What follows belongs to an exercise in optimizing a design on an open flow for small area, a short achievable clock period and few clock cycles per item; a production flow would make more cautious choices. At most, simulation tests tie the RTL to the original design; equivalence was not proved. Some runs may be left out. An edit can pass the tests and still lose a function that they never use. The RTL of runs 3, 4 and 10 was laid out without a check of its function.

### flow/config.mk
export PLATFORM = sky130hd
export DESIGN_NAME = insertionSort
export DESIGN_NICKNAME = insertionSort
export VERILOG_FILES = /design/flow/design.v
export SDC_FILE = /design/flow/constraint.sdc
export NUM_CORES = 8
export LEC_CHECK = 0
export CAP_MARGIN = 20
export CORE_MARGIN = 2
export CORE_UTILIZATION = 40
export SLEW_MARGIN = 20
### flow/constraint.sdc
create_clock -name core_clock -period 10.0 [get_ports {i_clk}]
set_input_delay 2.0000 -clock core_clock [delete_from_list [all_inputs] [get_ports {i_clk}]]
set_output_delay 2.0000 -clock core_clock [all_outputs]
set_load 0.01 [all_outputs]
### flow/design.v
module compare_block #(
    parameter SIZE_DATA = 8
)(
    input logic [SIZE_DATA-1:0]     i_data_a        ,
    input logic [SIZE_DATA-1:0]     i_data_b        ,
    input logic                     i_mode          ,
    output logic [SIZE_DATA-1:0]    o_less_data     ,
    output logic [SIZE_DATA-1:0]    o_greater_data  
);
logic w_compare_result;
assign w_compare_result = (i_data_a < i_data_b);
logic w_after_compare_result;
assign w_after_compare_result = w_compare_result ^ i_mode;
always_comb begin
    o_less_data = (w_after_compare_result) ? i_data_a : i_data_b;
    o_greater_data = (w_after_compare_result) ? i_data_b : i_data_a;
end
endmodule
module insertionSort #(
    parameter NUM_VALS = 32,
    parameter SIZE_DATA = 16
)(
    input  logic                         i_clk,
    input  logic                         i_rst_n,
    input  logic                         i_start,
    input  logic [NUM_VALS*SIZE_DATA-1:0] i_data,
    output logic                         o_done,
    output logic [NUM_VALS*SIZE_DATA-1:0] o_data
);
    typedef enum logic [2:0] {
        b0,  
        b1,  
        b2,  
        b3,  
        b4,  
        b5,  
        b6,  
        b7   
    } state_t;
    state_t state;
    logic [SIZE_DATA-1:0] arr_temp [NUM_VALS-1:0];
    logic [SIZE_DATA-1:0] key;
    logic signed [$clog2(NUM_VALS)+1:0] i_sign;  
    logic [SIZE_DATA-1:0] w_less_data;
    logic [SIZE_DATA-1:0] w_greater_data;
    logic w_shift;
    assign w_shift = (i_sign >= 0) && (key < arr_temp[i_sign]);
    always_ff @(posedge i_clk or negedge i_rst_n) begin
        if (!i_rst_n) begin
            state <= b2;
            o_done <= 1'b0;
            i_sign <= 0;
        end else begin
            case (state)
                b2: begin
                    o_done <= 1'b0;
                    if (i_start)
                        state <= b3;
                end
                b3: begin
                    i_sign <= 2;  
                    state <= b4;
                end
                b4: begin
                    if (i_sign < NUM_VALS) begin
                        i_sign <= i_sign - 1;
                        state <= b5;
                    end else begin
                        state <= b7;
                    end
                end
                b5: begin
                    if (w_shift) begin
                        i_sign <= i_sign - 1;
                        state <= b5;  
                    end else begin
                        state <= b6;
                    end
                end
                b6: begin
                    i_sign <= i_sign + 2;
                    state <= b4;
                end
                b7: begin
                    o_done <= 1'b1;
                    state <= b2;  
                end
                default: state <= b2;
            endcase
        end
    end
    always_ff @(posedge i_clk) begin
        case (state)
            b2: begin
                if (i_start) begin
                    for (int i = 0; i < NUM_VALS; i++) begin
                        arr_temp[i] <= i_data[i*SIZE_DATA +: SIZE_DATA];
                    end
                end
            end
            b3: begin
                arr_temp[0] <= w_less_data;
                arr_temp[1] <= w_greater_data;
            end
            b4: begin
                if (i_sign < NUM_VALS)
                    key <= arr_temp[i_sign];
            end
            b5: begin
                if (w_shift)
                    arr_temp[i_sign + 1] <= arr_temp[i_sign];
            end
            b6: begin
                arr_temp[i_sign + 1] <= key;
            end
            b7: begin
                for (int i = 0; i < NUM_VALS; i++) begin
                    o_data[i*SIZE_DATA +: SIZE_DATA] <= arr_temp[i];
                end
            end
            default: ;
        endcase
    end
    compare_block #(
        .SIZE_DATA(SIZE_DATA)
    ) u_compare_block (
        .i_data_a(arr_temp[0]),
        .i_data_b(arr_temp[1]),
        .i_mode(1'b0),
        .o_less_data(w_less_data),
        .o_greater_data(w_greater_data)
    );
endmodule
### flow/run.sh
#!/bin/bash
# synth_recipe.tcl (not shown) runs the flow's synth.tcl, then flattens the netlist and writes it again
# the make line also repeats each setting of config.mk as NAME=value (left out here)
make -C /OpenROAD-flow-scripts/flow DESIGN_CONFIG=/design/flow/config.mk WORK_HOME=/design/flow/orfs CLKGATE_MAP_FILE= SYNTH_SCRIPT=/design/flow/synth_recipe.tcl finish
==> impl_metrics.env, run 1 <==
export IMPL_grt_pass1_wl_um=263000
export IMPL_multiInputGateArea_um2=11100
export IMPL_dr_max_layer_used="met5"
export IMPL_placed_cells=4778
export IMPL_syn_inst=2503
export IMPL_min_path_type="flip-flop to flip-flop"
export IMPL_viasPerCell=6.32
export IMPL_maxSlewViolCount=0
export IMPL_crit_buf_inv=4
export IMPL_synthTopCellsByCount="edfxtp_1 (1,040), o22a_1 (485), mux2i_1 (153)"
export IMPL_met2_usage=0.571
export IMPL_drt_iter0_drc=5180
export IMPL_gr_total_overflow=0
export IMPL_wl_met1_um=71000
export IMPL_start_kind="flip-flop"
export IMPL_synthesis_nets=3057
export IMPL_synth_simple_area_share=0.0229
export IMPL_hold_buffers=0
export IMPL_area_growth_syn_to_layout_pct=33.5
export IMPL_cts_htree_levels=3
export IMPL_wl_met2_um=96700
export IMPL_hold_slack_ns=0.442
export IMPL_fp_dieW_um=335
export IMPL_synthAdderAreaFrac=0.0111
export IMPL_fin_skew_ns=0.0339
export IMPL_seq_share=0.538
export IMPL_synthFlopType="edfxtp_1"
export IMPL_syn_area_per_cell_um2=17.5
export IMPL_yosys_area_top_type="edfxtp_1"
export IMPL_num_multi_input_gates=1214
export IMPL_row_count=121
export IMPL_tightest_slew_ns=1.23
export IMPL_ys_seq_area_frac=0.718
export IMPL_core_area_um2=109000
export IMPL_synth_xor_area_frac=0.000798
export IMPL_met1_usage=0.425
export IMPL_largest_cell_class="registers"
export IMPL_fin_tns_setup_ns=0
export IMPL_largest_registers="arr_temp x512, o_data x512, key x16"
export IMPL_nonClkBufAreaFrac=0.180
export IMPL_cts_sinks=1051
export IMPL_dieArea_um2=112000
export IMPL_clk_pin_slew_worst_paths_ns=0.06
export IMPL_inverters=40
export IMPL_hpwl_um=148000
export IMPL_num_fill_cells=8681
export IMPL_synth_edff_count=1040
export IMPL_hold_viol=0
export IMPL_well_tap_count=1414
export IMPL_grt_pass1_vias=30834
export IMPL_final_common_cell="edfxtp_1"
export IMPL_drc=0
export IMPL_synth_warnings=2
export IMPL_regArea_um2=31500
export IMPL_end_kind="flip-flop"
export IMPL_clockBufferDepth=3
export IMPL_worstSkewPairLatency_ns=0.72
export IMPL_crit_family="simple AND/OR/NAND/NOR gates"
export IMPL_drive_gt1_frac=0.0980
export IMPL_tritoncts="built"
export IMPL_finalNetCount=4030
export IMPL_path_cells="buf_4 > buf_4 > mux2i_1 > a21oi_1 > nand3_1 > nand4_1 > inv_1 > ha_1 > o21ai_0 > a21oi_1 > a21oi_1 > nor4bb_1 > a31oi_4 > buf_4 > a21oi_2 > nand2b_1"
export IMPL_dp_slack_ns=2.77
export IMPL_syn_area_um2=43900
export IMPL_yosysTopAreaCellShare=0.711
export IMPL_fin_util=0.538
export IMPL_synth_compound_area_frac=0.146
export IMPL_num_nonclk_buffers=1059
export IMPL_finalWorstSetupSlack_ns=2.64
export IMPL_root_buffer="clkbuf_16"
export IMPL_wl_met3_um=20700
export IMPL_status="complete, no violations"
export IMPL_grt_max_degree=193
export IMPL_gp_congestion=0.988
export IMPL_cts_resized=0
export IMPL_finalCritPeriodShare=0.736
export IMPL_start_util=0.403
export IMPL_synth_top_family_by_area="compound AO/OA/AOI/OAI gates"
export IMPL_layout_cells_non_filler=4992
export IMPL_die_height_um=335
export IMPL_cts_setup_buffers=0
export IMPL_period_minus_slack_ns=7.36
export IMPL_synth_cell_types=56
export IMPL_yosysMostFrequentCell="edfxtp_1"
export IMPL_antenna_found_initial=21
export IMPL_max_freq_mhz=136
export IMPL_rsz0062_at_grt="false"
export IMPL_async_flop_share=0.0105
export IMPL_dr_pass1_iters=6
export IMPL_critPathMaxStageDelay_ns=0.97
export IMPL_final_cell_mix="edfxtp_1 (1,040), clkdlybuf4s50_1 (1,027), o22a_1 (482)"
export IMPL_design_seq_count=1051
export IMPL_crit_fanout=37
export IMPL_relSlewSlack=0.178
export IMPL_synthMuxAreaShare=0.0703
export IMPL_multi_input_area_share=0.189
export IMPL_top_usage_layer="met2"
export IMPL_postRouteAntennaNets=0
export IMPL_grt_met3_usage=0.0791
export IMPL_setup_viol=0
export IMPL_max_cap_viol_count=0
export IMPL_required_ns=10.32
export IMPL_synth_seq_cells=1051
Testbench counts for the RTL of run 1, summed over its fixed seeds: cycles 210,588, sorts 192.
## run 1: worst paths after layout
path                                               start  slack (ns)                    endpoint  cells past startpoint
worst max-delay path               i_sign[1]$_DFFE_PN0P_        2.64  arr_temp[30][11]$_DFFE_PP_                     16
worst min-delay path            arr_temp[2][4]$_DFFE_PP_        0.44        o_data[36]$_DFFE_PP_                      0
max in group asynchronous                        i_rst_n        7.86       i_sign[0]$_DFFE_PN0P_                      1
worst min register to register  arr_temp[2][4]$_DFFE_PP_        0.44        o_data[36]$_DFFE_PP_                      0
worst max register to register     i_sign[1]$_DFFE_PN0P_        2.64  arr_temp[30][11]$_DFFE_PP_                     16
min in group asynchronous                        i_rst_n        1.67       i_sign[3]$_DFFE_PN0P_                      1
## run 1: metrics by stage
| step | area [um2] |
|---|---|
| final | 58600 |
| after global routing | 58600 |
| after CTS | 58600 |
| after detailed placement | 55100 |
| after global placement | 55100 |
| after floorplan | 43900 |
==> run_1/clock_nets.png <==
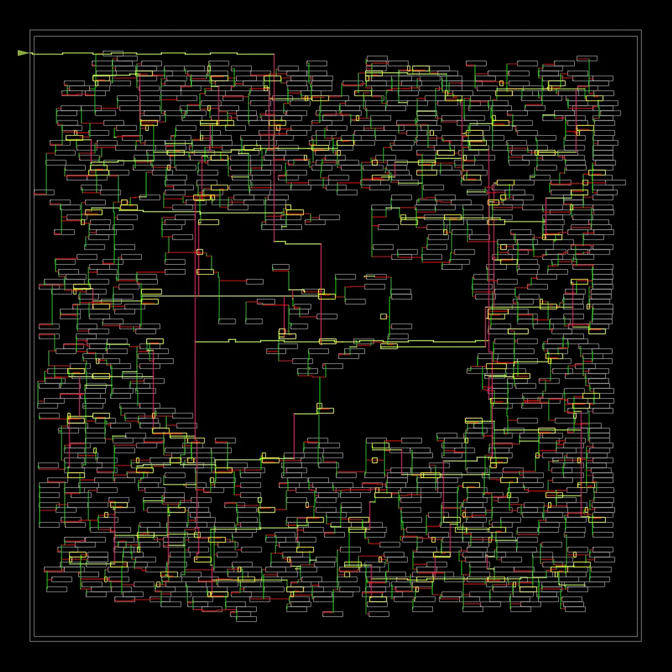
clkbuf count: 128
CTS Buf Count: 110

==> run_1/port_trees.png <==
Drawn at 1.5 px/um.
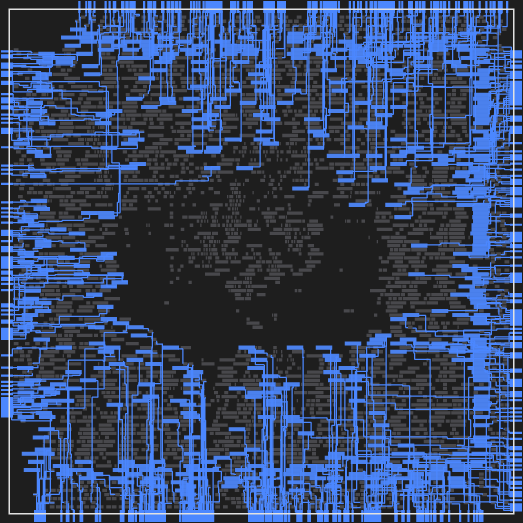
blue -> `o_data`  # bits 512, direction output, end cells 512, buffers 512, wire 28.3 mm
num ports: 1,028
port bufs: 1,027

==> run_1/route_heat.png <==
Drawn at 1 px/um. The die is cut into 34 by 34 equal tiles; dark blue is low, red is high, scaled to the fullest tile. Values are wire area over tile area, all layers added.
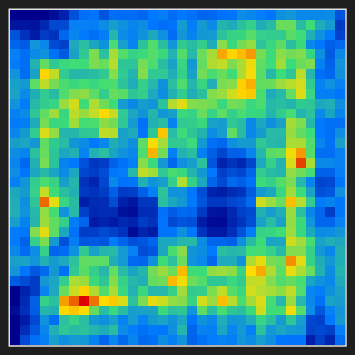
mean over tiles = 0.30
fullest tile = 0.79
nearly empty tiles = 0.90%
tiles over half the peak = 25%
Total GRT Usage: 0.344
WL final: 199,000 um
drt wl/cell: 39.9 um
routed vias: 31,556

==> run_1/ff_map.png <==
Drawn at 2 px/um. Other sequential cells in the stronger grey, the rest of the logic in the fainter grey.
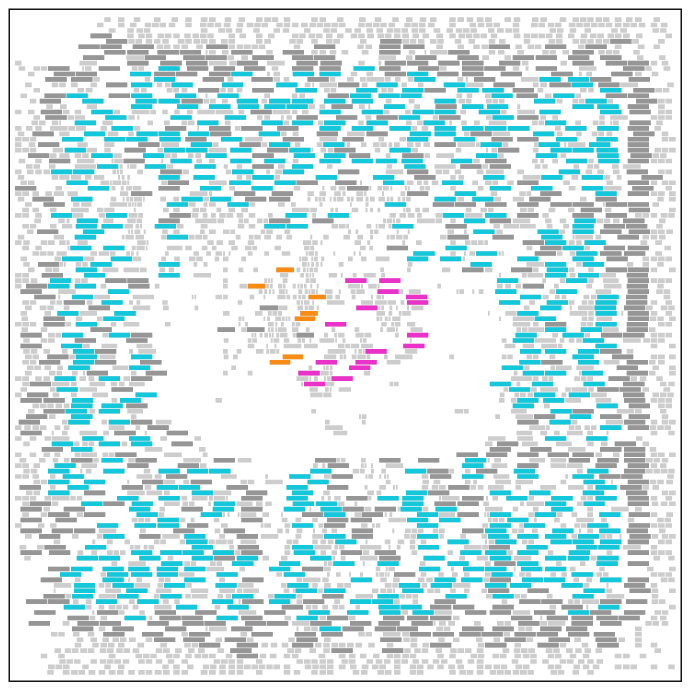

==> inputs of run 2 (changes only) <==
==> flow/design.v (replaced) <==
module compare_block #(
    parameter SIZE_DATA = 16
)(
    input  logic [SIZE_DATA-1:0] i_a,
    input  logic [SIZE_DATA-1:0] i_b,
    output logic [SIZE_DATA-1:0] o_lo,
    output logic [SIZE_DATA-1:0] o_hi
);
    logic w_swap;
    assign w_swap = (i_b < i_a);
    assign o_lo = w_swap ? i_b : i_a;
    assign o_hi = w_swap ? i_a : i_b;
endmodule
module insertionSort #(
    parameter NUM_VALS = 32,
    parameter SIZE_DATA = 16
)(
    input  logic                          i_clk,
    input  logic                          i_rst_n,
    input  logic                          i_start,
    input  logic [NUM_VALS*SIZE_DATA-1:0] i_data,
    output logic                          o_done,
    output logic [NUM_VALS*SIZE_DATA-1:0] o_data
);
    localparam int N = NUM_VALS;
    localparam int W = SIZE_DATA;
    localparam int STEPS = N / 2;            
    logic             r_busy;
    logic [$clog2(STEPS)-1:0] r_cnt;
    logic [W-1:0] r_key [N];                 
    logic [W-1:0] w_a   [N];                 
    logic [W-1:0] w_b   [N];                 
    for (genvar p = 0; p < N/2; p++) begin : g_even
        compare_block #(.SIZE_DATA(W)) u_ce (
            .i_a(r_key[2*p]), .i_b(r_key[2*p+1]),
            .o_lo(w_a[2*p]),  .o_hi(w_a[2*p+1])
        );
    end
    assign w_b[0]   = w_a[0];
    assign w_b[N-1] = w_a[N-1];
    for (genvar p = 0; p < N/2-1; p++) begin : g_odd
        compare_block #(.SIZE_DATA(W)) u_ce (
            .i_a(w_a[2*p+1]), .i_b(w_a[2*p+2]),
            .o_lo(w_b[2*p+1]), .o_hi(w_b[2*p+2])
        );
    end
    always_ff @(posedge i_clk or negedge i_rst_n) begin
        if (!i_rst_n) begin
            r_busy <= 1'b0;
            r_cnt  <= '0;
            o_done <= 1'b0;
        end else begin
            o_done <= r_busy && (r_cnt == STEPS-1);
            if (!r_busy) begin
                r_busy <= i_start;
                r_cnt  <= '0;
            end else begin
                r_cnt <= r_cnt + 1'b1;
                if (r_cnt == STEPS-1)
                    r_busy <= 1'b0;
            end
        end
    end
    always_ff @(posedge i_clk) begin
        for (int i = 0; i < N; i++)
            r_key[i] <= r_busy ? w_b[i] : i_data[i*W +: W];
    end
    for (genvar i = 0; i < N; i++) begin : g_out
        assign o_data[i*W +: W] = r_key[i];
    end
endmodule
==> run_2/ff_map.png <==
Drawn at 2 px/um. Other sequential cells in the stronger grey, the rest of the logic in the fainter grey.
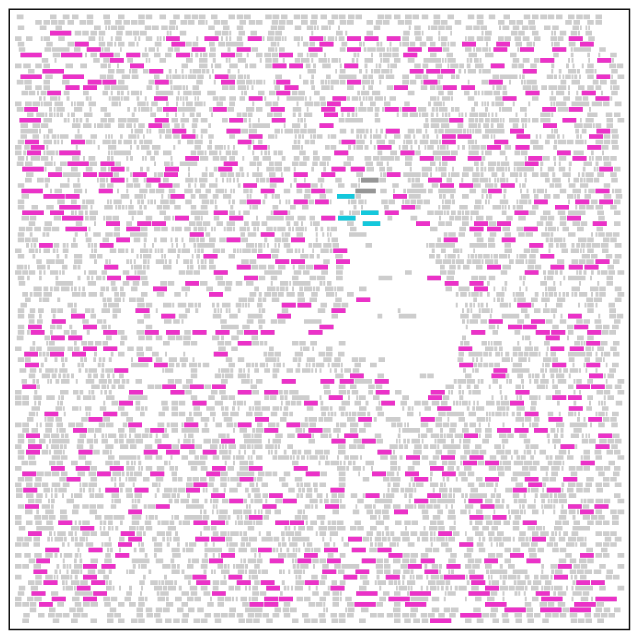
magenta -> `r_key`  # placed flops 512, where spread over the die
cyan -> `r_cnt`  # placed flops 4
not coloured = 2
final design utilization: 0.548
Seq/total area: 0.211

==> run_2/route_heat.png <==
Drawn at 1 px/um. The die is cut into 31 by 31 equal tiles; dark blue is low, red is high, scaled to the fullest tile. Values are wire area over tile area, all layers added.
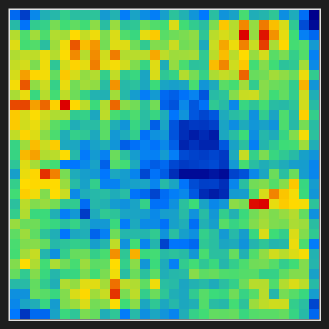
fullest tile = 0.61
nearly empty tiles = 0.10%
mean over tiles = 0.30
emptiest ninth of the die = centre
tiles over half the peak = 45%
densest ninth of the die = upper left
routed vias: 36,750
WL final: 169,000 um
drt wl/cell: 26.0 um
Total GRT Usage: 0.336

==> impl_metrics.env, run 2 <==
export IMPL_reg2reg_from="r_key[20][9]$_DFF_P_"
export IMPL_num_fill_cells=8751
export IMPL_critPathMaxStageDelay_ns=0.79
export IMPL_cts_htree_levels=3
export IMPL_min_path_type="flip-flop to flip-flop"
export IMPL_holdPathStages=1
export IMPL_grt_met3_usage=0.0919
export IMPL_synth_simple_area_share=0.0982
export IMPL_required_ns=10.50
export IMPL_worst_r2r_path_depth=20
export IMPL_fin_skew_ns=0.0277
export IMPL_path_cells="inv_1 > ha_1 > a211o_1 > a21oi_1 > o211a_1 > nand2_1 > a21oi_4 > buf_4 > mux2i_1 > inv_1 > ha_1 > a21o_1 > a21oi_1 > a21oi_1 > o41ai_1 > nand2_1 > o31ai_4 > buf_4 > mux2i_1 > mux2_2"
export IMPL_drc=0
export IMPL_pin_count=1028
export IMPL_synthFlopType="dfxtp_1"
export IMPL_placed_cells=6335
export IMPL_numCtsBuffers=69
export IMPL_grt_pass1_vias=35586
export IMPL_top_usage_layer="met2"
export IMPL_postRouteAntennaNets=0
export IMPL_synthAdderAreaFrac=0.156
export IMPL_syn_inst=4228
export IMPL_final_cell_mix="clkdlybuf4s50_1 (1,027), nor2_1 (509), dfxtp_1 (480)"
export IMPL_end_kind="flip-flop"
export IMPL_tightest_slew_ns=1.14
export IMPL_status="complete, no violations"
export IMPL_fp_dieW_um=309
export IMPL_rsz0062_at_grt="false"
export IMPL_hold_slack_ns=0.459
export IMPL_synth_top_family_by_area="compound AO/OA/AOI/OAI gates"
export IMPL_drive_gt1_frac=0.0953
export IMPL_layout_cells_non_filler=6493
export IMPL_r2r_setup_slack_ns=3.73
export IMPL_area_growth_syn_to_layout_pct=36.5
export IMPL_syn_area_um2=37300
export IMPL_synthTopCellsByCount="nor2_1 (509), dfxtp_1 (480), ha_1 (466)"
export IMPL_setup_viol=0
export IMPL_synth_warnings=6
export IMPL_crit_family="compound AO/OA/AOI/OAI gates"
export IMPL_wl_met3_um=13800
export IMPL_reg2reg_to="r_key[19][9]$_DFF_P_"
export IMPL_crit_cells=20
export IMPL_wl_met1_um=68400
export IMPL_row_count=112
export IMPL_die_height_um=309
export IMPL_hpwl_um=139000
export IMPL_synth_compound_area_frac=0.199
export IMPL_hold_path_end="r_cnt[0]$_DFF_PN0_"
export IMPL_startpoint="r_key[20][9]$_DFF_P_"
export IMPL_drt_iter0_drc=2864
export IMPL_synth_seq_cells=518
export IMPL_dpl_instance_area_um2=48700
export IMPL_min_from="r_cnt[0]$_DFF_PN0_"
export IMPL_relSlewSlack=0.243
export IMPL_crit_fanout=16
export IMPL_async_flop_share=0.0116
export IMPL_gr_total_overflow=0
export IMPL_start_util=0.402
export IMPL_grt_max_degree=139
export IMPL_yosysTopAreaCellShare=0.258
export IMPL_yosys_area_top_type="dfxtp_1"
export IMPL_fin_tns_setup_ns=0
export IMPL_syn_area_per_cell_um2=8.83
export IMPL_maxSlewViolCount=0
export IMPL_wl_met2_um=79000
export IMPL_synth_cell_types=85
Testbench counts for the RTL of run 2, summed over its fixed seeds: cycles 3,264, sorts 192.
## run 2: changes by cell type in the layout (fill, tap and decap cells not counted), sizes merged, moves of 423 or more
cell | before | now
dfxtp | 0 | 480
nor2 | 21 | 509
ha | 39 | 466
edfxtp | 1040 | 32
inv | 43 | 466
o22a | 498 | 0
## run 2: final cells by class
| type | count | area [um2] | area share |
|---|---|---|---|
| antenna | 34 | 85.1 | 0.00167 |
| timing repair buffer | 1071 | 10600 | 0.209 |
| sequential | 518 | 10700 | 0.211 |
| multi-input combinational | 3032 | 24100 | 0.473 |
| clock buffer | 103 | 1990 | 0.0390 |
| inverter | 461 | 1730 | 0.0340 |
| clock inverter | 20 | 119 | 0.00233 |
| tap | 1254 | 1570 | 0.0308 |
--- run 3 (changed files replaced; the others as in run 2) ---
==> flow/design.v <==
module compare_block #(
    parameter SIZE_DATA = 16
)(
    input  logic [SIZE_DATA-1:0] i_a,
    input  logic [SIZE_DATA-1:0] i_b,
    input  logic                 i_en,
    input  logic                 i_dn,
    output logic [SIZE_DATA-1:0] o_a,
    output logic [SIZE_DATA-1:0] o_b
);
    localparam int D = $clog2(SIZE_DATA);
    logic [SIZE_DATA-1:0] w_lt [D+1];
    logic [SIZE_DATA-1:0] w_gt [D+1];
    assign w_lt[0] = i_a & ~i_b;
    assign w_gt[0] = ~i_a & i_b;
    for (genvar d = 1; d <= D; d++) begin : g_lv
        for (genvar j = 0; j < (SIZE_DATA >> d); j++) begin : g_nd
            assign w_lt[d][j] = w_lt[d-1][2*j+1] | (~w_gt[d-1][2*j+1] & w_lt[d-1][2*j]);
            assign w_gt[d][j] = w_gt[d-1][2*j+1] | (~w_lt[d-1][2*j+1] & w_gt[d-1][2*j]);
        end
        if ((SIZE_DATA >> d) < SIZE_DATA) begin : g_pad
            assign w_lt[d][SIZE_DATA-1:(SIZE_DATA >> d)] = '0;
            assign w_gt[d][SIZE_DATA-1:(SIZE_DATA >> d)] = '0;
        end
    end
    logic w_swap;
    assign w_swap = i_en & (w_lt[D][0] ^ i_dn);
    assign o_a = w_swap ? i_b : i_a;
    assign o_b = w_swap ? i_a : i_b;
endmodule
module insertionSort #(
    parameter NUM_VALS = 32,
    parameter SIZE_DATA = 16
)(
    input  logic                          i_clk,
    input  logic                          i_rst_n,
    input  logic                          i_start,
    input  logic [NUM_VALS*SIZE_DATA-1:0] i_data,
    output logic                          o_done,
    output logic [NUM_VALS*SIZE_DATA-1:0] o_data
);
    localparam int N = 32;
    localparam int W = 16;
    localparam int L = 2;
    localparam int STEPS = 11;
    logic             r_busy;
    logic [3:0]      r_cnt;
    logic [N*W-1:0]     r_key;           
    logic [(L+1)*N*W-1:0] w_lv;          
    logic [L*N/2-1:0]   w_en;            
    logic [L*N/2-1:0]   w_dn;            
    always_comb begin
        w_en = '0;
        w_dn = '0;
        case (r_cnt)
            4'd0: begin w_en[0 +: 16] = 16'h0000; w_dn[0 +: 16] = 16'h0000; w_en[16 +: 16] = 16'hffff; w_dn[16 +: 16] = 16'haaaa; end
            4'd1: begin w_en[0 +: 16] = 16'h0000; w_dn[0 +: 16] = 16'h0000; w_en[16 +: 16] = 16'h0000; w_dn[16 +: 16] = 16'h0000; end
            4'd2: begin w_en[0 +: 16] = 16'h0000; w_dn[0 +: 16] = 16'h0000; w_en[16 +: 16] = 16'hffff; w_dn[16 +: 16] = 16'haaaa; end
            4'd3: begin w_en[0 +: 16] = 16'hffff; w_dn[0 +: 16] = 16'hcccc; w_en[16 +: 16] = 16'h0000; w_dn[16 +: 16] = 16'h0000; end
            4'd4: begin w_en[0 +: 16] = 16'h0000; w_dn[0 +: 16] = 16'h0000; w_en[16 +: 16] = 16'hffff; w_dn[16 +: 16] = 16'haaaa; end
            4'd5: begin w_en[0 +: 16] = 16'hffff; w_dn[0 +: 16] = 16'hcccc; w_en[16 +: 16] = 16'hffff; w_dn[16 +: 16] = 16'hf0f0; end
            4'd6: begin w_en[0 +: 16] = 16'h0000; w_dn[0 +: 16] = 16'h0000; w_en[16 +: 16] = 16'hffff; w_dn[16 +: 16] = 16'haaaa; end
            4'd7: begin w_en[0 +: 16] = 16'hffff; w_dn[0 +: 16] = 16'hcccc; w_en[16 +: 16] = 16'hffff; w_dn[16 +: 16] = 16'hf0f0; end
            4'd8: begin w_en[0 +: 16] = 16'hffff; w_dn[0 +: 16] = 16'hff00; w_en[16 +: 16] = 16'hffff; w_dn[16 +: 16] = 16'h0000; end
            4'd9: begin w_en[0 +: 16] = 16'hffff; w_dn[0 +: 16] = 16'h0000; w_en[16 +: 16] = 16'hffff; w_dn[16 +: 16] = 16'h0000; end
            4'd10: begin w_en[0 +: 16] = 16'hffff; w_dn[0 +: 16] = 16'h0000; w_en[16 +: 16] = 16'hffff; w_dn[16 +: 16] = 16'h0000; end
            default: ;
        endcase
    end
    assign w_lv[0 +: N*W] = r_key;
    for (genvar l = 0; l < L; l++) begin : g_lv
        for (genvar k = 0; k < N/2; k++) begin : g_ce
            localparam int PA = (2*k) >> 1;
            localparam int PB = ((2*k+1) >> 1) | (N/2);
            compare_block #(.SIZE_DATA(W)) u_ce (
                .i_a   (w_lv[(l*N + PA)*W +: W]),
                .i_b   (w_lv[(l*N + PB)*W +: W]),
                .i_en  (w_en[l*N/2 + k]),
                .i_dn  (w_dn[l*N/2 + k]),
                .o_a   (w_lv[((l+1)*N + 2*k)*W +: W]),
                .o_b   (w_lv[((l+1)*N + 2*k+1)*W +: W])
            );
        end
    end
    always_ff @(posedge i_clk or negedge i_rst_n) begin
        if (!i_rst_n) begin
            r_busy <= 1'b0;
            r_cnt  <= '0;
            o_done <= 1'b0;
        end else begin
            o_done <= r_busy && (r_cnt == STEPS-1);
            if (!r_busy) begin
                r_busy <= i_start;
                r_cnt  <= '0;
            end else begin
                r_cnt <= r_cnt + 1'b1;
                if (r_cnt == STEPS-1)
                    r_busy <= 1'b0;
            end
        end
    end
    always_ff @(posedge i_clk) begin
        r_key[0*W +: W] <= r_busy ? w_lv[(L*N + 0)*W +: W] : i_data[0*W +: W];
        r_key[8*W +: W] <= r_busy ? w_lv[(L*N + 8)*W +: W] : i_data[1*W +: W];
        r_key[16*W +: W] <= r_busy ? w_lv[(L*N + 16)*W +: W] : i_data[2*W +: W];
        r_key[24*W +: W] <= r_busy ? w_lv[(L*N + 24)*W +: W] : i_data[3*W +: W];
        r_key[1*W +: W] <= r_busy ? w_lv[(L*N + 1)*W +: W] : i_data[4*W +: W];
        r_key[9*W +: W] <= r_busy ? w_lv[(L*N + 9)*W +: W] : i_data[5*W +: W];
        r_key[17*W +: W] <= r_busy ? w_lv[(L*N + 17)*W +: W] : i_data[6*W +: W];
        r_key[25*W +: W] <= r_busy ? w_lv[(L*N + 25)*W +: W] : i_data[7*W +: W];
        r_key[2*W +: W] <= r_busy ? w_lv[(L*N + 2)*W +: W] : i_data[8*W +: W];
        r_key[10*W +: W] <= r_busy ? w_lv[(L*N + 10)*W +: W] : i_data[9*W +: W];
        r_key[18*W +: W] <= r_busy ? w_lv[(L*N + 18)*W +: W] : i_data[10*W +: W];
        r_key[26*W +: W] <= r_busy ? w_lv[(L*N + 26)*W +: W] : i_data[11*W +: W];
        r_key[3*W +: W] <= r_busy ? w_lv[(L*N + 3)*W +: W] : i_data[12*W +: W];
        r_key[11*W +: W] <= r_busy ? w_lv[(L*N + 11)*W +: W] : i_data[13*W +: W];
        r_key[19*W +: W] <= r_busy ? w_lv[(L*N + 19)*W +: W] : i_data[14*W +: W];
        r_key[27*W +: W] <= r_busy ? w_lv[(L*N + 27)*W +: W] : i_data[15*W +: W];
        r_key[4*W +: W] <= r_busy ? w_lv[(L*N + 4)*W +: W] : i_data[16*W +: W];
        r_key[12*W +: W] <= r_busy ? w_lv[(L*N + 12)*W +: W] : i_data[17*W +: W];
        r_key[20*W +: W] <= r_busy ? w_lv[(L*N + 20)*W +: W] : i_data[18*W +: W];
        r_key[28*W +: W] <= r_busy ? w_lv[(L*N + 28)*W +: W] : i_data[19*W +: W];
        r_key[5*W +: W] <= r_busy ? w_lv[(L*N + 5)*W +: W] : i_data[20*W +: W];
        r_key[13*W +: W] <= r_busy ? w_lv[(L*N + 13)*W +: W] : i_data[21*W +: W];
        r_key[21*W +: W] <= r_busy ? w_lv[(L*N + 21)*W +: W] : i_data[22*W +: W];
        r_key[29*W +: W] <= r_busy ? w_lv[(L*N + 29)*W +: W] : i_data[23*W +: W];
        r_key[6*W +: W] <= r_busy ? w_lv[(L*N + 6)*W +: W] : i_data[24*W +: W];
        r_key[14*W +: W] <= r_busy ? w_lv[(L*N + 14)*W +: W] : i_data[25*W +: W];
        r_key[22*W +: W] <= r_busy ? w_lv[(L*N + 22)*W +: W] : i_data[26*W +: W];
        r_key[30*W +: W] <= r_busy ? w_lv[(L*N + 30)*W +: W] : i_data[27*W +: W];
        r_key[7*W +: W] <= r_busy ? w_lv[(L*N + 7)*W +: W] : i_data[28*W +: W];
        r_key[15*W +: W] <= r_busy ? w_lv[(L*N + 15)*W +: W] : i_data[29*W +: W];
        r_key[23*W +: W] <= r_busy ? w_lv[(L*N + 23)*W +: W] : i_data[30*W +: W];
        r_key[31*W +: W] <= r_busy ? w_lv[(L*N + 31)*W +: W] : i_data[31*W +: W];
    end
    assign o_data[0*W +: W] = r_key[0*W +: W];
    assign o_data[1*W +: W] = r_key[1*W +: W];
    assign o_data[2*W +: W] = r_key[2*W +: W];
    assign o_data[3*W +: W] = r_key[3*W +: W];
    assign o_data[4*W +: W] = r_key[4*W +: W];
    assign o_data[5*W +: W] = r_key[5*W +: W];
    assign o_data[6*W +: W] = r_key[6*W +: W];
    assign o_data[7*W +: W] = r_key[7*W +: W];
    assign o_data[8*W +: W] = r_key[8*W +: W];
    assign o_data[9*W +: W] = r_key[9*W +: W];
    assign o_data[10*W +: W] = r_key[10*W +: W];
    assign o_data[11*W +: W] = r_key[11*W +: W];
    assign o_data[12*W +: W] = r_key[12*W +: W];
    assign o_data[13*W +: W] = r_key[13*W +: W];
    assign o_data[14*W +: W] = r_key[14*W +: W];
    assign o_data[15*W +: W] = r_key[15*W +: W];
    assign o_data[16*W +: W] = r_key[16*W +: W];
    assign o_data[17*W +: W] = r_key[17*W +: W];
    assign o_data[18*W +: W] = r_key[18*W +: W];
    assign o_data[19*W +: W] = r_key[19*W +: W];
    assign o_data[20*W +: W] = r_key[20*W +: W];
    assign o_data[21*W +: W] = r_key[21*W +: W];
    assign o_data[22*W +: W] = r_key[22*W +: W];
    assign o_data[23*W +: W] = r_key[23*W +: W];
    assign o_data[24*W +: W] = r_key[24*W +: W];
    assign o_data[25*W +: W] = r_key[25*W +: W];
    assign o_data[26*W +: W] = r_key[26*W +: W];
    assign o_data[27*W +: W] = r_key[27*W +: W];
    assign o_data[28*W +: W] = r_key[28*W +: W];
    assign o_data[29*W +: W] = r_key[29*W +: W];
    assign o_data[30*W +: W] = r_key[30*W +: W];
    assign o_data[31*W +: W] = r_key[31*W +: W];
endmodule
==> flow/config.mk <==
export PLATFORM = sky130hd
export DESIGN_NAME = insertionSort
export DESIGN_NICKNAME = insertionSort
export VERILOG_FILES = /design/flow/design.v
export SDC_FILE = /design/flow/constraint.sdc
export NUM_CORES = 8
export LEC_CHECK = 0
export CAP_MARGIN = 20
export CORE_MARGIN = 2
export CORE_UTILIZATION = 60
export SETUP_SLACK_MARGIN = 5
export SLEW_MARGIN = 20
==> impl_metrics.env, run 3 <==
export IMPL_async_flop_share=0.0116
export IMPL_synthTopCellsByCount="dfxtp_1 (512), mux2i_1 (487), nand2_1 (466)"
export IMPL_synthesis_nets=5558
export IMPL_synth_area_top_cells="dfxtp_1 (25%), mux2i_1 (12%), mux2_2 (9.2%)"
export IMPL_ys_seq_area_frac=0.257
export IMPL_row_count=95
export IMPL_error="[ERROR PPL-0024] Number of IO pins (1028) exceeds maximum number of available positions (950). Increase the die perimeter from 1055.62um to 1398.08um."
export IMPL_yosysTopAreaCellShare=0.253
export IMPL_synth_seq_cells=518
export IMPL_yosysMostFrequentCell="dfxtp_1"
export IMPL_status="aborted with a tool error"
export IMPL_stop_stage="3_2_place_iop"
export IMPL_syn_area_um2=40500
export IMPL_syn_inst=5038
export IMPL_synthFlopType="dfxtp_1"
export IMPL_syn_area_per_cell_um2=8.04
export IMPL_synth_cell_types=95
export IMPL_fp_dieW_um=264
export IMPL_synth_warnings=4
export IMPL_die_height_um=264
export IMPL_yosys_area_top_type="dfxtp_1"
export IMPL_synth_edff_count=0
export IMPL_start_util=0.605
[run 3: changes by cell type after synthesis, moves of 85 or more]
cell	before	now
a221oi_1	212	32
ha_1	466	5
inv_1	461	273
maj3_1	0	202
mux2i_1	402	487
nand2_1	104	466
nand2b_1	22	113
nand3_1	49	154
nor2_1	509	341
nor2b_1	6	113
o21ai_0	104	236
o22ai_1	1	93
[run 3: logic make-up after synthesis]
kind of cell             share of synthesized area
XOR/XNOR                                  0.000216
adder cells (fa/ha/maj)                     0.0542
AND/OR/NAND/NOR                              0.161
flip-flops                                   0.257
AO/OA/AOI/OAI                                0.252
buffers and inverters                       0.0605
multiplexers                                 0.215
==> inputs of run 4 (changes only) <==
--- a/flow/config.mk
+++ b/flow/config.mk
@@ -8,5 +8,5 @@
 export CAP_MARGIN = 20
 export CORE_MARGIN = 2
-export CORE_UTILIZATION = 60
+export CORE_UTILIZATION = 40
 export SETUP_SLACK_MARGIN = 5
 export SLEW_MARGIN = 20
==> run_4/top_view.png <==
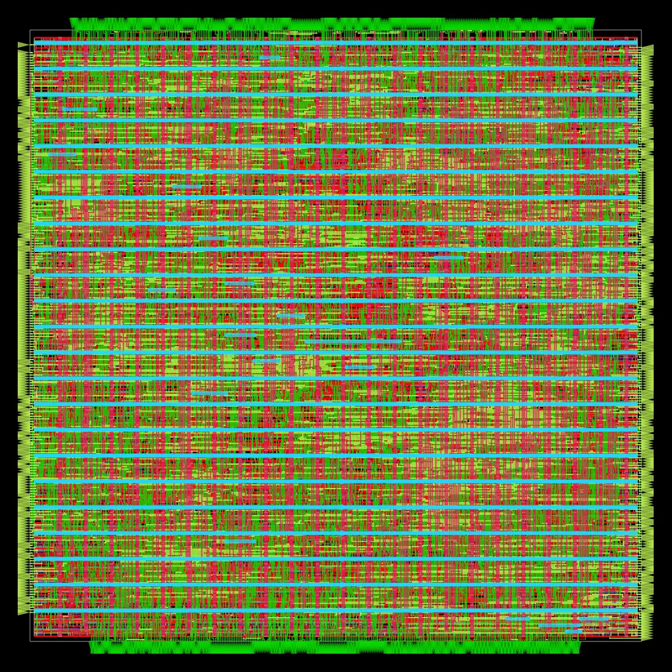
final design utilization: 0.624
final cell count without fillers: 7,664
Final Cell Area: 62,600 um2

==> impl_metrics.env, run 4 <==
export IMPL_status="complete, no violations"
export IMPL_area_growth_syn_to_layout_pct=54.4
export IMPL_tritoncts="built"
export IMPL_hold_path_end="o_done$_DFF_PN0_"
export IMPL_clockBufferDepth=3
export IMPL_cts_htree_levels=3
export IMPL_viasPerCell=6.66
export IMPL_postRouteAntennaNets=0
export IMPL_wl_met1_um=96800
export IMPL_clk_pin_slew_worst_paths_ns=0.06
export IMPL_grt_max_degree=197
export IMPL_synth_warnings=4
export IMPL_crit_fanout=6
export IMPL_hpwl_um=207000
export IMPL_startpoint="r_key[229]$_DFF_P_"
export IMPL_fp_dieW_um=322
export IMPL_synth_simple_area_share=0.161
export IMPL_syn_inst=5038
export IMPL_cts_resized=606
export IMPL_holdPathStages=1
export IMPL_synth_seq_cells=518
export IMPL_dieArea_um2=104000
export IMPL_ys_seq_area_frac=0.257
export IMPL_synth_top_family_by_area="compound AO/OA/AOI/OAI gates"
export IMPL_syn_area_per_cell_um2=8.04
export IMPL_maxSlewViolCount=0
export IMPL_largest_registers="r_key x512, r_cnt x4"
export IMPL_routed_wl_um=275000
export IMPL_final_common_cell="clkdlybuf4s50_1"
export IMPL_top_usage_layer="met2"
export IMPL_relSlewSlack=0.199
export IMPL_gp_congestion=1.07
export IMPL_drc=0
export IMPL_dpl_instance_area_um2=51800
export IMPL_worstSkewPairLatency_ns=0.66
export IMPL_met2_usage=0.738
export IMPL_setup_viol=0
export IMPL_met1_usage=0.580
export IMPL_end_kind="flip-flop"
export IMPL_synth_xor_area_frac=0.000216
export IMPL_grt_pass1_vias=46350
export IMPL_finalNetCount=6740
export IMPL_max_cap_viol_count=0
export IMPL_reg2reg_from="r_key[229]$_DFF_P_"
export IMPL_period_minus_slack_ns=5.34
export IMPL_min_from="r_cnt[2]$_DFF_PN0_"
export IMPL_antenna_found_initial=67
export IMPL_synth_edff_count=0
export IMPL_track_usage=0.492
export IMPL_synth_compound_area_frac=0.252
export IMPL_numPortBuffers=1027
export IMPL_finalCritPeriodShare=0.534
export IMPL_worst_r2r_path_depth=20
export IMPL_yosysMostFrequentCell="dfxtp_1"
export IMPL_min_path_type="flip-flop to flip-flop"
export IMPL_wl_met3_um=35400
export IMPL_r2r_setup_slack_ns=4.66
export IMPL_drive_gt1_frac=0.243
export IMPL_hold_viol=0
export IMPL_wl_per_cell_um=35.8
export IMPL_final_cell_mix="clkdlybuf4s50_1 (1,027), nand2_1 (454), dfxtp_1 (397)"
export IMPL_fin_tns_setup_ns=0
export IMPL_grt_pass1_wl_um=361000
export IMPL_dr_max_layer_used="met5"
export IMPL_required_ns=10.59
export IMPL_drt_iter0_drc=7517
export IMPL_gr_total_overflow=0
export IMPL_synthAdderAreaFrac=0.0542
export IMPL_vias=51074
export IMPL_reg2reg_to="r_key[403]$_DFF_P_"
export IMPL_worstSetupEndpoint="r_key[403]$_DFF_P_"
export IMPL_root_buffer="clkbuf_16"
export IMPL_wl_met2_um=115000
export IMPL_yosysTopAreaCellShare=0.253
export IMPL_pin_count=1028
export IMPL_syn_area_um2=40500
export IMPL_synth_cell_types=95
export IMPL_synthFlopType="dfxtp_1"
export IMPL_synthesis_nets=5558
export IMPL_hold_slack_ns=0.554
export IMPL_cts_sinks=518
export IMPL_tightest_slew_ns=1.20
export IMPL_placed_cells=7171
export IMPL_start_kind="flip-flop"
export IMPL_start_util=0.404
export IMPL_cts_setup_buffers=123
==> run_4/class_map.png <==
Drawn at 1.5 px/um.
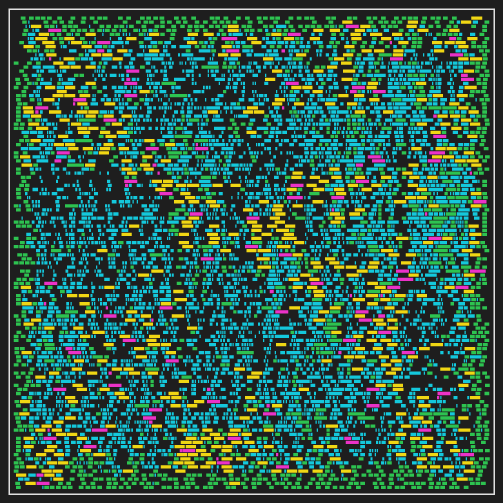
magenta -> clock drivers and dummy loads  # cells 119
cyan -> remaining logic cells  # cells 4,243
yellow -> registers  # cells 518
green -> remaining buffers and delay cells  # cells 1,389
Seq/total area: 0.170
core area: 100,000 um2
Rows: 116

run 4: cell counts after synthesis:
Identical to the previous run, type by type.
run 4: final cells by class:
| class | instances | area [um2] | area share |
|---|---|---|---|
| sequential | 518 | 10600 | 0.170 |
| timing repair buffer | 1389 | 14700 | 0.235 |
| antenna | 38 | 95.1 | 0.00152 |
| tap | 1357 | 1700 | 0.0271 |
| clock buffer | 89 | 1940 | 0.0311 |
| multi-input combinational | 3968 | 32100 | 0.513 |
| clock inverter | 30 | 334 | 0.00534 |
| inverter | 275 | 1040 | 0.0167 |
run 4: worst max-delay path, stage by stage (launching register included):
cell and delay (ns):
dfxtp_1 0.57, inv_1 0.14, maj3_1 0.37, maj3_1 0.37
a21oi_2 0.20, or4_4 0.19, nand3_4 0.11, buf_4 0.18
and2_4 0.18, buf_4 0.16, buf_4 0.15, o21ai_2 0.38
a21oi_1 0.12, o311ai_1 0.48, a211oi_4 0.07, o31ai_4 0.24
mux2i_4 0.43, buf_6 0.17, buf_12 0.15, mux2i_4 0.37
mux2_4 0.21
==> run_4/clock_nets.png <==
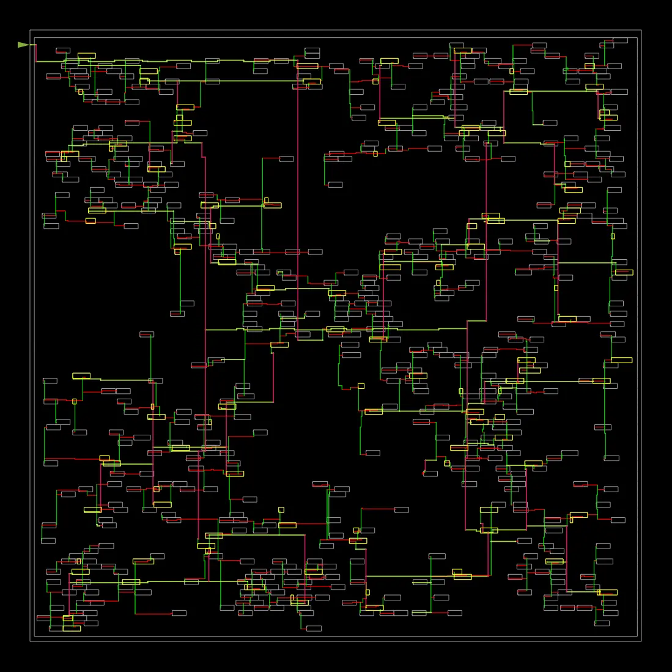

--- run 5 (changed files replaced; the others as in run 4) ---
removed: flow/run.sh
==> flow/design.v <==
module compare_block #(
    parameter SIZE_DATA = 16
)(
    input  logic [SIZE_DATA-1:0] i_a,
    input  logic [SIZE_DATA-1:0] i_b,
    input  logic                 i_en,
    input  logic                 i_dn,
    output logic [SIZE_DATA-1:0] o_a,
    output logic [SIZE_DATA-1:0] o_b
);
    localparam int D = $clog2(SIZE_DATA);
    logic [SIZE_DATA-1:0] w_lt [D+1];
    logic [SIZE_DATA-1:0] w_gt [D+1];
    assign w_lt[0] = i_a & ~i_b;
    assign w_gt[0] = ~i_a & i_b;
    for (genvar d = 1; d <= D; d++) begin : g_lv
        for (genvar j = 0; j < (SIZE_DATA >> d); j++) begin : g_nd
            assign w_lt[d][j] = w_lt[d-1][2*j+1] | (~w_gt[d-1][2*j+1] & w_lt[d-1][2*j]);
            assign w_gt[d][j] = w_gt[d-1][2*j+1] | (~w_lt[d-1][2*j+1] & w_gt[d-1][2*j]);
        end
        if ((SIZE_DATA >> d) < SIZE_DATA) begin : g_pad
            assign w_lt[d][SIZE_DATA-1:(SIZE_DATA >> d)] = '0;
            assign w_gt[d][SIZE_DATA-1:(SIZE_DATA >> d)] = '0;
        end
    end
    logic w_swap;
    assign w_swap = i_en & (w_lt[D][0] ^ i_dn);
    assign o_a = w_swap ? i_b : i_a;
    assign o_b = w_swap ? i_a : i_b;
endmodule
module insertionSort #(
    parameter NUM_VALS = 32,
    parameter SIZE_DATA = 16
)(
    input  logic                          i_clk,
    input  logic                          i_rst_n,
    input  logic                          i_start,
    input  logic [NUM_VALS*SIZE_DATA-1:0] i_data,
    output logic                          o_done,
    output logic [NUM_VALS*SIZE_DATA-1:0] o_data
);
    localparam int N = 32;
    localparam int W = 16;
    localparam int L = 1;
    localparam int STEPS = 21;
    logic             r_busy;
    logic [4:0]      r_cnt;
    logic [N*W-1:0]     r_key;           
    logic [(L+1)*N*W-1:0] w_lv;          
    logic [L*N/2-1:0]   w_en;            
    logic [L*N/2-1:0]   w_dn;            
    always_comb begin
        w_en = '0;
        w_dn = '0;
        case (r_cnt)
            5'd0: begin w_en[0 +: 16] = 16'hffff; w_dn[0 +: 16] = 16'haaaa; end
            5'd1: begin w_en[0 +: 16] = 16'h0000; w_dn[0 +: 16] = 16'h0000; end
            5'd2: begin w_en[0 +: 16] = 16'h0000; w_dn[0 +: 16] = 16'h0000; end
            5'd3: begin w_en[0 +: 16] = 16'h0000; w_dn[0 +: 16] = 16'h0000; end
            5'd4: begin w_en[0 +: 16] = 16'hffff; w_dn[0 +: 16] = 16'haaaa; end
            5'd5: begin w_en[0 +: 16] = 16'hffff; w_dn[0 +: 16] = 16'hcccc; end
            5'd6: begin w_en[0 +: 16] = 16'h0000; w_dn[0 +: 16] = 16'h0000; end
            5'd7: begin w_en[0 +: 16] = 16'h0000; w_dn[0 +: 16] = 16'h0000; end
            5'd8: begin w_en[0 +: 16] = 16'hffff; w_dn[0 +: 16] = 16'haaaa; end
            5'd9: begin w_en[0 +: 16] = 16'hffff; w_dn[0 +: 16] = 16'hcccc; end
            5'd10: begin w_en[0 +: 16] = 16'hffff; w_dn[0 +: 16] = 16'hf0f0; end
            5'd11: begin w_en[0 +: 16] = 16'h0000; w_dn[0 +: 16] = 16'h0000; end
            5'd12: begin w_en[0 +: 16] = 16'hffff; w_dn[0 +: 16] = 16'haaaa; end
            5'd13: begin w_en[0 +: 16] = 16'hffff; w_dn[0 +: 16] = 16'hcccc; end
            5'd14: begin w_en[0 +: 16] = 16'hffff; w_dn[0 +: 16] = 16'hf0f0; end
            5'd15: begin w_en[0 +: 16] = 16'hffff; w_dn[0 +: 16] = 16'hff00; end
            5'd16: begin w_en[0 +: 16] = 16'hffff; w_dn[0 +: 16] = 16'h0000; end
            5'd17: begin w_en[0 +: 16] = 16'hffff; w_dn[0 +: 16] = 16'h0000; end
            5'd18: begin w_en[0 +: 16] = 16'hffff; w_dn[0 +: 16] = 16'h0000; end
            5'd19: begin w_en[0 +: 16] = 16'hffff; w_dn[0 +: 16] = 16'h0000; end
            5'd20: begin w_en[0 +: 16] = 16'hffff; w_dn[0 +: 16] = 16'h0000; end
            default: ;
        endcase
    end
    assign w_lv[0 +: N*W] = r_key;
    for (genvar l = 0; l < L; l++) begin : g_lv
        for (genvar k = 0; k < N/2; k++) begin : g_ce
            localparam int PA = (2*k) >> 1;
            localparam int PB = ((2*k+1) >> 1) | (N/2);
            compare_block #(.SIZE_DATA(W)) u_ce (
                .i_a   (w_lv[(l*N + PA)*W +: W]),
                .i_b   (w_lv[(l*N + PB)*W +: W]),
                .i_en  (w_en[l*N/2 + k]),
                .i_dn  (w_dn[l*N/2 + k]),
                .o_a   (w_lv[((l+1)*N + 2*k)*W +: W]),
                .o_b   (w_lv[((l+1)*N + 2*k+1)*W +: W])
            );
        end
    end
    always_ff @(posedge i_clk or negedge i_rst_n) begin
        if (!i_rst_n) begin
            r_busy <= 1'b0;
            r_cnt  <= '0;
            o_done <= 1'b0;
        end else begin
            o_done <= r_busy && (r_cnt == STEPS-1);
            if (!r_busy) begin
                r_busy <= i_start;
                r_cnt  <= '0;
            end else begin
                r_cnt <= r_cnt + 1'b1;
                if (r_cnt == STEPS-1)
                    r_busy <= 1'b0;
            end
        end
    end
    always_ff @(posedge i_clk) begin
        r_key[0*W +: W] <= r_busy ? w_lv[(L*N + 0)*W +: W] : i_data[0*W +: W];
        r_key[16*W +: W] <= r_busy ? w_lv[(L*N + 16)*W +: W] : i_data[1*W +: W];
        r_key[1*W +: W] <= r_busy ? w_lv[(L*N + 1)*W +: W] : i_data[2*W +: W];
        r_key[17*W +: W] <= r_busy ? w_lv[(L*N + 17)*W +: W] : i_data[3*W +: W];
        r_key[2*W +: W] <= r_busy ? w_lv[(L*N + 2)*W +: W] : i_data[4*W +: W];
        r_key[18*W +: W] <= r_busy ? w_lv[(L*N + 18)*W +: W] : i_data[5*W +: W];
        r_key[3*W +: W] <= r_busy ? w_lv[(L*N + 3)*W +: W] : i_data[6*W +: W];
        r_key[19*W +: W] <= r_busy ? w_lv[(L*N + 19)*W +: W] : i_data[7*W +: W];
        r_key[4*W +: W] <= r_busy ? w_lv[(L*N + 4)*W +: W] : i_data[8*W +: W];
        r_key[20*W +: W] <= r_busy ? w_lv[(L*N + 20)*W +: W] : i_data[9*W +: W];
        r_key[5*W +: W] <= r_busy ? w_lv[(L*N + 5)*W +: W] : i_data[10*W +: W];
        r_key[21*W +: W] <= r_busy ? w_lv[(L*N + 21)*W +: W] : i_data[11*W +: W];
        r_key[6*W +: W] <= r_busy ? w_lv[(L*N + 6)*W +: W] : i_data[12*W +: W];
        r_key[22*W +: W] <= r_busy ? w_lv[(L*N + 22)*W +: W] : i_data[13*W +: W];
        r_key[7*W +: W] <= r_busy ? w_lv[(L*N + 7)*W +: W] : i_data[14*W +: W];
        r_key[23*W +: W] <= r_busy ? w_lv[(L*N + 23)*W +: W] : i_data[15*W +: W];
        r_key[8*W +: W] <= r_busy ? w_lv[(L*N + 8)*W +: W] : i_data[16*W +: W];
        r_key[24*W +: W] <= r_busy ? w_lv[(L*N + 24)*W +: W] : i_data[17*W +: W];
        r_key[9*W +: W] <= r_busy ? w_lv[(L*N + 9)*W +: W] : i_data[18*W +: W];
        r_key[25*W +: W] <= r_busy ? w_lv[(L*N + 25)*W +: W] : i_data[19*W +: W];
        r_key[10*W +: W] <= r_busy ? w_lv[(L*N + 10)*W +: W] : i_data[20*W +: W];
        r_key[26*W +: W] <= r_busy ? w_lv[(L*N + 26)*W +: W] : i_data[21*W +: W];
        r_key[11*W +: W] <= r_busy ? w_lv[(L*N + 11)*W +: W] : i_data[22*W +: W];
        r_key[27*W +: W] <= r_busy ? w_lv[(L*N + 27)*W +: W] : i_data[23*W +: W];
        r_key[12*W +: W] <= r_busy ? w_lv[(L*N + 12)*W +: W] : i_data[24*W +: W];
        r_key[28*W +: W] <= r_busy ? w_lv[(L*N + 28)*W +: W] : i_data[25*W +: W];
        r_key[13*W +: W] <= r_busy ? w_lv[(L*N + 13)*W +: W] : i_data[26*W +: W];
        r_key[29*W +: W] <= r_busy ? w_lv[(L*N + 29)*W +: W] : i_data[27*W +: W];
        r_key[14*W +: W] <= r_busy ? w_lv[(L*N + 14)*W +: W] : i_data[28*W +: W];
        r_key[30*W +: W] <= r_busy ? w_lv[(L*N + 30)*W +: W] : i_data[29*W +: W];
        r_key[15*W +: W] <= r_busy ? w_lv[(L*N + 15)*W +: W] : i_data[30*W +: W];
        r_key[31*W +: W] <= r_busy ? w_lv[(L*N + 31)*W +: W] : i_data[31*W +: W];
    end
    assign o_data[0*W +: W] = r_key[0*W +: W];
    assign o_data[1*W +: W] = r_key[1*W +: W];
    assign o_data[2*W +: W] = r_key[2*W +: W];
    assign o_data[3*W +: W] = r_key[3*W +: W];
    assign o_data[4*W +: W] = r_key[4*W +: W];
    assign o_data[5*W +: W] = r_key[5*W +: W];
    assign o_data[6*W +: W] = r_key[6*W +: W];
    assign o_data[7*W +: W] = r_key[7*W +: W];
    assign o_data[8*W +: W] = r_key[8*W +: W];
    assign o_data[9*W +: W] = r_key[9*W +: W];
    assign o_data[10*W +: W] = r_key[10*W +: W];
    assign o_data[11*W +: W] = r_key[11*W +: W];
    assign o_data[12*W +: W] = r_key[12*W +: W];
    assign o_data[13*W +: W] = r_key[13*W +: W];
    assign o_data[14*W +: W] = r_key[14*W +: W];
    assign o_data[15*W +: W] = r_key[15*W +: W];
    assign o_data[16*W +: W] = r_key[16*W +: W];
    assign o_data[17*W +: W] = r_key[17*W +: W];
    assign o_data[18*W +: W] = r_key[18*W +: W];
    assign o_data[19*W +: W] = r_key[19*W +: W];
    assign o_data[20*W +: W] = r_key[20*W +: W];
    assign o_data[21*W +: W] = r_key[21*W +: W];
    assign o_data[22*W +: W] = r_key[22*W +: W];
    assign o_data[23*W +: W] = r_key[23*W +: W];
    assign o_data[24*W +: W] = r_key[24*W +: W];
    assign o_data[25*W +: W] = r_key[25*W +: W];
    assign o_data[26*W +: W] = r_key[26*W +: W];
    assign o_data[27*W +: W] = r_key[27*W +: W];
    assign o_data[28*W +: W] = r_key[28*W +: W];
    assign o_data[29*W +: W] = r_key[29*W +: W];
    assign o_data[30*W +: W] = r_key[30*W +: W];
    assign o_data[31*W +: W] = r_key[31*W +: W];
endmodule
==> flow/flow/run.sh <==
#!/bin/bash
# The standard ORFS layout (standard.sh, standard synthesis unchanged)
# with two changes: the port buffers the standard flow's flow inserts use a small buffer
# cell instead of the delay buffer buffer_ports picks by default, and repair
# aims for a setup slack margin of MARGIN ns against the 10 ns clock.
# Each tool's output goes to ORFS's own logs under orfs/logs; the make output
# is kept in standard.log.
set -euo pipefail
MARGIN=$(cat flow/margin.txt)
PORTBUF=$(cat flow/portbuf.txt)
bash standard.sh "SETUP_SLACK_MARGIN=${MARGIN}" \
    "BUFFER_PORTS_ARGS=-buffer_cell ${PORTBUF}" finish > standard.log 2>&1
==> flow/flow/margin.txt <==
6.5
==> flow/flow/portbuf.txt <==
sky130_fd_sc_hd__buf_2
==> flow/standard.sh <==
#!/bin/bash
# synth_recipe.tcl (not shown) runs the flow's synth.tcl, then flattens the netlist and writes it again
# the make line also repeats each setting of config.mk as NAME=value (left out here)
make -C /OpenROAD-flow-scripts/flow DESIGN_CONFIG=/design/flow/config.mk WORK_HOME=/design/flow/orfs CLKGATE_MAP_FILE= SYNTH_SCRIPT=/design/flow/synth_recipe.tcl "${@:-finish}"
==> flow/config.mk <==
export PLATFORM = sky130hd
export DESIGN_NAME = insertionSort
export DESIGN_NICKNAME = insertionSort
export VERILOG_FILES = /design/flow/design.v
export SDC_FILE = /design/flow/constraint.sdc
export NUM_CORES = 8
export LEC_CHECK = 0
export CAP_MARGIN = 20
export CORE_AREA = 2 2 318 318
export CTS_CLUSTER_DIAMETER = 120
export CTS_CLUSTER_SIZE = 20
export DIE_AREA = 0 0 320 320
export SLEW_MARGIN = 20
==> run_5/clock_nets.png <==
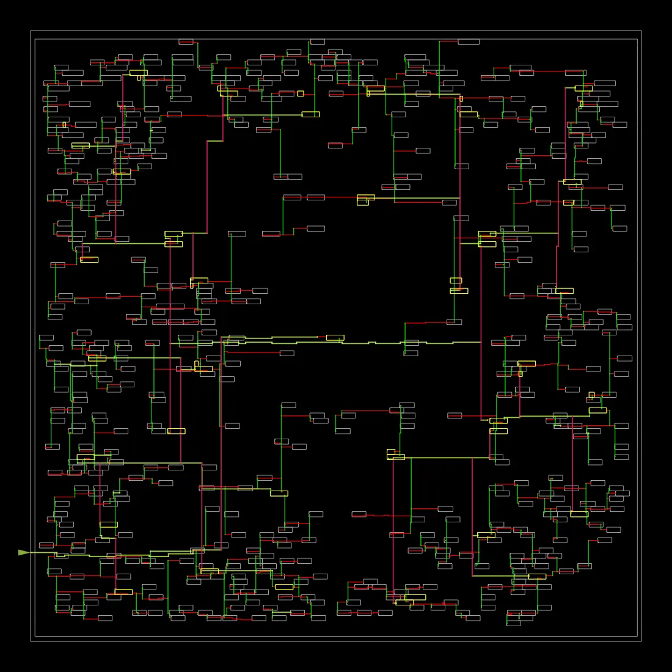
clock latency (worst-skew pair): 0.61 ns
Seq cells: 519
clkbuf count: 45
Clock Skews: 0.0246 ns

==> impl_metrics.env, run 5 <==
export IMPL_finalNetCount=4660
export IMPL_gp_congestion=1.05
export IMPL_root_buffer="clkbuf_16"
export IMPL_status="complete, no violations"
export IMPL_fin_tns_setup_ns=0
export IMPL_start_util=0.285
export IMPL_pin_count=1028
export IMPL_drive_gt1_frac=0.313
export IMPL_dpl_instance_area_um2=34200
export IMPL_yosys_area_top_type="dfxtp_1"
export IMPL_finalCritPeriodShare=0.349
export IMPL_fp_dieW_um=320
export IMPL_synth_top_family_by_area="compound AO/OA/AOI/OAI gates"
export IMPL_tritoncts="built"
export IMPL_slowest_stage="dfxtp_1"
export IMPL_dr_pass1_iters=6
export IMPL_hold_buffers=0
export IMPL_final_cell_mix="buf_2 (1,027), dfxtp_1 (422), nor2_1 (392)"
export IMPL_yosysMostFrequentCell="dfxtp_1"
export IMPL_clk_pin_slew_worst_paths_ns=0.09
export IMPL_gr_total_overflow=0
export IMPL_final_common_cell="buf_2"
export IMPL_drt_iter0_drc=3076
export IMPL_crit_fanout=5
export IMPL_cts_setup_buffers=12
export IMPL_wl_per_cell_um=31.7
export IMPL_drc=0
export IMPL_reg2reg_from="r_key[24]$_DFF_P_"
export IMPL_wl_met1_um=70100
export IMPL_start_kind="flip-flop"
export IMPL_yosysTopAreaCellShare=0.342
export IMPL_die_height_um=320
export IMPL_viasPerCell=5.53
export IMPL_numPortBuffers=1027
export IMPL_grt_pass1_vias=28358
export IMPL_top_usage_layer="met2"
export IMPL_synthFlopType="dfxtp_1"
export IMPL_grt_met3_usage=0.0607
export IMPL_dp_slack_ns=5.41
export IMPL_max_freq_mhz=287
export IMPL_finalWorstSetupSlack_ns=6.51
export IMPL_cts_sinks=519
export IMPL_met2_usage=0.522
export IMPL_synth_xor_area_frac=0.00312
export IMPL_antenna_found_initial=38
export IMPL_wl_met3_um=12600
export IMPL_syn_area_per_cell_um2=8.72
export IMPL_postRouteAntennaNets=0
export IMPL_track_usage=0.319
export IMPL_hpwl_um=138000
export IMPL_syn_area_um2=28100
Testbench counts for the RTL of run 5, summed over its fixed seeds: cycles 4,224, sorts 192.
==> run_5/class_map.png <==
Drawn at 1.5 px/um.
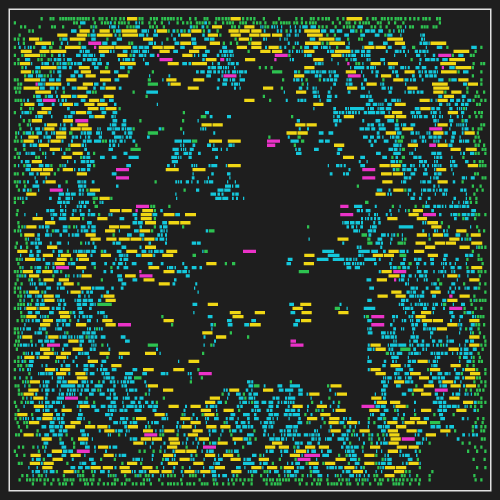
yellow -> registers  # cells 519
magenta -> clock drivers and dummy loads  # cells 53
green -> remaining buffers and delay cells  # cells 1,074
cyan -> remaining logic cells  # cells 2,506
Seq/total area: 0.301
Rows: 115
Final Cell Area: 35,900 um2
core area: 98,700 um2

run 5: cell count changes after synthesis, moves of 86 or more:
| cell | before | now |
|---|---|---|
| a21o_1 | 95 | 9 |
| o21ai_0 | 236 | 27 |
| o22ai_1 | 93 | 2 |
| o221ai_1 | 90 | 3 |
| mux2_2 | 331 | 33 |
| inv_1 | 273 | 169 |
| mux2i_1 | 487 | 335 |
| nand3_1 | 154 | 21 |
| nand2_1 | 466 | 155 |
run 5: final timing paths:
kind | to | slack (ns) | cells after the start
max | o_data[377] | 6.51 | 1
min | r_key[400]$_DFF_P_ | 0.56 | 1
max reg2reg | r_key[41]$_DFF_P_ | 6.55 | 10
min reg2reg | r_key[400]$_DFF_P_ | 0.56 | 1
max in group asynchronous | r_busy$_DFF_PN0_ | 8.54 | 1
min in group asynchronous | o_done$_DFF_PN0_ | 1.24 | 1
run 5: cell type report:
| type | instances | area, um2 |
|---|---|---|
| timing repair buffer | 1074 | 5660 |
| clock inverter | 8 | 100 |
| multi-input combinational | 2335 | 16100 |
| antenna | 15 | 37.5 |
| inverter | 171 | 642 |
| clock buffer | 45 | 966 |
| tap | 1287 | 1610 |
| fill | 10468 | 62800 |
| sequential | 519 | 10800 |
==> run_5/route_heat.png <==
Drawn at 1 px/um. The die is cut into 32 by 32 equal tiles; dark blue is low, red is high, scaled to the fullest tile. Values are wire area over tile area, all layers added.
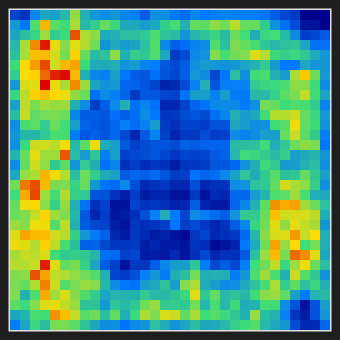

==> inputs of run 6 (changes only) <==
==> flow/flow/portbuf.txt (replaced) <==
sky130_fd_sc_hd__buf_1
==> run_6/route_heat.png <==
Drawn at 1 px/um. The die is cut into 32 by 32 equal tiles; dark blue is low, red is high, scaled to the fullest tile. Values are wire area over tile area, all layers added.
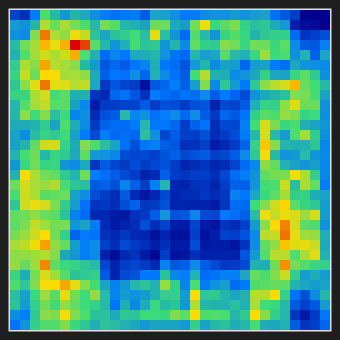
mean over tiles = 0.28
tiles over half the peak = 28%
nearly empty tiles = 0.50%
emptiest ninth of the die = centre
fullest tile = 0.77
Total GRT Usage: 0.317
WL final: 173,000 um
drt wl/cell: 31.8 um
routed vias: 30,298

==> impl_metrics.env, run 6 <==
export IMPL_regArea_um2=10900
export IMPL_drive_gt1_frac=0.0915
export IMPL_crit_buf_inv=1
export IMPL_num_multi_input_gates=2335
export IMPL_min_from="r_key[448]$_DFF_P_"
export IMPL_fin_tns_setup_ns=0
export IMPL_yosysTopAreaCellShare=0.342
export IMPL_synthAdderAreaFrac=0.0553
export IMPL_syn_inst=3225
export IMPL_postRouteAntennaNets=0
export IMPL_core_area_um2=98700
export IMPL_start_util=0.285
export IMPL_synth_compound_area_frac=0.190
export IMPL_area_growth_syn_to_layout_pct=23.3
export IMPL_hpwl_um=139000
export IMPL_viasPerCell=5.57
export IMPL_clockBufferDepth=3
export IMPL_largest_cell_class="multi-input combinational cells"
export IMPL_wl_met1_um=69400
export IMPL_drt_iter0_drc=3101
export IMPL_dpl_instance_area_um2=32900
export IMPL_gr_total_overflow=0
export IMPL_die_height_um=320
export IMPL_min_path_type="flip-flop to flip-flop"
export IMPL_synth_warnings=4
export IMPL_cts_htree_levels=1
export IMPL_numCtsBuffers=31
export IMPL_startpoint="r_key[328]$_DFF_P_"
export IMPL_maxSlewViolCount=0
export IMPL_wl_met3_um=12800
export IMPL_path_cells="buf_1"
export IMPL_grt_met3_usage=0.0560
export IMPL_r2r_setup_slack_ns=6.56
export IMPL_num_nonclk_buffers=1076
export IMPL_nonClkBufAreaFrac=0.127
export IMPL_top_usage_layer="met2"
export IMPL_start_kind="flip-flop"
export IMPL_gp_congestion=0.991
export IMPL_drc=0
export IMPL_ys_seq_area_frac=0.382
export IMPL_required_ns=8.00
export IMPL_grt_max_degree=241
export IMPL_crit_fanout=5
export IMPL_reg2reg_from="r_key[324]$_DFF_P_"
export IMPL_clkbuf_count=39
export IMPL_fp_dieW_um=320
export IMPL_final_common_cell="buf_1"
export IMPL_met2_usage=0.520
export IMPL_crit_family="flip-flops"
export IMPL_hold_viol=0
export IMPL_max_freq_mhz=286
export IMPL_async_flop_share=0.0135
export IMPL_relSlewSlack=0.289
export IMPL_status="complete, no violations"
export IMPL_dieArea_um2=102000
export IMPL_design_area_um2=34700
export IMPL_finalCritPeriodShare=0.349
export IMPL_hold_path_end="r_key[384]$_DFF_P_"
export IMPL_reg2reg_to="r_key[155]$_DFF_P_"
export IMPL_syn_area_um2=28100
export IMPL_dr_pass1_iters=6
export IMPL_synth_edff_count=32
export IMPL_synth_top_family_by_area="compound AO/OA/AOI/OAI gates"
export IMPL_antenna_found_initial=23
export IMPL_grt_pass1_wl_um=228000
export IMPL_pin_count=1028
export IMPL_synth_cell_types=79
export IMPL_final_cell_mix="buf_1 (997), nor2_1 (391), a21oi_1 (369)"
export IMPL_multiInputGateArea_um2=16200
export IMPL_synthFlopType="dfxtp_1"
export IMPL_syn_area_per_cell_um2=8.72
export IMPL_yosys_area_top_type="dfxtp_1"
export IMPL_largest_registers="r_key x512, r_cnt x5"
export IMPL_met1_usage=0.394
export IMPL_clockNetworkAreaShare=0.0247
export IMPL_seq_share=0.315
export IMPL_dr_max_layer_used="met5"
export IMPL_finalWorstSetupSlack_ns=6.51
export IMPL_synth_xor_area_frac=0.00312
export IMPL_synth_simple_area_share=0.176
export IMPL_dp_slack_ns=5.48
export IMPL_root_buffer="clkbuf_16"
export IMPL_worst_r2r_path_depth=10
export IMPL_inverters=171
export IMPL_synthMuxAreaShare=0.133
export IMPL_rsz0062_at_grt="true"
export IMPL_crit_cells=1
export IMPL_synth_seq_cells=519
export IMPL_yosysMostFrequentCell="dfxtp_1"
export IMPL_tritoncts="built"
export IMPL_worstSetupEndpoint="o_data[328]"
export IMPL_numPortBuffers=1027
export IMPL_row_count=115
export IMPL_finalNetCount=4659
export IMPL_slowest_stage="dfxtp_1"
export IMPL_grt_pass1_vias=28116
export IMPL_num_fill_cells=10680
export IMPL_synthesis_nets=3750
==> run_6/clock_nets.png <==
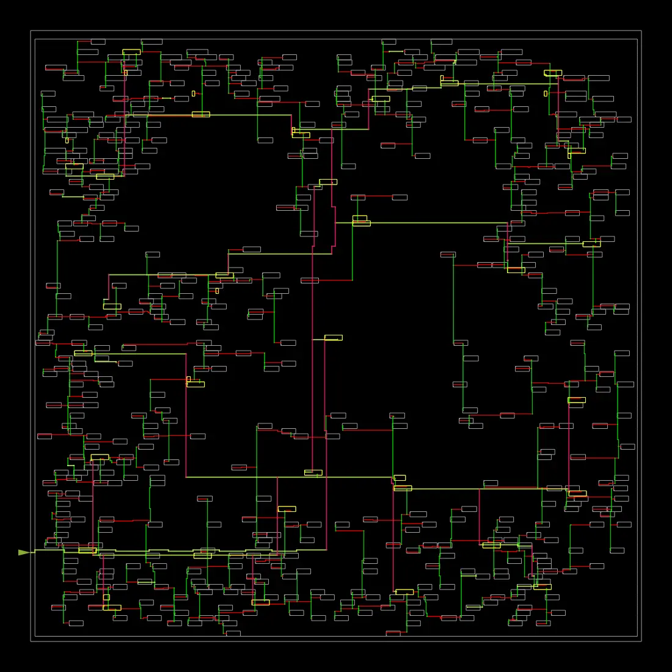
Clock Sinks: 519
clock latency (worst-skew pair): 0.67 ns

[run 6: changes by cell type in the layout (fill, tap and decap cells not counted), moves of 6 or more]
| cell | before | now |
|---|---|---|
| buf_1 | 0 | 997 |
| buf_2 | 1027 | 28 |
| buf_4 | 26 | 34 |
| buf_6 | 10 | 4 |
| clkbuf_16 | 37 | 31 |
| dfxtp_1 | 422 | 352 |
| dfxtp_2 | 58 | 124 |
| mux2i_1 | 315 | 300 |
| mux2i_2 | 12 | 21 |
| mux2i_4 | 9 | 15 |
[run 6: stage by stage]
step	hold WS [ns]	instances
final	0.572	5441
after global routing	0.611	5432
after CTS	0.581	5424
after detailed placement	0.561	5370
after global placement	0.521	5369
after floorplan	0.526	3225
[run 6: repair_timing]
| action | CTS | global route |
|---|---|---|
| endpoints found under the hold margin | 0 | 0 |
| pin swaps | 4 | 4 |
| resized for setup | 201 | 62 |
| endpoints found under the setup margin | 462 | 221 |
| setup buffers | 9 | 4 |
| gates cloned | 2 | 3 |
==> run_6/ff_map.png <==
Drawn at 2 px/um. Other sequential cells in the stronger grey, the rest of the logic in the fainter grey.
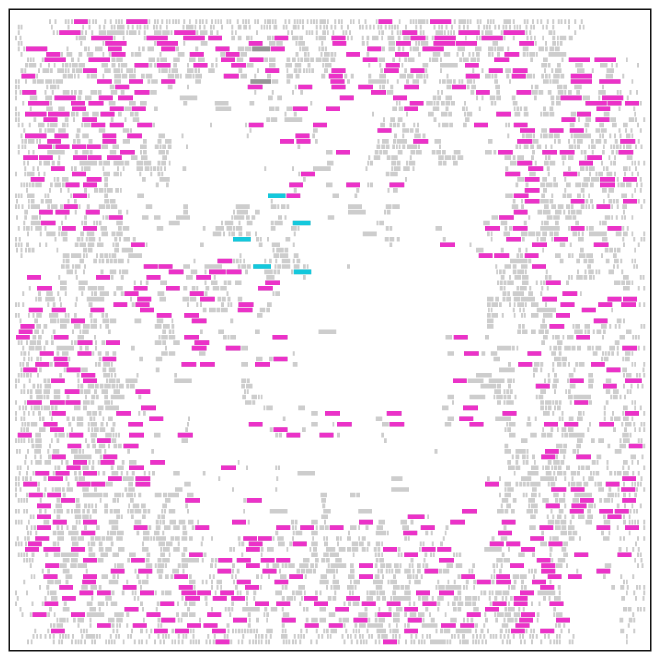

==> inputs of run 7 (changes only) <==
==> flow/flow/margin.txt (replaced) <==
6.8
==> run_7/ff_map.png <==
Drawn at 2 px/um. Other sequential cells in the stronger grey, the rest of the logic in the fainter grey.
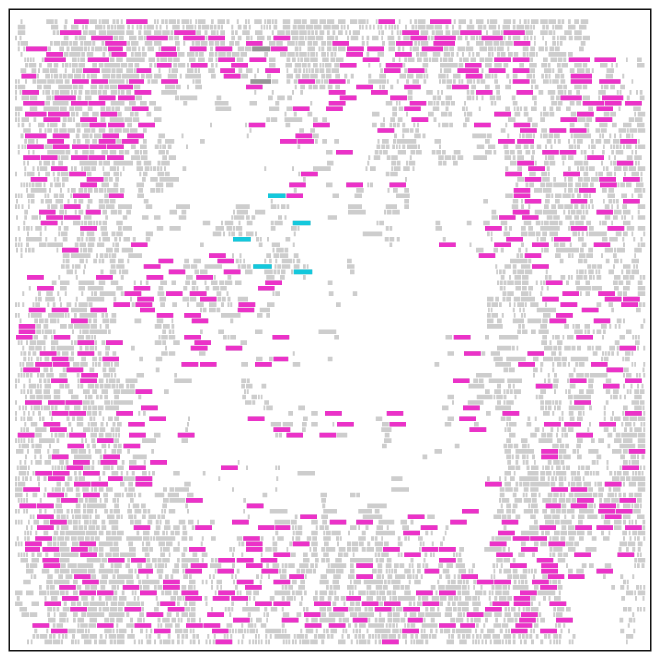
cyan -> `r_cnt`  # placed flops 5
magenta -> `r_key`  # placed flops 512, where spread over the die
Seq/total area: 0.275
final design utilization: 0.459
Register Area: 12,500 um2

==> impl_metrics.env, run 7 <==
export IMPL_holdPathStages=1
export IMPL_root_buffer="clkbuf_16"
export IMPL_fin_skew_ns=0.0335
export IMPL_top_register="r_key"
export IMPL_syn_area_um2=28100
export IMPL_cts_htree_levels=1
export IMPL_end_kind="flip-flop"
export IMPL_wl_per_cell_um=31.5
export IMPL_finalCritPeriodShare=0.336
export IMPL_max_freq_mhz=298
export IMPL_critPathMaxStageDelay_ns=0.80
export IMPL_synthesis_nets=3750
export IMPL_gp_congestion=0.991
export IMPL_path_cells="buf_4 > buf_16 > nor2_1 > a21oi_1"
export IMPL_synth_seq_cells=519
export IMPL_grt_max_degree=241
export IMPL_synth_area_top_cells="dfxtp_1 (34%), mux2i_1 (12%), a21oi_1 (6.6%)"
export IMPL_crit_family="buffers and inverters"
export IMPL_tightest_slew_ns=1.01
export IMPL_track_usage=0.345
export IMPL_pin_count=1028
export IMPL_gr_total_overflow=0
export IMPL_clk_pin_slew_worst_paths_ns=0.10
export IMPL_arrival_ns=3.86
export IMPL_yosysMostFrequentCell="dfxtp_1"
export IMPL_met1_usage=0.406
export IMPL_synthAdderAreaFrac=0.0553
export IMPL_postRouteAntennaNets=0
export IMPL_viasPerCell=5.60
export IMPL_final_common_cell="buf_4"
export IMPL_worst_r2r_path_depth=4
export IMPL_wl_met1_um=71700
export IMPL_crit_buf_inv=2
export IMPL_start_util=0.285
export IMPL_yosysTopAreaCellShare=0.342
export IMPL_crit_fanout=240
export IMPL_synth_cell_types=79
export IMPL_drive_gt1_frac=0.416
export IMPL_min_from="r_cnt[0]$_DFF_PN0_"
export IMPL_crit_cells=4
export IMPL_worstSkewPairLatency_ns=0.68
export IMPL_dr_pass1_iters=6
export IMPL_maxSlewViolCount=0
export IMPL_met2_usage=0.555
export IMPL_synth_xor_area_frac=0.00312
export IMPL_ys_seq_area_frac=0.382
export IMPL_syn_area_per_cell_um2=8.72
export IMPL_syn_inst=3225
export IMPL_async_flop_share=0.0135
export IMPL_grt_met3_usage=0.0757
export IMPL_synth_compound_area_frac=0.190
export IMPL_drc=0
export IMPL_worstSetupEndpoint="r_key[379]$_DFF_P_"
export IMPL_drt_iter0_drc=3588
export IMPL_synth_warnings=4
export IMPL_synthFlopType="dfxtp_1"
export IMPL_largest_registers="r_key x512, r_cnt x5"
export IMPL_status="complete, no violations"
export IMPL_required_ns=10.50
export IMPL_setup_viol=0
export IMPL_relSlewSlack=0.326
export IMPL_max_cap_viol_count=0
export IMPL_cts_sinks=519
export IMPL_hold_buffers=0
export IMPL_dieArea_um2=102000
export IMPL_startpoint="r_busy$_DFF_PN0_"
export IMPL_reg2reg_to="r_key[379]$_DFF_P_"
export IMPL_fin_tns_setup_ns=0
export IMPL_grt_pass1_vias=31880
export IMPL_cts_resized=1958
export IMPL_area_growth_syn_to_layout_pct=61.2
export IMPL_core_area_um2=98700
export IMPL_top_usage_layer="met2"
export IMPL_synth_edff_count=32
export IMPL_antenna_found_initial=24
export IMPL_wl_met2_um=84900
export IMPL_period_minus_slack_ns=3.36
export IMPL_tritoncts="built"
export IMPL_yosys_area_top_type="dfxtp_1"
export IMPL_row_count=115
export IMPL_finalNetCount=5268
export IMPL_synth_top_family_by_area="compound AO/OA/AOI/OAI gates"
export IMPL_crit_type="flip-flop to flip-flop"
export IMPL_rsz0062_at_grt="true"
export IMPL_start_kind="flip-flop"
export IMPL_hpwl_um=139000
export IMPL_cts_setup_buffers=527
export IMPL_vias=33853
export IMPL_synth_simple_area_share=0.176
export IMPL_final_cell_mix="buf_4 (593), buf_1 (516), dfxtp_4 (450)"
export IMPL_min_path_type="flip-flop to flip-flop"
export IMPL_hold_viol=0
export IMPL_hold_path_end="r_cnt[0]$_DFF_PN0_"
export IMPL_clockBufferDepth=3
export IMPL_grt_pass1_wl_um=249000
export IMPL_largest_reg_flops=512
export IMPL_synthTopCellsByCount="dfxtp_1 (480), nor2_1 (394), a21oi_1 (373)"
export IMPL_synthMuxAreaShare=0.133
export IMPL_numPortBuffers=1027
export IMPL_r2r_setup_slack_ns=6.64
export IMPL_wl_met3_um=16200
export IMPL_reg2reg_from="r_busy$_DFF_PN0_"
export IMPL_slowest_stage="buf_4"
export IMPL_dr_max_layer_used="met5"
export IMPL_numCtsBuffers=31
==> run_7/top_view.png <==
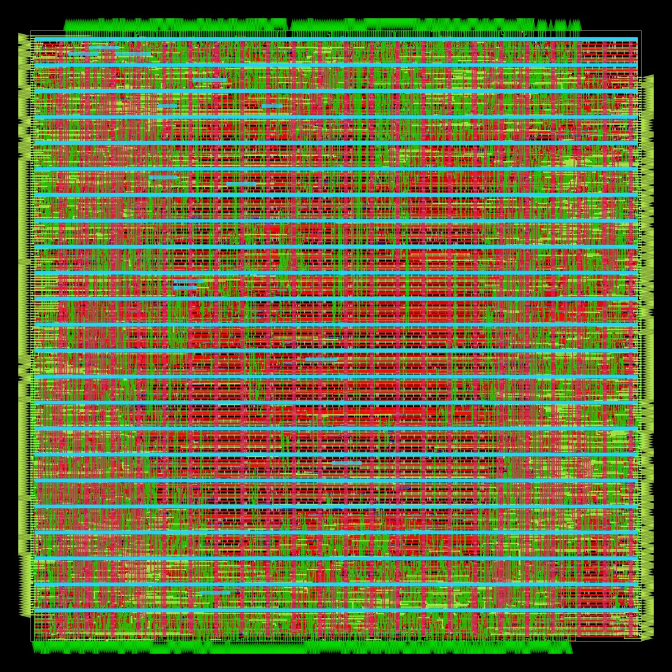
Die Y: 320 um
Die Span X: 320 um
WL final: 191,000 um

[run 7: changes by cell type in the layout (fill, tap and decap cells not counted), moves of 15 or more]
cell	previous run	this run
clkbuf_2	1	29
buf_2	28	152
dfxtp_4	4	450
a21oi_1	369	343
nor4_1	35	20
buf_1	997	516
mux2i_4	15	56
a21oi_2	4	28
dfxtp_1	352	0
mux2i_2	21	37
dfxtp_2	124	30
buf_4	34	593
buf_6	4	344
mux2i_1	300	243
[run 7: metrics by stage]
step	cell area [um2]	worst slack, ns	hold slack [ns]	std cells	util
final	45300	6.64	0.531	6050	0.459
after global routing	45300	6.61	0.548	6044	0.459
after CTS	42900	6.67	0.575	5950	0.435
after detailed placement	32900	5.48	0.561	5370	0.333
after global placement	32900	5.40	0.521	5369	0.333
after floorplan	28100	6.87	0.526	3225	-
[run 7: final cells by class]
type	count	area (um2)
clock buffers	39	806
repair buffers	1681	12200
multi-input cells	2339	17500
fillers	9611	53400
inverters	171	642
flip-flops and latches	519	12500
clock inverters	4	50.0
diodes	10	25.0
well taps	1287	1610
==> run_7/clock_nets.png <==
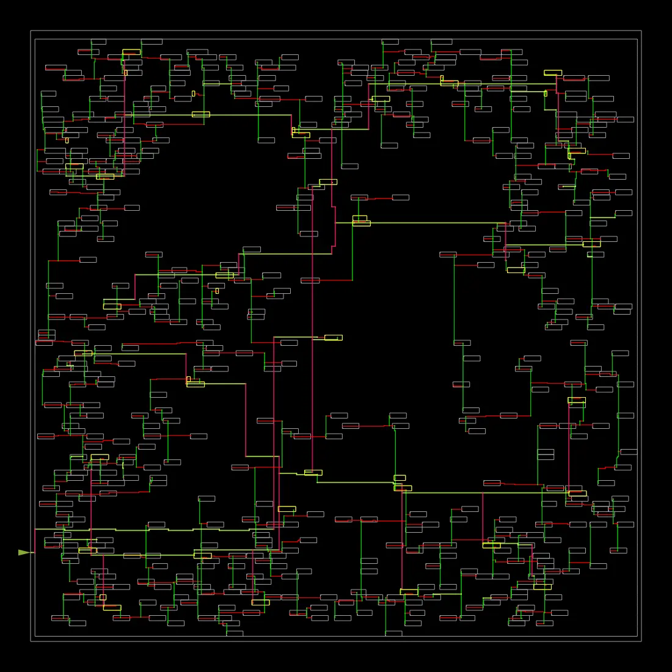

==> inputs of run 8 (changes only) <==
==> flow/flow/margin.txt (replaced) <==
6.5
==> flow/flow/portbuf.txt (replaced) <==
sky130_fd_sc_hd__buf_2
--- a/flow/config.mk
+++ b/flow/config.mk
@@ -8,6 +8,4 @@
 export CAP_MARGIN = 20
 export CORE_AREA = 2 2 318 318
-export CTS_CLUSTER_DIAMETER = 120
-export CTS_CLUSTER_SIZE = 20
 export DIE_AREA = 0 0 320 320
 export SLEW_MARGIN = 20
==> run_8/clock_nets.png <==
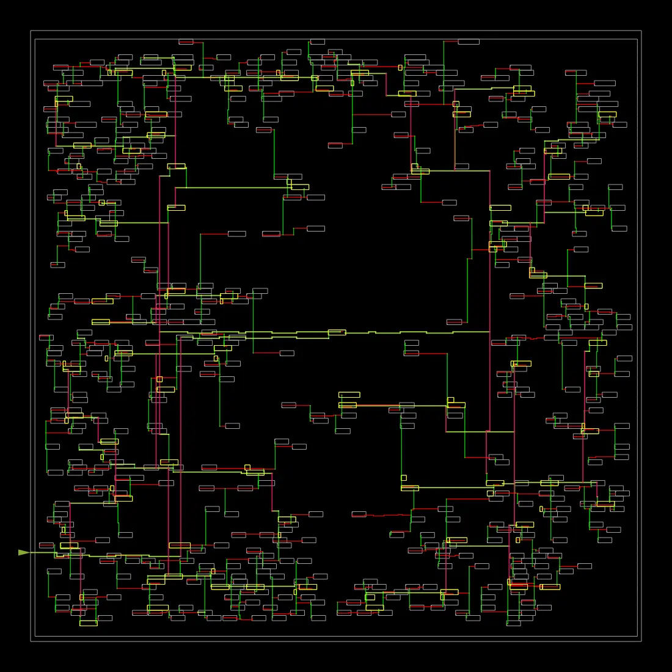
clock latency (worst-skew pair): 0.69 ns
Clock Skews: 0.0319 ns

==> impl_metrics.env, run 8 <==
export IMPL_inverters=171
export IMPL_synth_area_top_cells="dfxtp_1 (34%), mux2i_1 (12%), a21oi_1 (6.6%)"
export IMPL_crit_fanout=6
export IMPL_numPortBuffers=1027
export IMPL_die_height_um=320
export IMPL_crit_type="flip-flop to primary output"
export IMPL_synth_simple_area_share=0.176
export IMPL_tightest_slew_ns=1.03
export IMPL_required_ns=8.00
export IMPL_final_common_cell="buf_2"
export IMPL_cts_setup_buffers=6
export IMPL_ys_seq_area_frac=0.382
export IMPL_start_util=0.285
export IMPL_dp_slack_ns=5.41
export IMPL_largest_cell_class="multi-input combinational cells"
export IMPL_relSlewSlack=0.310
export IMPL_track_usage=0.320
export IMPL_finalNetCount=4709
export IMPL_area_growth_syn_to_layout_pct=32.3
export IMPL_root_buffer="clkbuf_16"
export IMPL_gr_total_overflow=0
export IMPL_final_cell_mix="buf_2 (1,027), nor2_1 (392), a21oi_1 (370)"
export IMPL_hold_slack_ns=0.553
export IMPL_nonClkBufAreaFrac=0.157
export IMPL_dpl_instance_area_um2=34200
export IMPL_clkbuf_count=81
export IMPL_yosys_area_top_type="dfxtp_1"
export IMPL_cts_resized=147
export IMPL_tritoncts="built"
export IMPL_drc=0
export IMPL_cts_htree_levels=2
export IMPL_clockBufferDepth=3
export IMPL_num_fill_cells=10356
export IMPL_arrival_ns=1.51
export IMPL_largest_reg_flops=512
export IMPL_synth_cell_types=79
export IMPL_grt_max_degree=213
export IMPL_viasPerCell=5.53
export IMPL_synth_edff_count=32
export IMPL_finalWorstSetupSlack_ns=6.49
export IMPL_status="complete, no violations"
export IMPL_syn_area_per_cell_um2=8.72
export IMPL_synthTopCellsByCount="dfxtp_1 (480), nor2_1 (394), a21oi_1 (373)"
export IMPL_crit_buf_inv=1
export IMPL_row_count=115
export IMPL_hold_viol=0
export IMPL_regArea_um2=10900
export IMPL_routed_wl_um=174000
export IMPL_synthMuxAreaShare=0.133
export IMPL_cts_sinks=519
export IMPL_syn_inst=3225
export IMPL_async_flop_share=0.0135
export IMPL_placed_cells=5368
export IMPL_synth_compound_area_frac=0.190
export IMPL_dieArea_um2=102000
export IMPL_grt_pass1_wl_um=230000
export IMPL_maxSlewViolCount=0
export IMPL_design_seq_count=519
export IMPL_antenna_found_initial=46
export IMPL_drt_iter0_drc=3370
export IMPL_finalCritPeriodShare=0.351
export IMPL_synth_seq_cells=519
export IMPL_yosysMostFrequentCell="dfxtp_1"
export IMPL_num_multi_input_gates=2335
export IMPL_hold_buffers=0
export IMPL_rsz0062_at_grt="true"
export IMPL_top_register="r_key"
export IMPL_vias=30626
export IMPL_largest_registers="r_key x512, r_cnt x5"
export IMPL_setup_viol=0
export IMPL_core_area_um2=98700
export IMPL_clk_pin_slew_worst_paths_ns=0.06
export IMPL_postRouteAntennaNets=0
export IMPL_yosysTopAreaCellShare=0.342
export IMPL_start_kind="flip-flop"
export IMPL_synth_top_family_by_area="compound AO/OA/AOI/OAI gates"
export IMPL_slowest_stage="dfxtp_1"
export IMPL_end_kind="primary output"
export IMPL_hpwl_um=138000
export IMPL_multiInputGateArea_um2=16100
export IMPL_fp_dieW_um=320
export IMPL_critPathMaxStageDelay_ns=0.56
export IMPL_crit_family="flip-flops"
export IMPL_diodes=16
export IMPL_period_minus_slack_ns=3.51
export IMPL_wl_per_cell_um=31.4
export IMPL_grt_pass1_vias=28558
==> run_8/class_map.png <==
Drawn at 1.5 px/um.
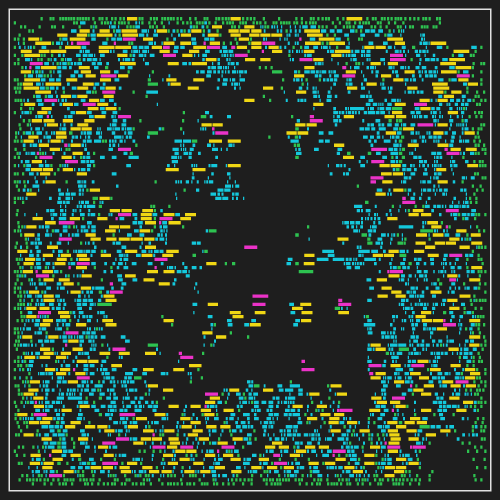
magenta -> clock drivers and dummy loads  # cells 116
cyan -> remaining logic cells  # cells 2,506
green -> remaining buffers and delay cells  # cells 1,096
yellow -> registers  # cells 519
final design utilization: 0.377
Final Cell Area: 37,200 um2
Seq/total area: 0.293

## run 8: cell counts after synthesis
No cell type changed its count.
## run 8: metal layers
metal  vias up  share of wire  global-route usage
li1      13516              -                   -
met1     14973           0.41               0.396
met2      1673           0.46               0.527
met3       426          0.074              0.0622
met4        38          0.057               0.164
met5         -         0.0013                   0
## run 8: path summary, 6_finish.rpt
check | from | to | slack (ns) | cells past startpoint
max | r_key[223]$_DFF_P_ | o_data[223] | 6.49 | 1
min | r_key[448]$_DFF_P_ | r_key[400]$_DFF_P_ | 0.55 | 1
max reg2reg | r_key[216]$_DFF_P_ | r_key[426]$_DFF_P_ | 6.55 | 11
min reg2reg | r_key[448]$_DFF_P_ | r_key[400]$_DFF_P_ | 0.55 | 1
max in group asynchronous | i_rst_n | r_busy$_DFF_PN0_ | 8.61 | 1
min in group asynchronous | i_rst_n | r_cnt[2]$_DFF_PN0_ | 1.16 | 1
==> run_8/port_trees.png <==
Drawn at 1.5 px/um.
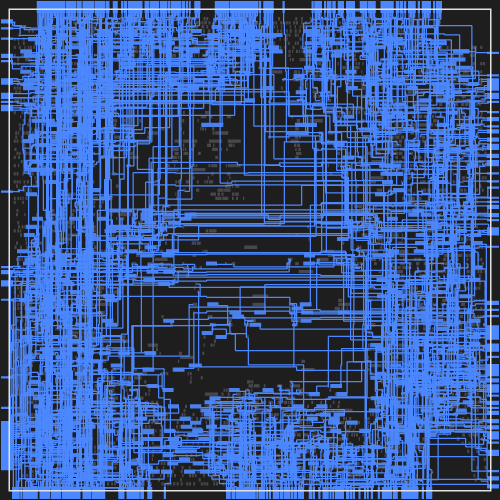

==> inputs of run 9 (changes only) <==
--- a/flow/config.mk
+++ b/flow/config.mk
@@ -8,4 +8,5 @@
 export CAP_MARGIN = 20
 export CORE_AREA = 2 2 318 318
+export CTS_BUF_LIST = sky130_fd_sc_hd__clkbuf_8
 export DIE_AREA = 0 0 320 320
 export SLEW_MARGIN = 20
==> run_9/port_trees.png <==
Drawn at 1.5 px/um.
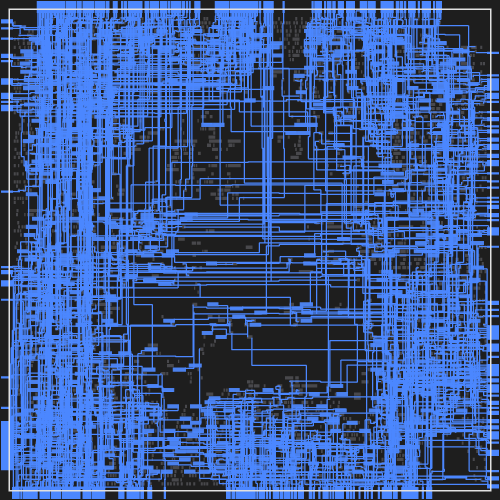
blue -> `o_data`  # bits 512, direction output, end cells 512, buffers 516, wire 84.0 mm

==> run_9/ff_map.png <==
Drawn at 2 px/um. Other sequential cells in the stronger grey, the rest of the logic in the fainter grey.
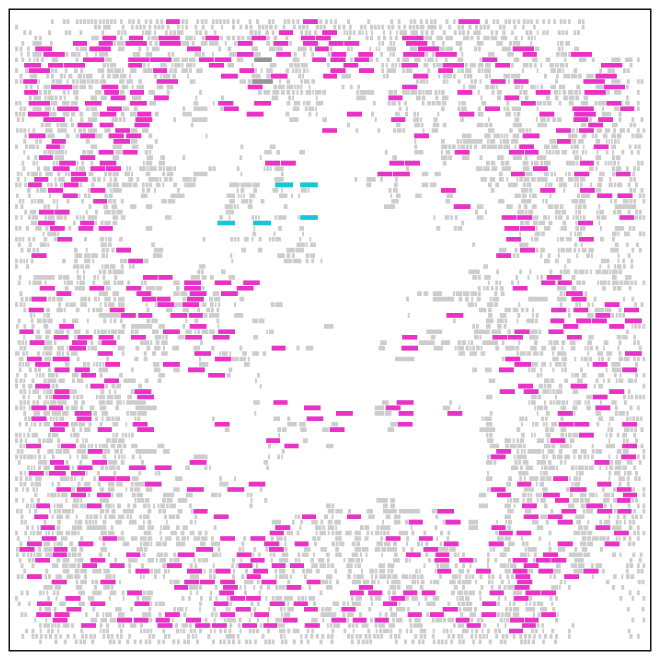
magenta -> `r_key`  # placed flops 512, where spread over the die
cyan -> `r_cnt`  # placed flops 5
not coloured = 2
Seq/total area: 0.301
Register Area: 11,400 um2

==> impl_metrics.env, run 9 <==
export IMPL_synth_simple_area_share=0.176
export IMPL_synth_top_family_by_area="compound AO/OA/AOI/OAI gates"
export IMPL_hold_path_end="r_key[400]$_DFF_P_"
export IMPL_grt_met3_usage=0.0710
export IMPL_area_growth_syn_to_layout_pct=34.9
export IMPL_ys_seq_area_frac=0.382
export IMPL_reg2reg_from="r_key[280]$_DFF_P_"
export IMPL_largest_cell_class="multi-input combinational cells"
export IMPL_grt_max_degree=213
export IMPL_synth_seq_cells=519
export IMPL_fp_dieW_um=320
export IMPL_synthMuxAreaShare=0.133
export IMPL_row_count=115
export IMPL_vias=30853
export IMPL_fin_skew_ns=0.0493
export IMPL_syn_area_per_cell_um2=8.72
export IMPL_synth_compound_area_frac=0.190
export IMPL_end_kind="primary output"
export IMPL_finalCritPeriodShare=0.345
export IMPL_largest_registers="r_key x512, r_cnt x5"
export IMPL_diodes=20
export IMPL_numCtsBuffers=97
export IMPL_required_ns=8.00
export IMPL_rsz0062_at_grt="true"
export IMPL_core_area_um2=98700
export IMPL_largest_reg_flops=512
export IMPL_hold_buffers=0
export IMPL_synth_xor_area_frac=0.00312
export IMPL_synthesis_nets=3750
export IMPL_critPathMaxStageDelay_ns=0.45
export IMPL_grt_pass1_vias=29208
export IMPL_setup_viol=0
export IMPL_dieArea_um2=102000
export IMPL_synth_warnings=4
export IMPL_cts_htree_levels=3
export IMPL_slowest_stage="dfxtp_2"
export IMPL_drive_gt1_frac=0.406
export IMPL_num_nonclk_buffers=1103
export IMPL_path_cells="buf_2"
export IMPL_reg2reg_to="r_key[59]$_DFF_P_"
export IMPL_num_fill_cells=10410
export IMPL_wl_met2_um=80400
export IMPL_start_util=0.285
export IMPL_top_register="r_key"
export IMPL_crit_family="flip-flops"
export IMPL_max_freq_mhz=290
export IMPL_status="complete, no violations"
export IMPL_inverters=171
export IMPL_syn_inst=3225
export IMPL_synthAdderAreaFrac=0.0553
export IMPL_gr_total_overflow=0
export IMPL_multiInputGateArea_um2=16100
export IMPL_synth_area_top_cells="dfxtp_1 (34%), mux2i_1 (12%), a21oi_1 (6.6%)"
export IMPL_grt_pass1_wl_um=233000
export IMPL_worstSetupEndpoint="o_data[371]"
export IMPL_yosysMostFrequentCell="dfxtp_1"
export IMPL_crit_fanout=5
export IMPL_clockBufferDepth=3
export IMPL_met1_usage=0.397
export IMPL_synthFlopType="dfxtp_1"
export IMPL_startpoint="r_key[371]$_DFF_P_"
export IMPL_hold_slack_ns=0.551
export IMPL_r2r_setup_slack_ns=6.55
export IMPL_min_path_type="flip-flop to flip-flop"
export IMPL_pin_count=1028
export IMPL_final_cell_mix="buf_2 (1,000), nor2_1 (391), a21oi_1 (369)"
export IMPL_clk_pin_slew_worst_paths_ns=0.06
export IMPL_tightest_slew_ns=1.03
export IMPL_antenna_found_initial=46
export IMPL_wl_per_cell_um=31.2
export IMPL_min_from="r_key[448]$_DFF_P_"
export IMPL_track_usage=0.325
export IMPL_dr_max_layer_used="met5"
export IMPL_dpl_instance_area_um2=34200
export IMPL_synthTopCellsByCount="dfxtp_1 (480), nor2_1 (394), a21oi_1 (373)"
export IMPL_cts_sinks=519
export IMPL_die_height_um=320
export IMPL_start_kind="flip-flop"
export IMPL_routed_wl_um=175000
export IMPL_drt_iter0_drc=3190
export IMPL_crit_cells=1
export IMPL_yosys_area_top_type="dfxtp_1"
export IMPL_finalNetCount=4752
export IMPL_wl_met3_um=14300
export IMPL_top_usage_layer="met2"
export IMPL_relSlewSlack=0.313
export IMPL_arrival_ns=1.45
export IMPL_synth_edff_count=32
export IMPL_design_area_um2=37900
export IMPL_tritoncts="built"
export IMPL_worst_r2r_path_depth=11
export IMPL_wl_met1_um=69300
export IMPL_syn_area_um2=28100
export IMPL_final_common_cell="buf_2"
export IMPL_num_multi_input_gates=2335
export IMPL_fin_util=0.384
export IMPL_period_minus_slack_ns=3.45
export IMPL_async_flop_share=0.0135
export IMPL_dr_pass1_iters=6
export IMPL_nonClkBufAreaFrac=0.157
export IMPL_maxSlewViolCount=0
export IMPL_crit_buf_inv=1
export IMPL_hpwl_um=138000
export IMPL_fin_tns_setup_ns=0
export IMPL_synth_cell_types=79
export IMPL_numPortBuffers=1027
export IMPL_root_buffer="clkbuf_8"
export IMPL_clkbuf_count=123
export IMPL_viasPerCell=5.50
export IMPL_yosysTopAreaCellShare=0.342
export IMPL_holdPathStages=1
export IMPL_met2_usage=0.529
export IMPL_worstSkewPairLatency_ns=0.78
export IMPL_max_cap_viol_count=0
export IMPL_clockNetworkAreaShare=0.0578
export IMPL_drc=0
export IMPL_crit_type="flip-flop to primary output"
export IMPL_gp_congestion=1.05
export IMPL_design_seq_count=519
export IMPL_postRouteAntennaNets=0
export IMPL_well_tap_count=1287
export IMPL_multi_input_area_share=0.423
export IMPL_hold_viol=0
## run 9: changes by cell type in the layout (fill, tap and decap cells not counted), moves of 4 or more
cell	change
buf_6	+8
buf_4	+28
clkinv_2	+5
mux2i_1	+7
inv_1	+21
buf_2	-27
clkbuf_1	-16
clkbuf_16	-63
dfxtp_4	+73
dfxtp_2	+180
dfxtp_1	-253
diode_2	+4
clkbuf_8	+120
mux2i_2	-7
## run 9: per-stage QoR
| stage | cells | worst slack [ns] |
|---|---|---|
| finish | 5613 | 6.55 |
| global route | 5599 | 6.49 |
| CTS | 5582 | 6.43 |
| detailed placement | 5368 | 5.41 |
| global placement | 5367 | 5.38 |
| floorplan | 3225 | 6.87 |
## run 9: repair_timing
action	4_1_cts	5_1_grt
pin swaps	5	4
hold endpoints to repair	0	0
buffers inserted	33	9
endpoints found under the setup margin	717	287
gates cloned	3	2
gates resized for setup	499	50
==> run_9/top_view.png <==
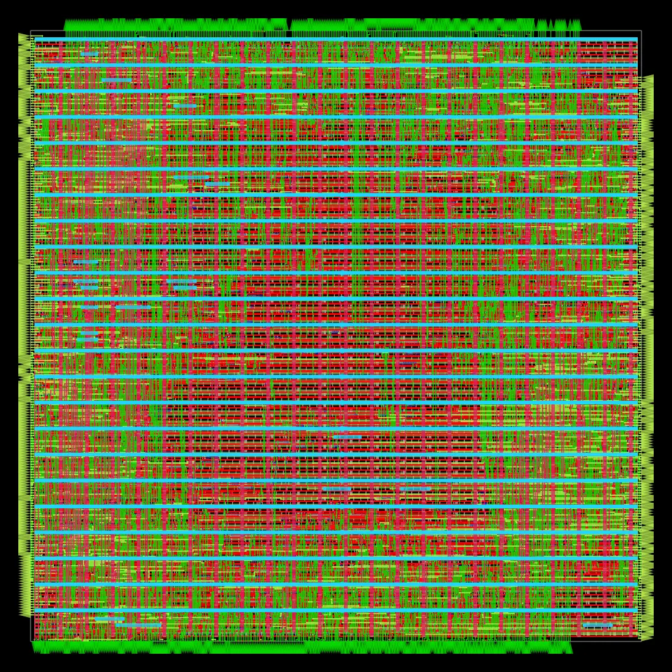

--- run 10 (changed files replaced; the others as in run 9) ---
==> flow/design.v <==
module compare_block #(
    parameter SIZE_DATA = 16
)(
    input  logic                   i_load,
    input  logic [1:0]             i_kind,
    input  logic [7:0]             i_rank,
    input  logic [4*SIZE_DATA-1:0] i_x,
    input  logic [4*SIZE_DATA-1:0] i_din,
    output logic [4*SIZE_DATA-1:0] o_y
);
    localparam int W = SIZE_DATA;
    logic [W-1:0] x [4];
    for (genvar i = 0; i < 4; i++) begin : g_x
        assign x[i] = i_x[i*W +: W];
    end
    function automatic logic lt(input logic [W-1:0] a, input logic [W-1:0] b);
        logic [W-1:0] l, g;
        logic nl, ng;
        integer w, m;
        l = ~a & b;
        g = a & ~b;
        for (w = W; w > 1; w = w / 2)
            for (m = 0; m < w / 2; m = m + 1) begin
                nl = l[2*m+1] | (~g[2*m+1] & l[2*m]);
                ng = g[2*m+1] | (~l[2*m+1] & g[2*m]);
                l[m] = nl;
                g[m] = ng;
            end
        lt = g[0];
    endfunction
    logic s01, s23, s02, s13;
    assign s01 = lt(x[0], x[1]) ^ i_rank[0];
    assign s23 = lt(x[2], x[3]) ^ i_rank[2];
    assign s02 = lt(x[0], x[2]) ^ i_rank[0];
    assign s13 = lt(x[1], x[3]) ^ i_rank[2];
    logic [3:0] sel [4];
    always_comb begin
        for (int k = 0; k < 4; k++)
            sel[k] = 4'b1 << k;
        if (i_kind == 2'd2) begin
            if (s01) begin sel[0] = 4'b0010; sel[1] = 4'b0001; end
            if (s23) begin sel[2] = 4'b1000; sel[3] = 4'b0100; end
        end else if (i_kind == 2'd3) begin
            if (s02) begin sel[0] = 4'b0100; sel[2] = 4'b0001; end
            if (s13) begin sel[1] = 4'b1000; sel[3] = 4'b0010; end
        end
    end
    always_comb begin
        for (int k = 0; k < 4; k++) begin
            o_y[k*W +: W] = i_load ? i_din[k*W +: W] :
                            ({W{sel[k][0]}} & x[0]) | ({W{sel[k][1]}} & x[1]) |
                            ({W{sel[k][2]}} & x[2]) | ({W{sel[k][3]}} & x[3]);
        end
    end
endmodule
module insertionSort #(
    parameter NUM_VALS = 32,
    parameter SIZE_DATA = 16
)(
    input  logic                          i_clk,
    input  logic                          i_rst_n,
    input  logic                          i_start,
    input  logic [NUM_VALS*SIZE_DATA-1:0] i_data,
    output logic                          o_done,
    output logic [NUM_VALS*SIZE_DATA-1:0] o_data
);
    localparam int N = 32;
    localparam int W = 16;
    localparam int G = N / 4;
    localparam int STEPS = 16;
    logic             r_busy;
    logic [3:0]      r_cnt;
    logic [N*W-1:0]   r_key;             
    logic [N*W-1:0]   w_perm;            
    logic [N*W-1:0]   w_next;            
    logic [N*W-1:0]   w_din;             
    logic [G*2-1:0]   w_kind;            
    logic [G*8-1:0]   w_rank;            
    always_comb begin
        w_kind = '0;
        w_rank = '0;
        case (r_cnt)
            4'd0: begin w_kind = 16'haaaa; w_rank = 64'h0500050005000500; end
            4'd1: begin w_kind = 16'hffff; w_rank = 64'h0505000005050000; end
            4'd2: begin w_kind = 16'hffff; w_rank = 64'h0505050500000000; end
            4'd3: begin w_kind = 16'haaaa; w_rank = 64'h0500050005000500; end
            4'd4: begin w_kind = 16'haaaa; w_rank = 64'h0404040404040404; end
            4'd5: begin w_kind = 16'haaaa; w_rank = 64'h0505000005050000; end
            4'd6: begin w_kind = 16'h0000; w_rank = 64'he4e4e4e4e4e4e4e4; end
            4'd7: begin w_kind = 16'haaaa; w_rank = 64'h0500050005000500; end
            4'd8: begin w_kind = 16'haaaa; w_rank = 64'h0404040404040404; end
            4'd9: begin w_kind = 16'haaaa; w_rank = 64'h0505000005050000; end
            4'd10: begin w_kind = 16'haaaa; w_rank = 64'h0505050500000000; end
            4'd11: begin w_kind = 16'haaaa; w_rank = 64'h0000000000000000; end
            4'd12: begin w_kind = 16'haaaa; w_rank = 64'h0000000000000000; end
            4'd13: begin w_kind = 16'haaaa; w_rank = 64'h0000000000000000; end
            4'd14: begin w_kind = 16'haaaa; w_rank = 64'h0000000000000000; end
            4'd15: begin w_kind = 16'haaaa; w_rank = 64'h0000000000000000; end
            default: ;
        endcase
    end
    assign w_perm[0*W +: W] = r_key[0*W +: W];
    assign w_perm[1*W +: W] = r_key[16*W +: W];
    assign w_perm[2*W +: W] = r_key[4*W +: W];
    assign w_perm[3*W +: W] = r_key[20*W +: W];
    assign w_perm[4*W +: W] = r_key[1*W +: W];
    assign w_perm[5*W +: W] = r_key[17*W +: W];
    assign w_perm[6*W +: W] = r_key[5*W +: W];
    assign w_perm[7*W +: W] = r_key[21*W +: W];
    assign w_perm[8*W +: W] = r_key[2*W +: W];
    assign w_perm[9*W +: W] = r_key[18*W +: W];
    assign w_perm[10*W +: W] = r_key[6*W +: W];
    assign w_perm[11*W +: W] = r_key[22*W +: W];
    assign w_perm[12*W +: W] = r_key[3*W +: W];
    assign w_perm[13*W +: W] = r_key[19*W +: W];
    assign w_perm[14*W +: W] = r_key[7*W +: W];
    assign w_perm[15*W +: W] = r_key[23*W +: W];
    assign w_perm[16*W +: W] = r_key[8*W +: W];
    assign w_perm[17*W +: W] = r_key[24*W +: W];
    assign w_perm[18*W +: W] = r_key[12*W +: W];
    assign w_perm[19*W +: W] = r_key[28*W +: W];
    assign w_perm[20*W +: W] = r_key[9*W +: W];
    assign w_perm[21*W +: W] = r_key[25*W +: W];
    assign w_perm[22*W +: W] = r_key[13*W +: W];
    assign w_perm[23*W +: W] = r_key[29*W +: W];
    assign w_perm[24*W +: W] = r_key[10*W +: W];
    assign w_perm[25*W +: W] = r_key[26*W +: W];
    assign w_perm[26*W +: W] = r_key[14*W +: W];
    assign w_perm[27*W +: W] = r_key[30*W +: W];
    assign w_perm[28*W +: W] = r_key[11*W +: W];
    assign w_perm[29*W +: W] = r_key[27*W +: W];
    assign w_perm[30*W +: W] = r_key[15*W +: W];
    assign w_perm[31*W +: W] = r_key[31*W +: W];
    for (genvar g = 0; g < G; g++) begin : g_grp
        compare_block #(.SIZE_DATA(W)) u_grp (
            .i_load (~r_busy),
            .i_kind (w_kind[2*g +: 2]),
            .i_rank (w_rank[8*g +: 8]),
            .i_x    (w_perm[4*g*W +: 4*W]),
            .i_din  (w_din[4*g*W +: 4*W]),
            .o_y    (w_next[4*g*W +: 4*W])
        );
    end
    assign w_din[0*W +: W] = i_data[0*W +: W];
    assign w_din[16*W +: W] = i_data[1*W +: W];
    assign w_din[1*W +: W] = i_data[2*W +: W];
    assign w_din[17*W +: W] = i_data[3*W +: W];
    assign w_din[4*W +: W] = i_data[4*W +: W];
    assign w_din[20*W +: W] = i_data[5*W +: W];
    assign w_din[5*W +: W] = i_data[6*W +: W];
    assign w_din[21*W +: W] = i_data[7*W +: W];
    assign w_din[2*W +: W] = i_data[8*W +: W];
    assign w_din[18*W +: W] = i_data[9*W +: W];
    assign w_din[3*W +: W] = i_data[10*W +: W];
    assign w_din[19*W +: W] = i_data[11*W +: W];
    assign w_din[6*W +: W] = i_data[12*W +: W];
    assign w_din[22*W +: W] = i_data[13*W +: W];
    assign w_din[7*W +: W] = i_data[14*W +: W];
    assign w_din[23*W +: W] = i_data[15*W +: W];
    assign w_din[8*W +: W] = i_data[16*W +: W];
    assign w_din[24*W +: W] = i_data[17*W +: W];
    assign w_din[9*W +: W] = i_data[18*W +: W];
    assign w_din[25*W +: W] = i_data[19*W +: W];
    assign w_din[12*W +: W] = i_data[20*W +: W];
    assign w_din[28*W +: W] = i_data[21*W +: W];
    assign w_din[13*W +: W] = i_data[22*W +: W];
    assign w_din[29*W +: W] = i_data[23*W +: W];
    assign w_din[10*W +: W] = i_data[24*W +: W];
    assign w_din[26*W +: W] = i_data[25*W +: W];
    assign w_din[11*W +: W] = i_data[26*W +: W];
    assign w_din[27*W +: W] = i_data[27*W +: W];
    assign w_din[14*W +: W] = i_data[28*W +: W];
    assign w_din[30*W +: W] = i_data[29*W +: W];
    assign w_din[15*W +: W] = i_data[30*W +: W];
    assign w_din[31*W +: W] = i_data[31*W +: W];
    always_ff @(posedge i_clk or negedge i_rst_n) begin
        if (!i_rst_n) begin
            r_busy <= 1'b0;
            r_cnt  <= '0;
            o_done <= 1'b0;
        end else begin
            o_done <= r_busy && (r_cnt == STEPS-1);
            if (!r_busy) begin
                r_busy <= i_start;
                r_cnt  <= '0;
            end else begin
                r_cnt <= r_cnt + 1'b1;
                if (r_cnt == STEPS-1)
                    r_busy <= 1'b0;
            end
        end
    end
    always_ff @(posedge i_clk)
        r_key <= w_next;
    assign o_data[0*W +: W] = r_key[0*W +: W];
    assign o_data[1*W +: W] = r_key[1*W +: W];
    assign o_data[4*W +: W] = r_key[2*W +: W];
    assign o_data[5*W +: W] = r_key[3*W +: W];
    assign o_data[2*W +: W] = r_key[4*W +: W];
    assign o_data[3*W +: W] = r_key[5*W +: W];
    assign o_data[6*W +: W] = r_key[6*W +: W];
    assign o_data[7*W +: W] = r_key[7*W +: W];
    assign o_data[8*W +: W] = r_key[8*W +: W];
    assign o_data[9*W +: W] = r_key[9*W +: W];
    assign o_data[12*W +: W] = r_key[10*W +: W];
    assign o_data[13*W +: W] = r_key[11*W +: W];
    assign o_data[10*W +: W] = r_key[12*W +: W];
    assign o_data[11*W +: W] = r_key[13*W +: W];
    assign o_data[14*W +: W] = r_key[14*W +: W];
    assign o_data[15*W +: W] = r_key[15*W +: W];
    assign o_data[16*W +: W] = r_key[16*W +: W];
    assign o_data[17*W +: W] = r_key[17*W +: W];
    assign o_data[20*W +: W] = r_key[18*W +: W];
    assign o_data[21*W +: W] = r_key[19*W +: W];
    assign o_data[18*W +: W] = r_key[20*W +: W];
    assign o_data[19*W +: W] = r_key[21*W +: W];
    assign o_data[22*W +: W] = r_key[22*W +: W];
    assign o_data[23*W +: W] = r_key[23*W +: W];
    assign o_data[24*W +: W] = r_key[24*W +: W];
    assign o_data[25*W +: W] = r_key[25*W +: W];
    assign o_data[28*W +: W] = r_key[26*W +: W];
    assign o_data[29*W +: W] = r_key[27*W +: W];
    assign o_data[26*W +: W] = r_key[28*W +: W];
    assign o_data[27*W +: W] = r_key[29*W +: W];
    assign o_data[30*W +: W] = r_key[30*W +: W];
    assign o_data[31*W +: W] = r_key[31*W +: W];
endmodule
==> flow/flow/portbuf.txt <==
sky130_fd_sc_hd__buf_1
==> flow/config.mk <==
export PLATFORM = sky130hd
export DESIGN_NAME = insertionSort
export DESIGN_NICKNAME = insertionSort
export VERILOG_FILES = /design/flow/design.v
export SDC_FILE = /design/flow/constraint.sdc
export NUM_CORES = 8
export LEC_CHECK = 0
export CAP_MARGIN = 20
export CORE_AREA = 2 2 318 318
export CTS_CLUSTER_DIAMETER = 120
export CTS_CLUSTER_SIZE = 20
export DIE_AREA = 0 0 320 320
export SLEW_MARGIN = 20
==> run_10/top_view.png <==
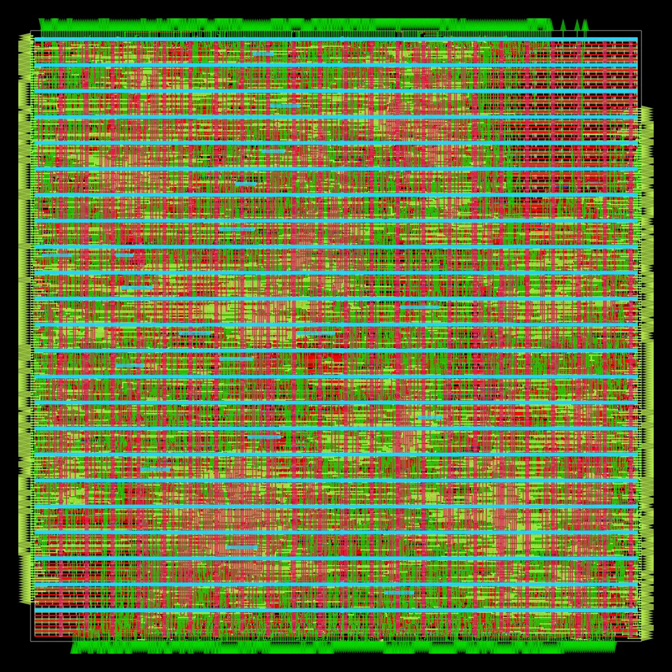
Final Cell Area: 43,100 um2
WL final: 259,000 um
final design utilization: 0.437

==> run_10/route_heat.png <==
Drawn at 1 px/um. The die is cut into 32 by 32 equal tiles; dark blue is low, red is high, scaled to the fullest tile. Values are wire area over tile area, all layers added.
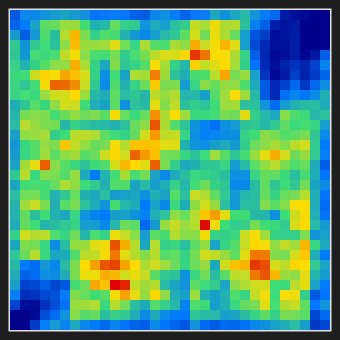
emptiest ninth of the die = upper right
mean over tiles = 0.46
fullest tile = 0.97
tiles over half the peak = 48%
drt wl/cell: 38.7 um
routed vias: 45,439
Total GRT Usage: 0.469

==> impl_metrics.env, run 10 <==
export IMPL_finalCritPeriodShare=0.358
export IMPL_synth_edff_count=0
export IMPL_synth_area_top_cells="dfxtp_1 (30%), maj3_1 (8.0%), a221o_1 (6.1%)"
export IMPL_cts_sinks=518
export IMPL_numPortBuffers=1027
export IMPL_cts_htree_levels=2
export IMPL_pin_count=1028
export IMPL_crit_top_cell="maj3_2"
export IMPL_status="complete, no violations"
export IMPL_start_util=0.344
export IMPL_syn_inst=4391
export IMPL_synth_cell_types=93
export IMPL_worstSkewPairLatency_ns=0.61
export IMPL_syn_area_per_cell_um2=7.74
export IMPL_clockBufferDepth=3
export IMPL_grt_max_degree=171
export IMPL_max_freq_mhz=279
export IMPL_r2r_setup_slack_ns=6.42
export IMPL_area_growth_syn_to_layout_pct=26.9
export IMPL_drt_iter0_drc=7601
export IMPL_row_count=115
export IMPL_critPathMaxStageDelay_ns=0.45
export IMPL_cts_resized=389
export IMPL_numCtsBuffers=36
export IMPL_dp_slack_ns=5.33
export IMPL_finalNetCount=5891
export IMPL_grt_pass1_wl_um=338000
export IMPL_synthTopCellsByCount="dfxtp_1 (512), nor2_1 (462), nand2_1 (459)"
export IMPL_grt_pass1_vias=40396
export IMPL_crit_cells=12
export IMPL_hold_path_end="r_cnt[0]$_DFF_PN0_"
export IMPL_core_area_um2=98700
export IMPL_yosysMostFrequentCell="dfxtp_1"
export IMPL_crit_family="adder cells"
export IMPL_setup_viol=0
export IMPL_fp_dieW_um=320
export IMPL_placed_cells=6483
export IMPL_crit_type="flip-flop to flip-flop"
export IMPL_largest_registers="r_key x512, r_cnt x4"
export IMPL_drive_gt1_frac=0.139
export IMPL_cts_setup_buffers=63
export IMPL_path_cells="inv_2 > maj3_2 > maj3_2 > o2111ai_2 > a31oi_1 > maj3_2 > a221oi_4 > mux2i_4 > nand2_4 > nor2_4 > buf_6 > a221o_2"
export IMPL_fin_tns_setup_ns=0
export IMPL_min_path_type="flip-flop to flip-flop"
export IMPL_fin_skew_ns=0.0413
export IMPL_crit_fanout=5
export IMPL_final_common_cell="buf_1"
export IMPL_finalWorstSetupSlack_ns=6.42
export IMPL_reg2reg_to="r_key[182]$_DFF_P_"
export IMPL_synthesis_nets=4912
export IMPL_period_minus_slack_ns=3.58
export IMPL_hpwl_um=195000
export IMPL_dpl_instance_area_um2=38800
export IMPL_clk_pin_slew_worst_paths_ns=0.09
export IMPL_synth_seq_cells=518
export IMPL_largest_reg_flops=512
export IMPL_hold_viol=0
export IMPL_antenna_found_initial=39
export IMPL_yosysTopAreaCellShare=0.302
export IMPL_die_height_um=320
export IMPL_hold_buffers=0
export IMPL_dr_pass1_iters=9
export IMPL_hold_slack_ns=0.534
export IMPL_synth_warnings=4
export IMPL_syn_area_um2=34000
export IMPL_startpoint="r_key[353]$_DFF_P_"
export IMPL_top_register="r_key"
export IMPL_min_from="r_cnt[0]$_DFF_PN0_"
export IMPL_multiInputGateArea_um2=22200
export IMPL_start_kind="flip-flop"
export IMPL_final_cell_mix="buf_1 (1,024), nand2_1 (454), nor2_1 (441)"
export IMPL_drc=0
export IMPL_required_ns=10.52
export IMPL_postRouteAntennaNets=0
export IMPL_root_buffer="clkbuf_16"
export IMPL_rsz0062_at_grt="true"
export IMPL_reg2reg_from="r_key[353]$_DFF_P_"
export IMPL_dieArea_um2=102000
export IMPL_gr_total_overflow=0
export IMPL_regArea_um2=10800
export IMPL_worst_r2r_path_depth=12
export IMPL_worstSetupEndpoint="r_key[182]$_DFF_P_"
export IMPL_tritoncts="built"
export IMPL_gp_congestion=1.07
==> run 10: area by class of cell <==
type / instances / share of cell area
Antenna cell: 18 / 0.00104
Tap cell: 1287 / 0.0374
Clock inverter: 10 / 0.00334
Sequential cell: 518 / 0.252
Timing Repair Buffer: 1241 / 0.143
Multi-Input combinational cell: 3281 / 0.516
Clock buffer: 40 / 0.0222
Inverter: 292 / 0.0258
==> run 10: routing by layer <==
metal | vias up | wire (um) | part of all wire | GRT usage
met5 | - | 243 | 0.00094 | 0
met4 | 36 | 25200 | 0.097 | 0.335
met3 | 1271 | 33800 | 0.13 | 0.140
met2 | 4178 | 110000 | 0.42 | 0.725
met1 | 21740 | 89900 | 0.35 | 0.555
li1 | 18214 | - | - | -
==> run 10: logic make-up after synthesis <==
| family | after synthesis | share of synthesized area |
|---|---|---|
| AO/OA/AOI/OAI | 1476 | 0.322 |
| XOR/XNOR | 18 | 0.00508 |
| adder cells (fa/ha/maj) | 306 | 0.0917 |
| buffers and inverters | 602 | 0.0730 |
| flip-flops | 518 | 0.306 |
| multiplexers | 17 | 0.00645 |
| AND/OR/NAND/NOR | 1454 | 0.196 |
==> run_10/ff_map.png <==
Drawn at 2 px/um. Other sequential cells in the stronger grey, the rest of the logic in the fainter grey.
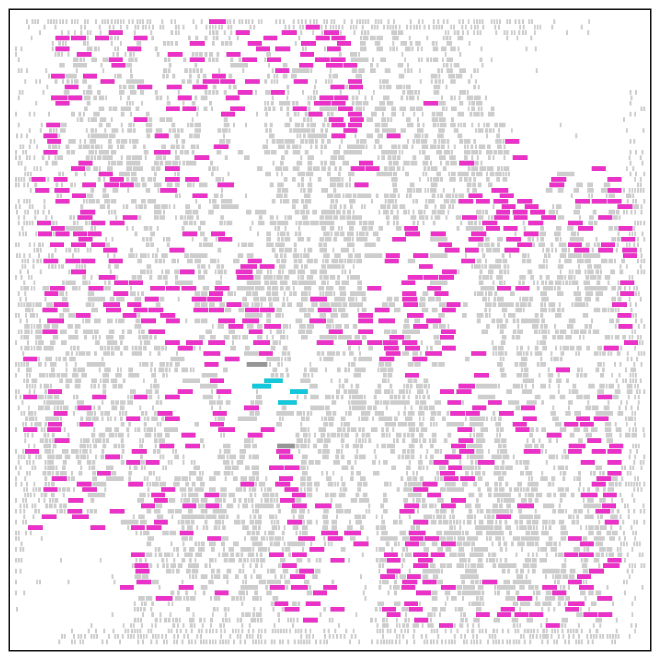

==> run 11: too many edits to list; what changed since run 10 <==
flow/design.v: 227 -> 250 lines; modules unchanged: 0
  compare_block: edited, 55 -> 85 lines
  insertionSort: edited, 172 -> 165 lines
==> flow/flow/margin.txt (replaced) <==
6.0
==> flow/flow/portbuf.txt (replaced) <==
sky130_fd_sc_hd__buf_2
--- a/flow/config.mk
+++ b/flow/config.mk
@@ -8,6 +8,4 @@
 export CAP_MARGIN = 20
 export CORE_AREA = 2 2 318 318
-export CTS_CLUSTER_DIAMETER = 120
-export CTS_CLUSTER_SIZE = 20
 export DIE_AREA = 0 0 320 320
 export SLEW_MARGIN = 20
==> run_11/ff_map.png <==
Drawn at 2 px/um. Other sequential cells in the stronger grey, the rest of the logic in the fainter grey.
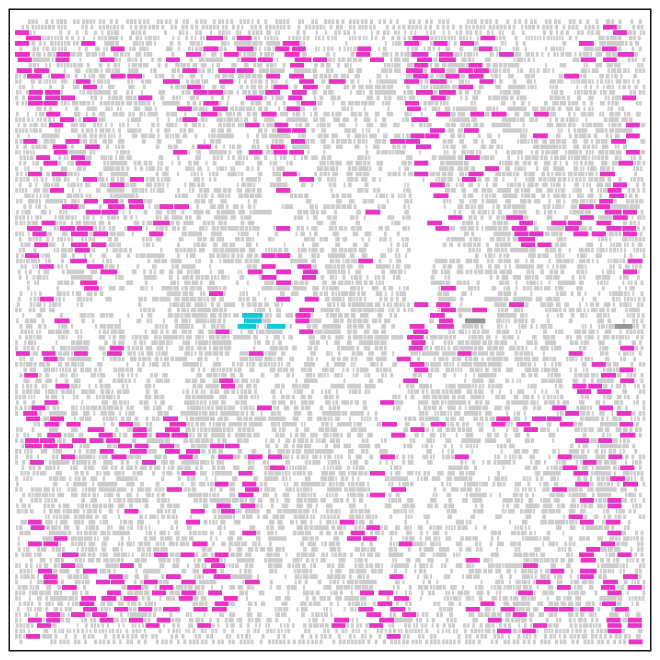
cyan -> `r_cnt`  # placed flops 4
magenta -> `r_key`  # placed flops 512, where spread over the die
not coloured = 2
Seq/total area: 0.181
Register Area: 10,800 um2

==> impl_metrics.env, run 11 <==
export IMPL_vias=68704
export IMPL_hold_slack_ns=0.578
export IMPL_grt_pass1_wl_um=456000
export IMPL_startpoint="r_key[319]$_DFF_P_"
export IMPL_synth_cell_types=107
export IMPL_tightest_slew_ns=1.36
export IMPL_grt_met3_usage=0.340
export IMPL_drive_gt1_frac=0.276
export IMPL_crit_family="flip-flops"
export IMPL_crit_cells=1
export IMPL_track_usage=0.611
export IMPL_arrival_ns=2.23
export IMPL_fin_skew_ns=0.0324
export IMPL_tritoncts="built"
export IMPL_die_height_um=320
export IMPL_rsz0062_at_grt="true"
export IMPL_relSlewSlack=0.0896
export IMPL_synth_seq_cells=518
export IMPL_max_freq_mhz=237
export IMPL_reg2reg_to="r_key[312]$_DFF_P_"
export IMPL_min_from="r_key[135]$_DFF_P_"
export IMPL_area_growth_syn_to_layout_pct=26.7
export IMPL_worst_r2r_path_depth=14
export IMPL_setup_viol=0
export IMPL_routed_wl_um=337000
export IMPL_largest_reg_flops=512
export IMPL_r2r_setup_slack_ns=5.83
export IMPL_top_register="r_key"
export IMPL_antenna_found_initial=39
export IMPL_finalNetCount=8113
export IMPL_grt_max_degree=175
export IMPL_ys_seq_area_frac=0.222
export IMPL_numPortBuffers=1027
export IMPL_met1_usage=0.654
export IMPL_synth_edff_count=0
export IMPL_synth_area_top_cells="dfxtp_1 (22%), maj3_1 (7.0%), nor2_1 (6.7%)"
export IMPL_row_count=115
export IMPL_largest_registers="r_key x512, r_cnt x4"
export IMPL_final_cell_mix="buf_2 (1,027), nor2_1 (810), nand2_1 (690)"
export IMPL_finalCritPeriodShare=0.423
export IMPL_yosysTopAreaCellShare=0.218
export IMPL_syn_area_um2=47000
export IMPL_worstSkewPairLatency_ns=0.70
export IMPL_numCtsBuffers=67
export IMPL_period_minus_slack_ns=4.23
export IMPL_yosysMostFrequentCell="nor2_1"
export IMPL_final_common_cell="buf_2"
export IMPL_gp_congestion=1.14
export IMPL_status="complete, no violations"
export IMPL_viasPerCell=7.66
export IMPL_syn_inst=6808
export IMPL_fp_dieW_um=320
export IMPL_slowest_stage="dfxtp_1"
export IMPL_cts_sinks=518
export IMPL_holdPathStages=2
export IMPL_wl_met1_um=104000
export IMPL_drc=0
export IMPL_maxSlewViolCount=0
export IMPL_core_area_um2=98700
export IMPL_clockBufferDepth=3
export IMPL_root_buffer="clkbuf_16"
export IMPL_path_cells="buf_2"
export IMPL_synthTopCellsByCount="nor2_1 (839), nand2_1 (709), clkbuf_1 (575)"
export IMPL_fin_tns_setup_ns=0
export IMPL_dp_slack_ns=4.57
export IMPL_wl_met3_um=61000
export IMPL_worstSetupEndpoint="o_data[415]"
export IMPL_synth_warnings=18
export IMPL_met2_usage=0.815
export IMPL_top_usage_layer="met2"
export IMPL_yosys_area_top_type="dfxtp_1"
export IMPL_dpl_instance_area_um2=52800
export IMPL_async_flop_share=0.0116
export IMPL_start_util=0.476
export IMPL_start_kind="flip-flop"
export IMPL_dr_max_layer_used="met5"
export IMPL_end_kind="primary output"
export IMPL_cts_htree_levels=3
export IMPL_placed_cells=8640
export IMPL_dr_pass1_iters=15
export IMPL_max_cap_viol_count=0
export IMPL_gr_total_overflow=0
export IMPL_hpwl_um=238000
export IMPL_wl_per_cell_um=37.5
export IMPL_clk_pin_slew_worst_paths_ns=0.06
export IMPL_drt_iter0_drc=14638
export IMPL_crit_fanout=12
export IMPL_postRouteAntennaNets=0
export IMPL_finalWorstSetupSlack_ns=5.77
export IMPL_wl_met2_um=126000
export IMPL_crit_type="flip-flop to primary output"
export IMPL_synthesis_nets=7330
export IMPL_hold_path_end="r_key[279]$_DFF_P_"
export IMPL_hold_viol=0
export IMPL_pin_count=1028
export IMPL_reg2reg_from="r_key[388]$_DFF_P_"
export IMPL_layout_cells_non_filler=8975
export IMPL_required_ns=8.00
export IMPL_dieArea_um2=102000
export IMPL_synthFlopType="dfxtp_1"
export IMPL_min_path_type="flip-flop to flip-flop"
export IMPL_critPathMaxStageDelay_ns=1.22
export IMPL_crit_buf_inv=1
export IMPL_syn_area_per_cell_um2=6.90
export IMPL_grt_pass1_vias=61525
Testbench counts for the RTL of run 11, summed over its fixed seeds: cycles 1,920, sorts 192.
==> run_11/class_map.png <==
Drawn at 1.5 px/um.
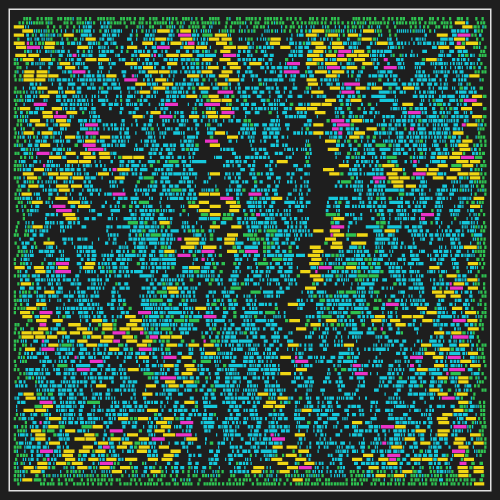
green -> remaining buffers and delay cells  # cells 1,398
magenta -> clock drivers and dummy loads  # cells 123
cyan -> remaining logic cells  # cells 5,606
yellow -> registers  # cells 518
Final Cell Area: 59,500 um2
final design utilization: 0.603

## run 11: changes by cell type after synthesis, moves of 128 or more
cell | before | now
a222oi_1 | 25 | 153
a31oi_1 | 62 | 263
a221oi_1 | 155 | 296
nand2_1 | 459 | 709
clkbuf_1 | 214 | 575
o21ai_0 | 151 | 367
nor2_1 | 462 | 839
a221o_1 | 207 | 59
## run 11: cells by family after synthesis
group | after synthesis | synth area share
flip-flops | 518 | 0.222
multiplexers | 39 | 0.00845
XOR/XNOR | 84 | 0.0157
buffers and inverters | 1096 | 0.0911
AND/OR/NAND/NOR | 2295 | 0.221
adder cells (fa/ha/maj) | 341 | 0.0732
AO/OA/AOI/OAI | 2435 | 0.369
## run 11: timing repair
item / 4_1_cts / 5_1_grt
gates cloned: 2 / 9
hold endpoints to repair: 0 / 0
setup buffers: 55 / 103
setup endpoints to repair: 512 / 494
pin swaps: 36 / 94
resized for setup: 347 / 363
hold buffers: 0 / 0
## run 11: final cells by class
class	instances	area (um2)
antenna	43	108
clock buffer	83	1860
clock inverter	40	557
fill	9357	39200
inverter	404	1540
multi-input combinational	5202	34500
sequential	518	10800
tap	1287	1610
timing repair buffer	1398	8550

[afterwards: timing with drivers on the ports]
No port has a modelled driver above. Below, the same layouts with a new extraction and two added sets of constraints. Step 1 sets driving cells, clkbuf_16 on the clock port and buf_2 on the other inputs (assumed; they add their load-dependent delay and slew). Step 2 moves the port delays by t, midway between the first and last clock arrival at a register: inputs arrive t later, outputs are due t later. That takes back most of the time a late clock gives input paths. a / b / c = ideal / step 1 / step 2; a / b = the first two.
| run | t, ns | setup slack, ns | latest minus earliest clock arrival (ns) |
|---|---|---|---|
| run 1 | 0.776 | 2.637 / 2.637 / 2.637 | 0.034 / 0.034 |
| run 2 | 0.692 | 3.730 / 3.730 / 3.730 | 0.029 / 0.030 |
| run 4 | 0.729 | 4.662 / 4.662 / 4.662 | 0.028 / 0.028 |
| run 5 | 0.671 | 6.511 / 6.440 / 6.548 | 0.025 / 0.025 |
| run 6 | 0.724 | 6.509 / 6.436 / 6.557 | 0.029 / 0.029 |
| run 7 | 0.730 | 6.643 / 6.621 / 6.643 | 0.033 / 0.033 |
| run 8 | 0.749 | 6.492 / 6.418 / 6.547 | 0.034 / 0.034 |
| run 9 | 0.823 | 6.546 / 6.476 / 6.549 | 0.050 / 0.050 |
| run 10 | 0.664 | 6.419 / 6.366 / 6.419 | 0.042 / 0.042 |
| run 11 | 0.769 | 5.772 / 5.685 / 5.828 | 0.033 / 0.032 |
After both steps every run listed still meets setup and hold.
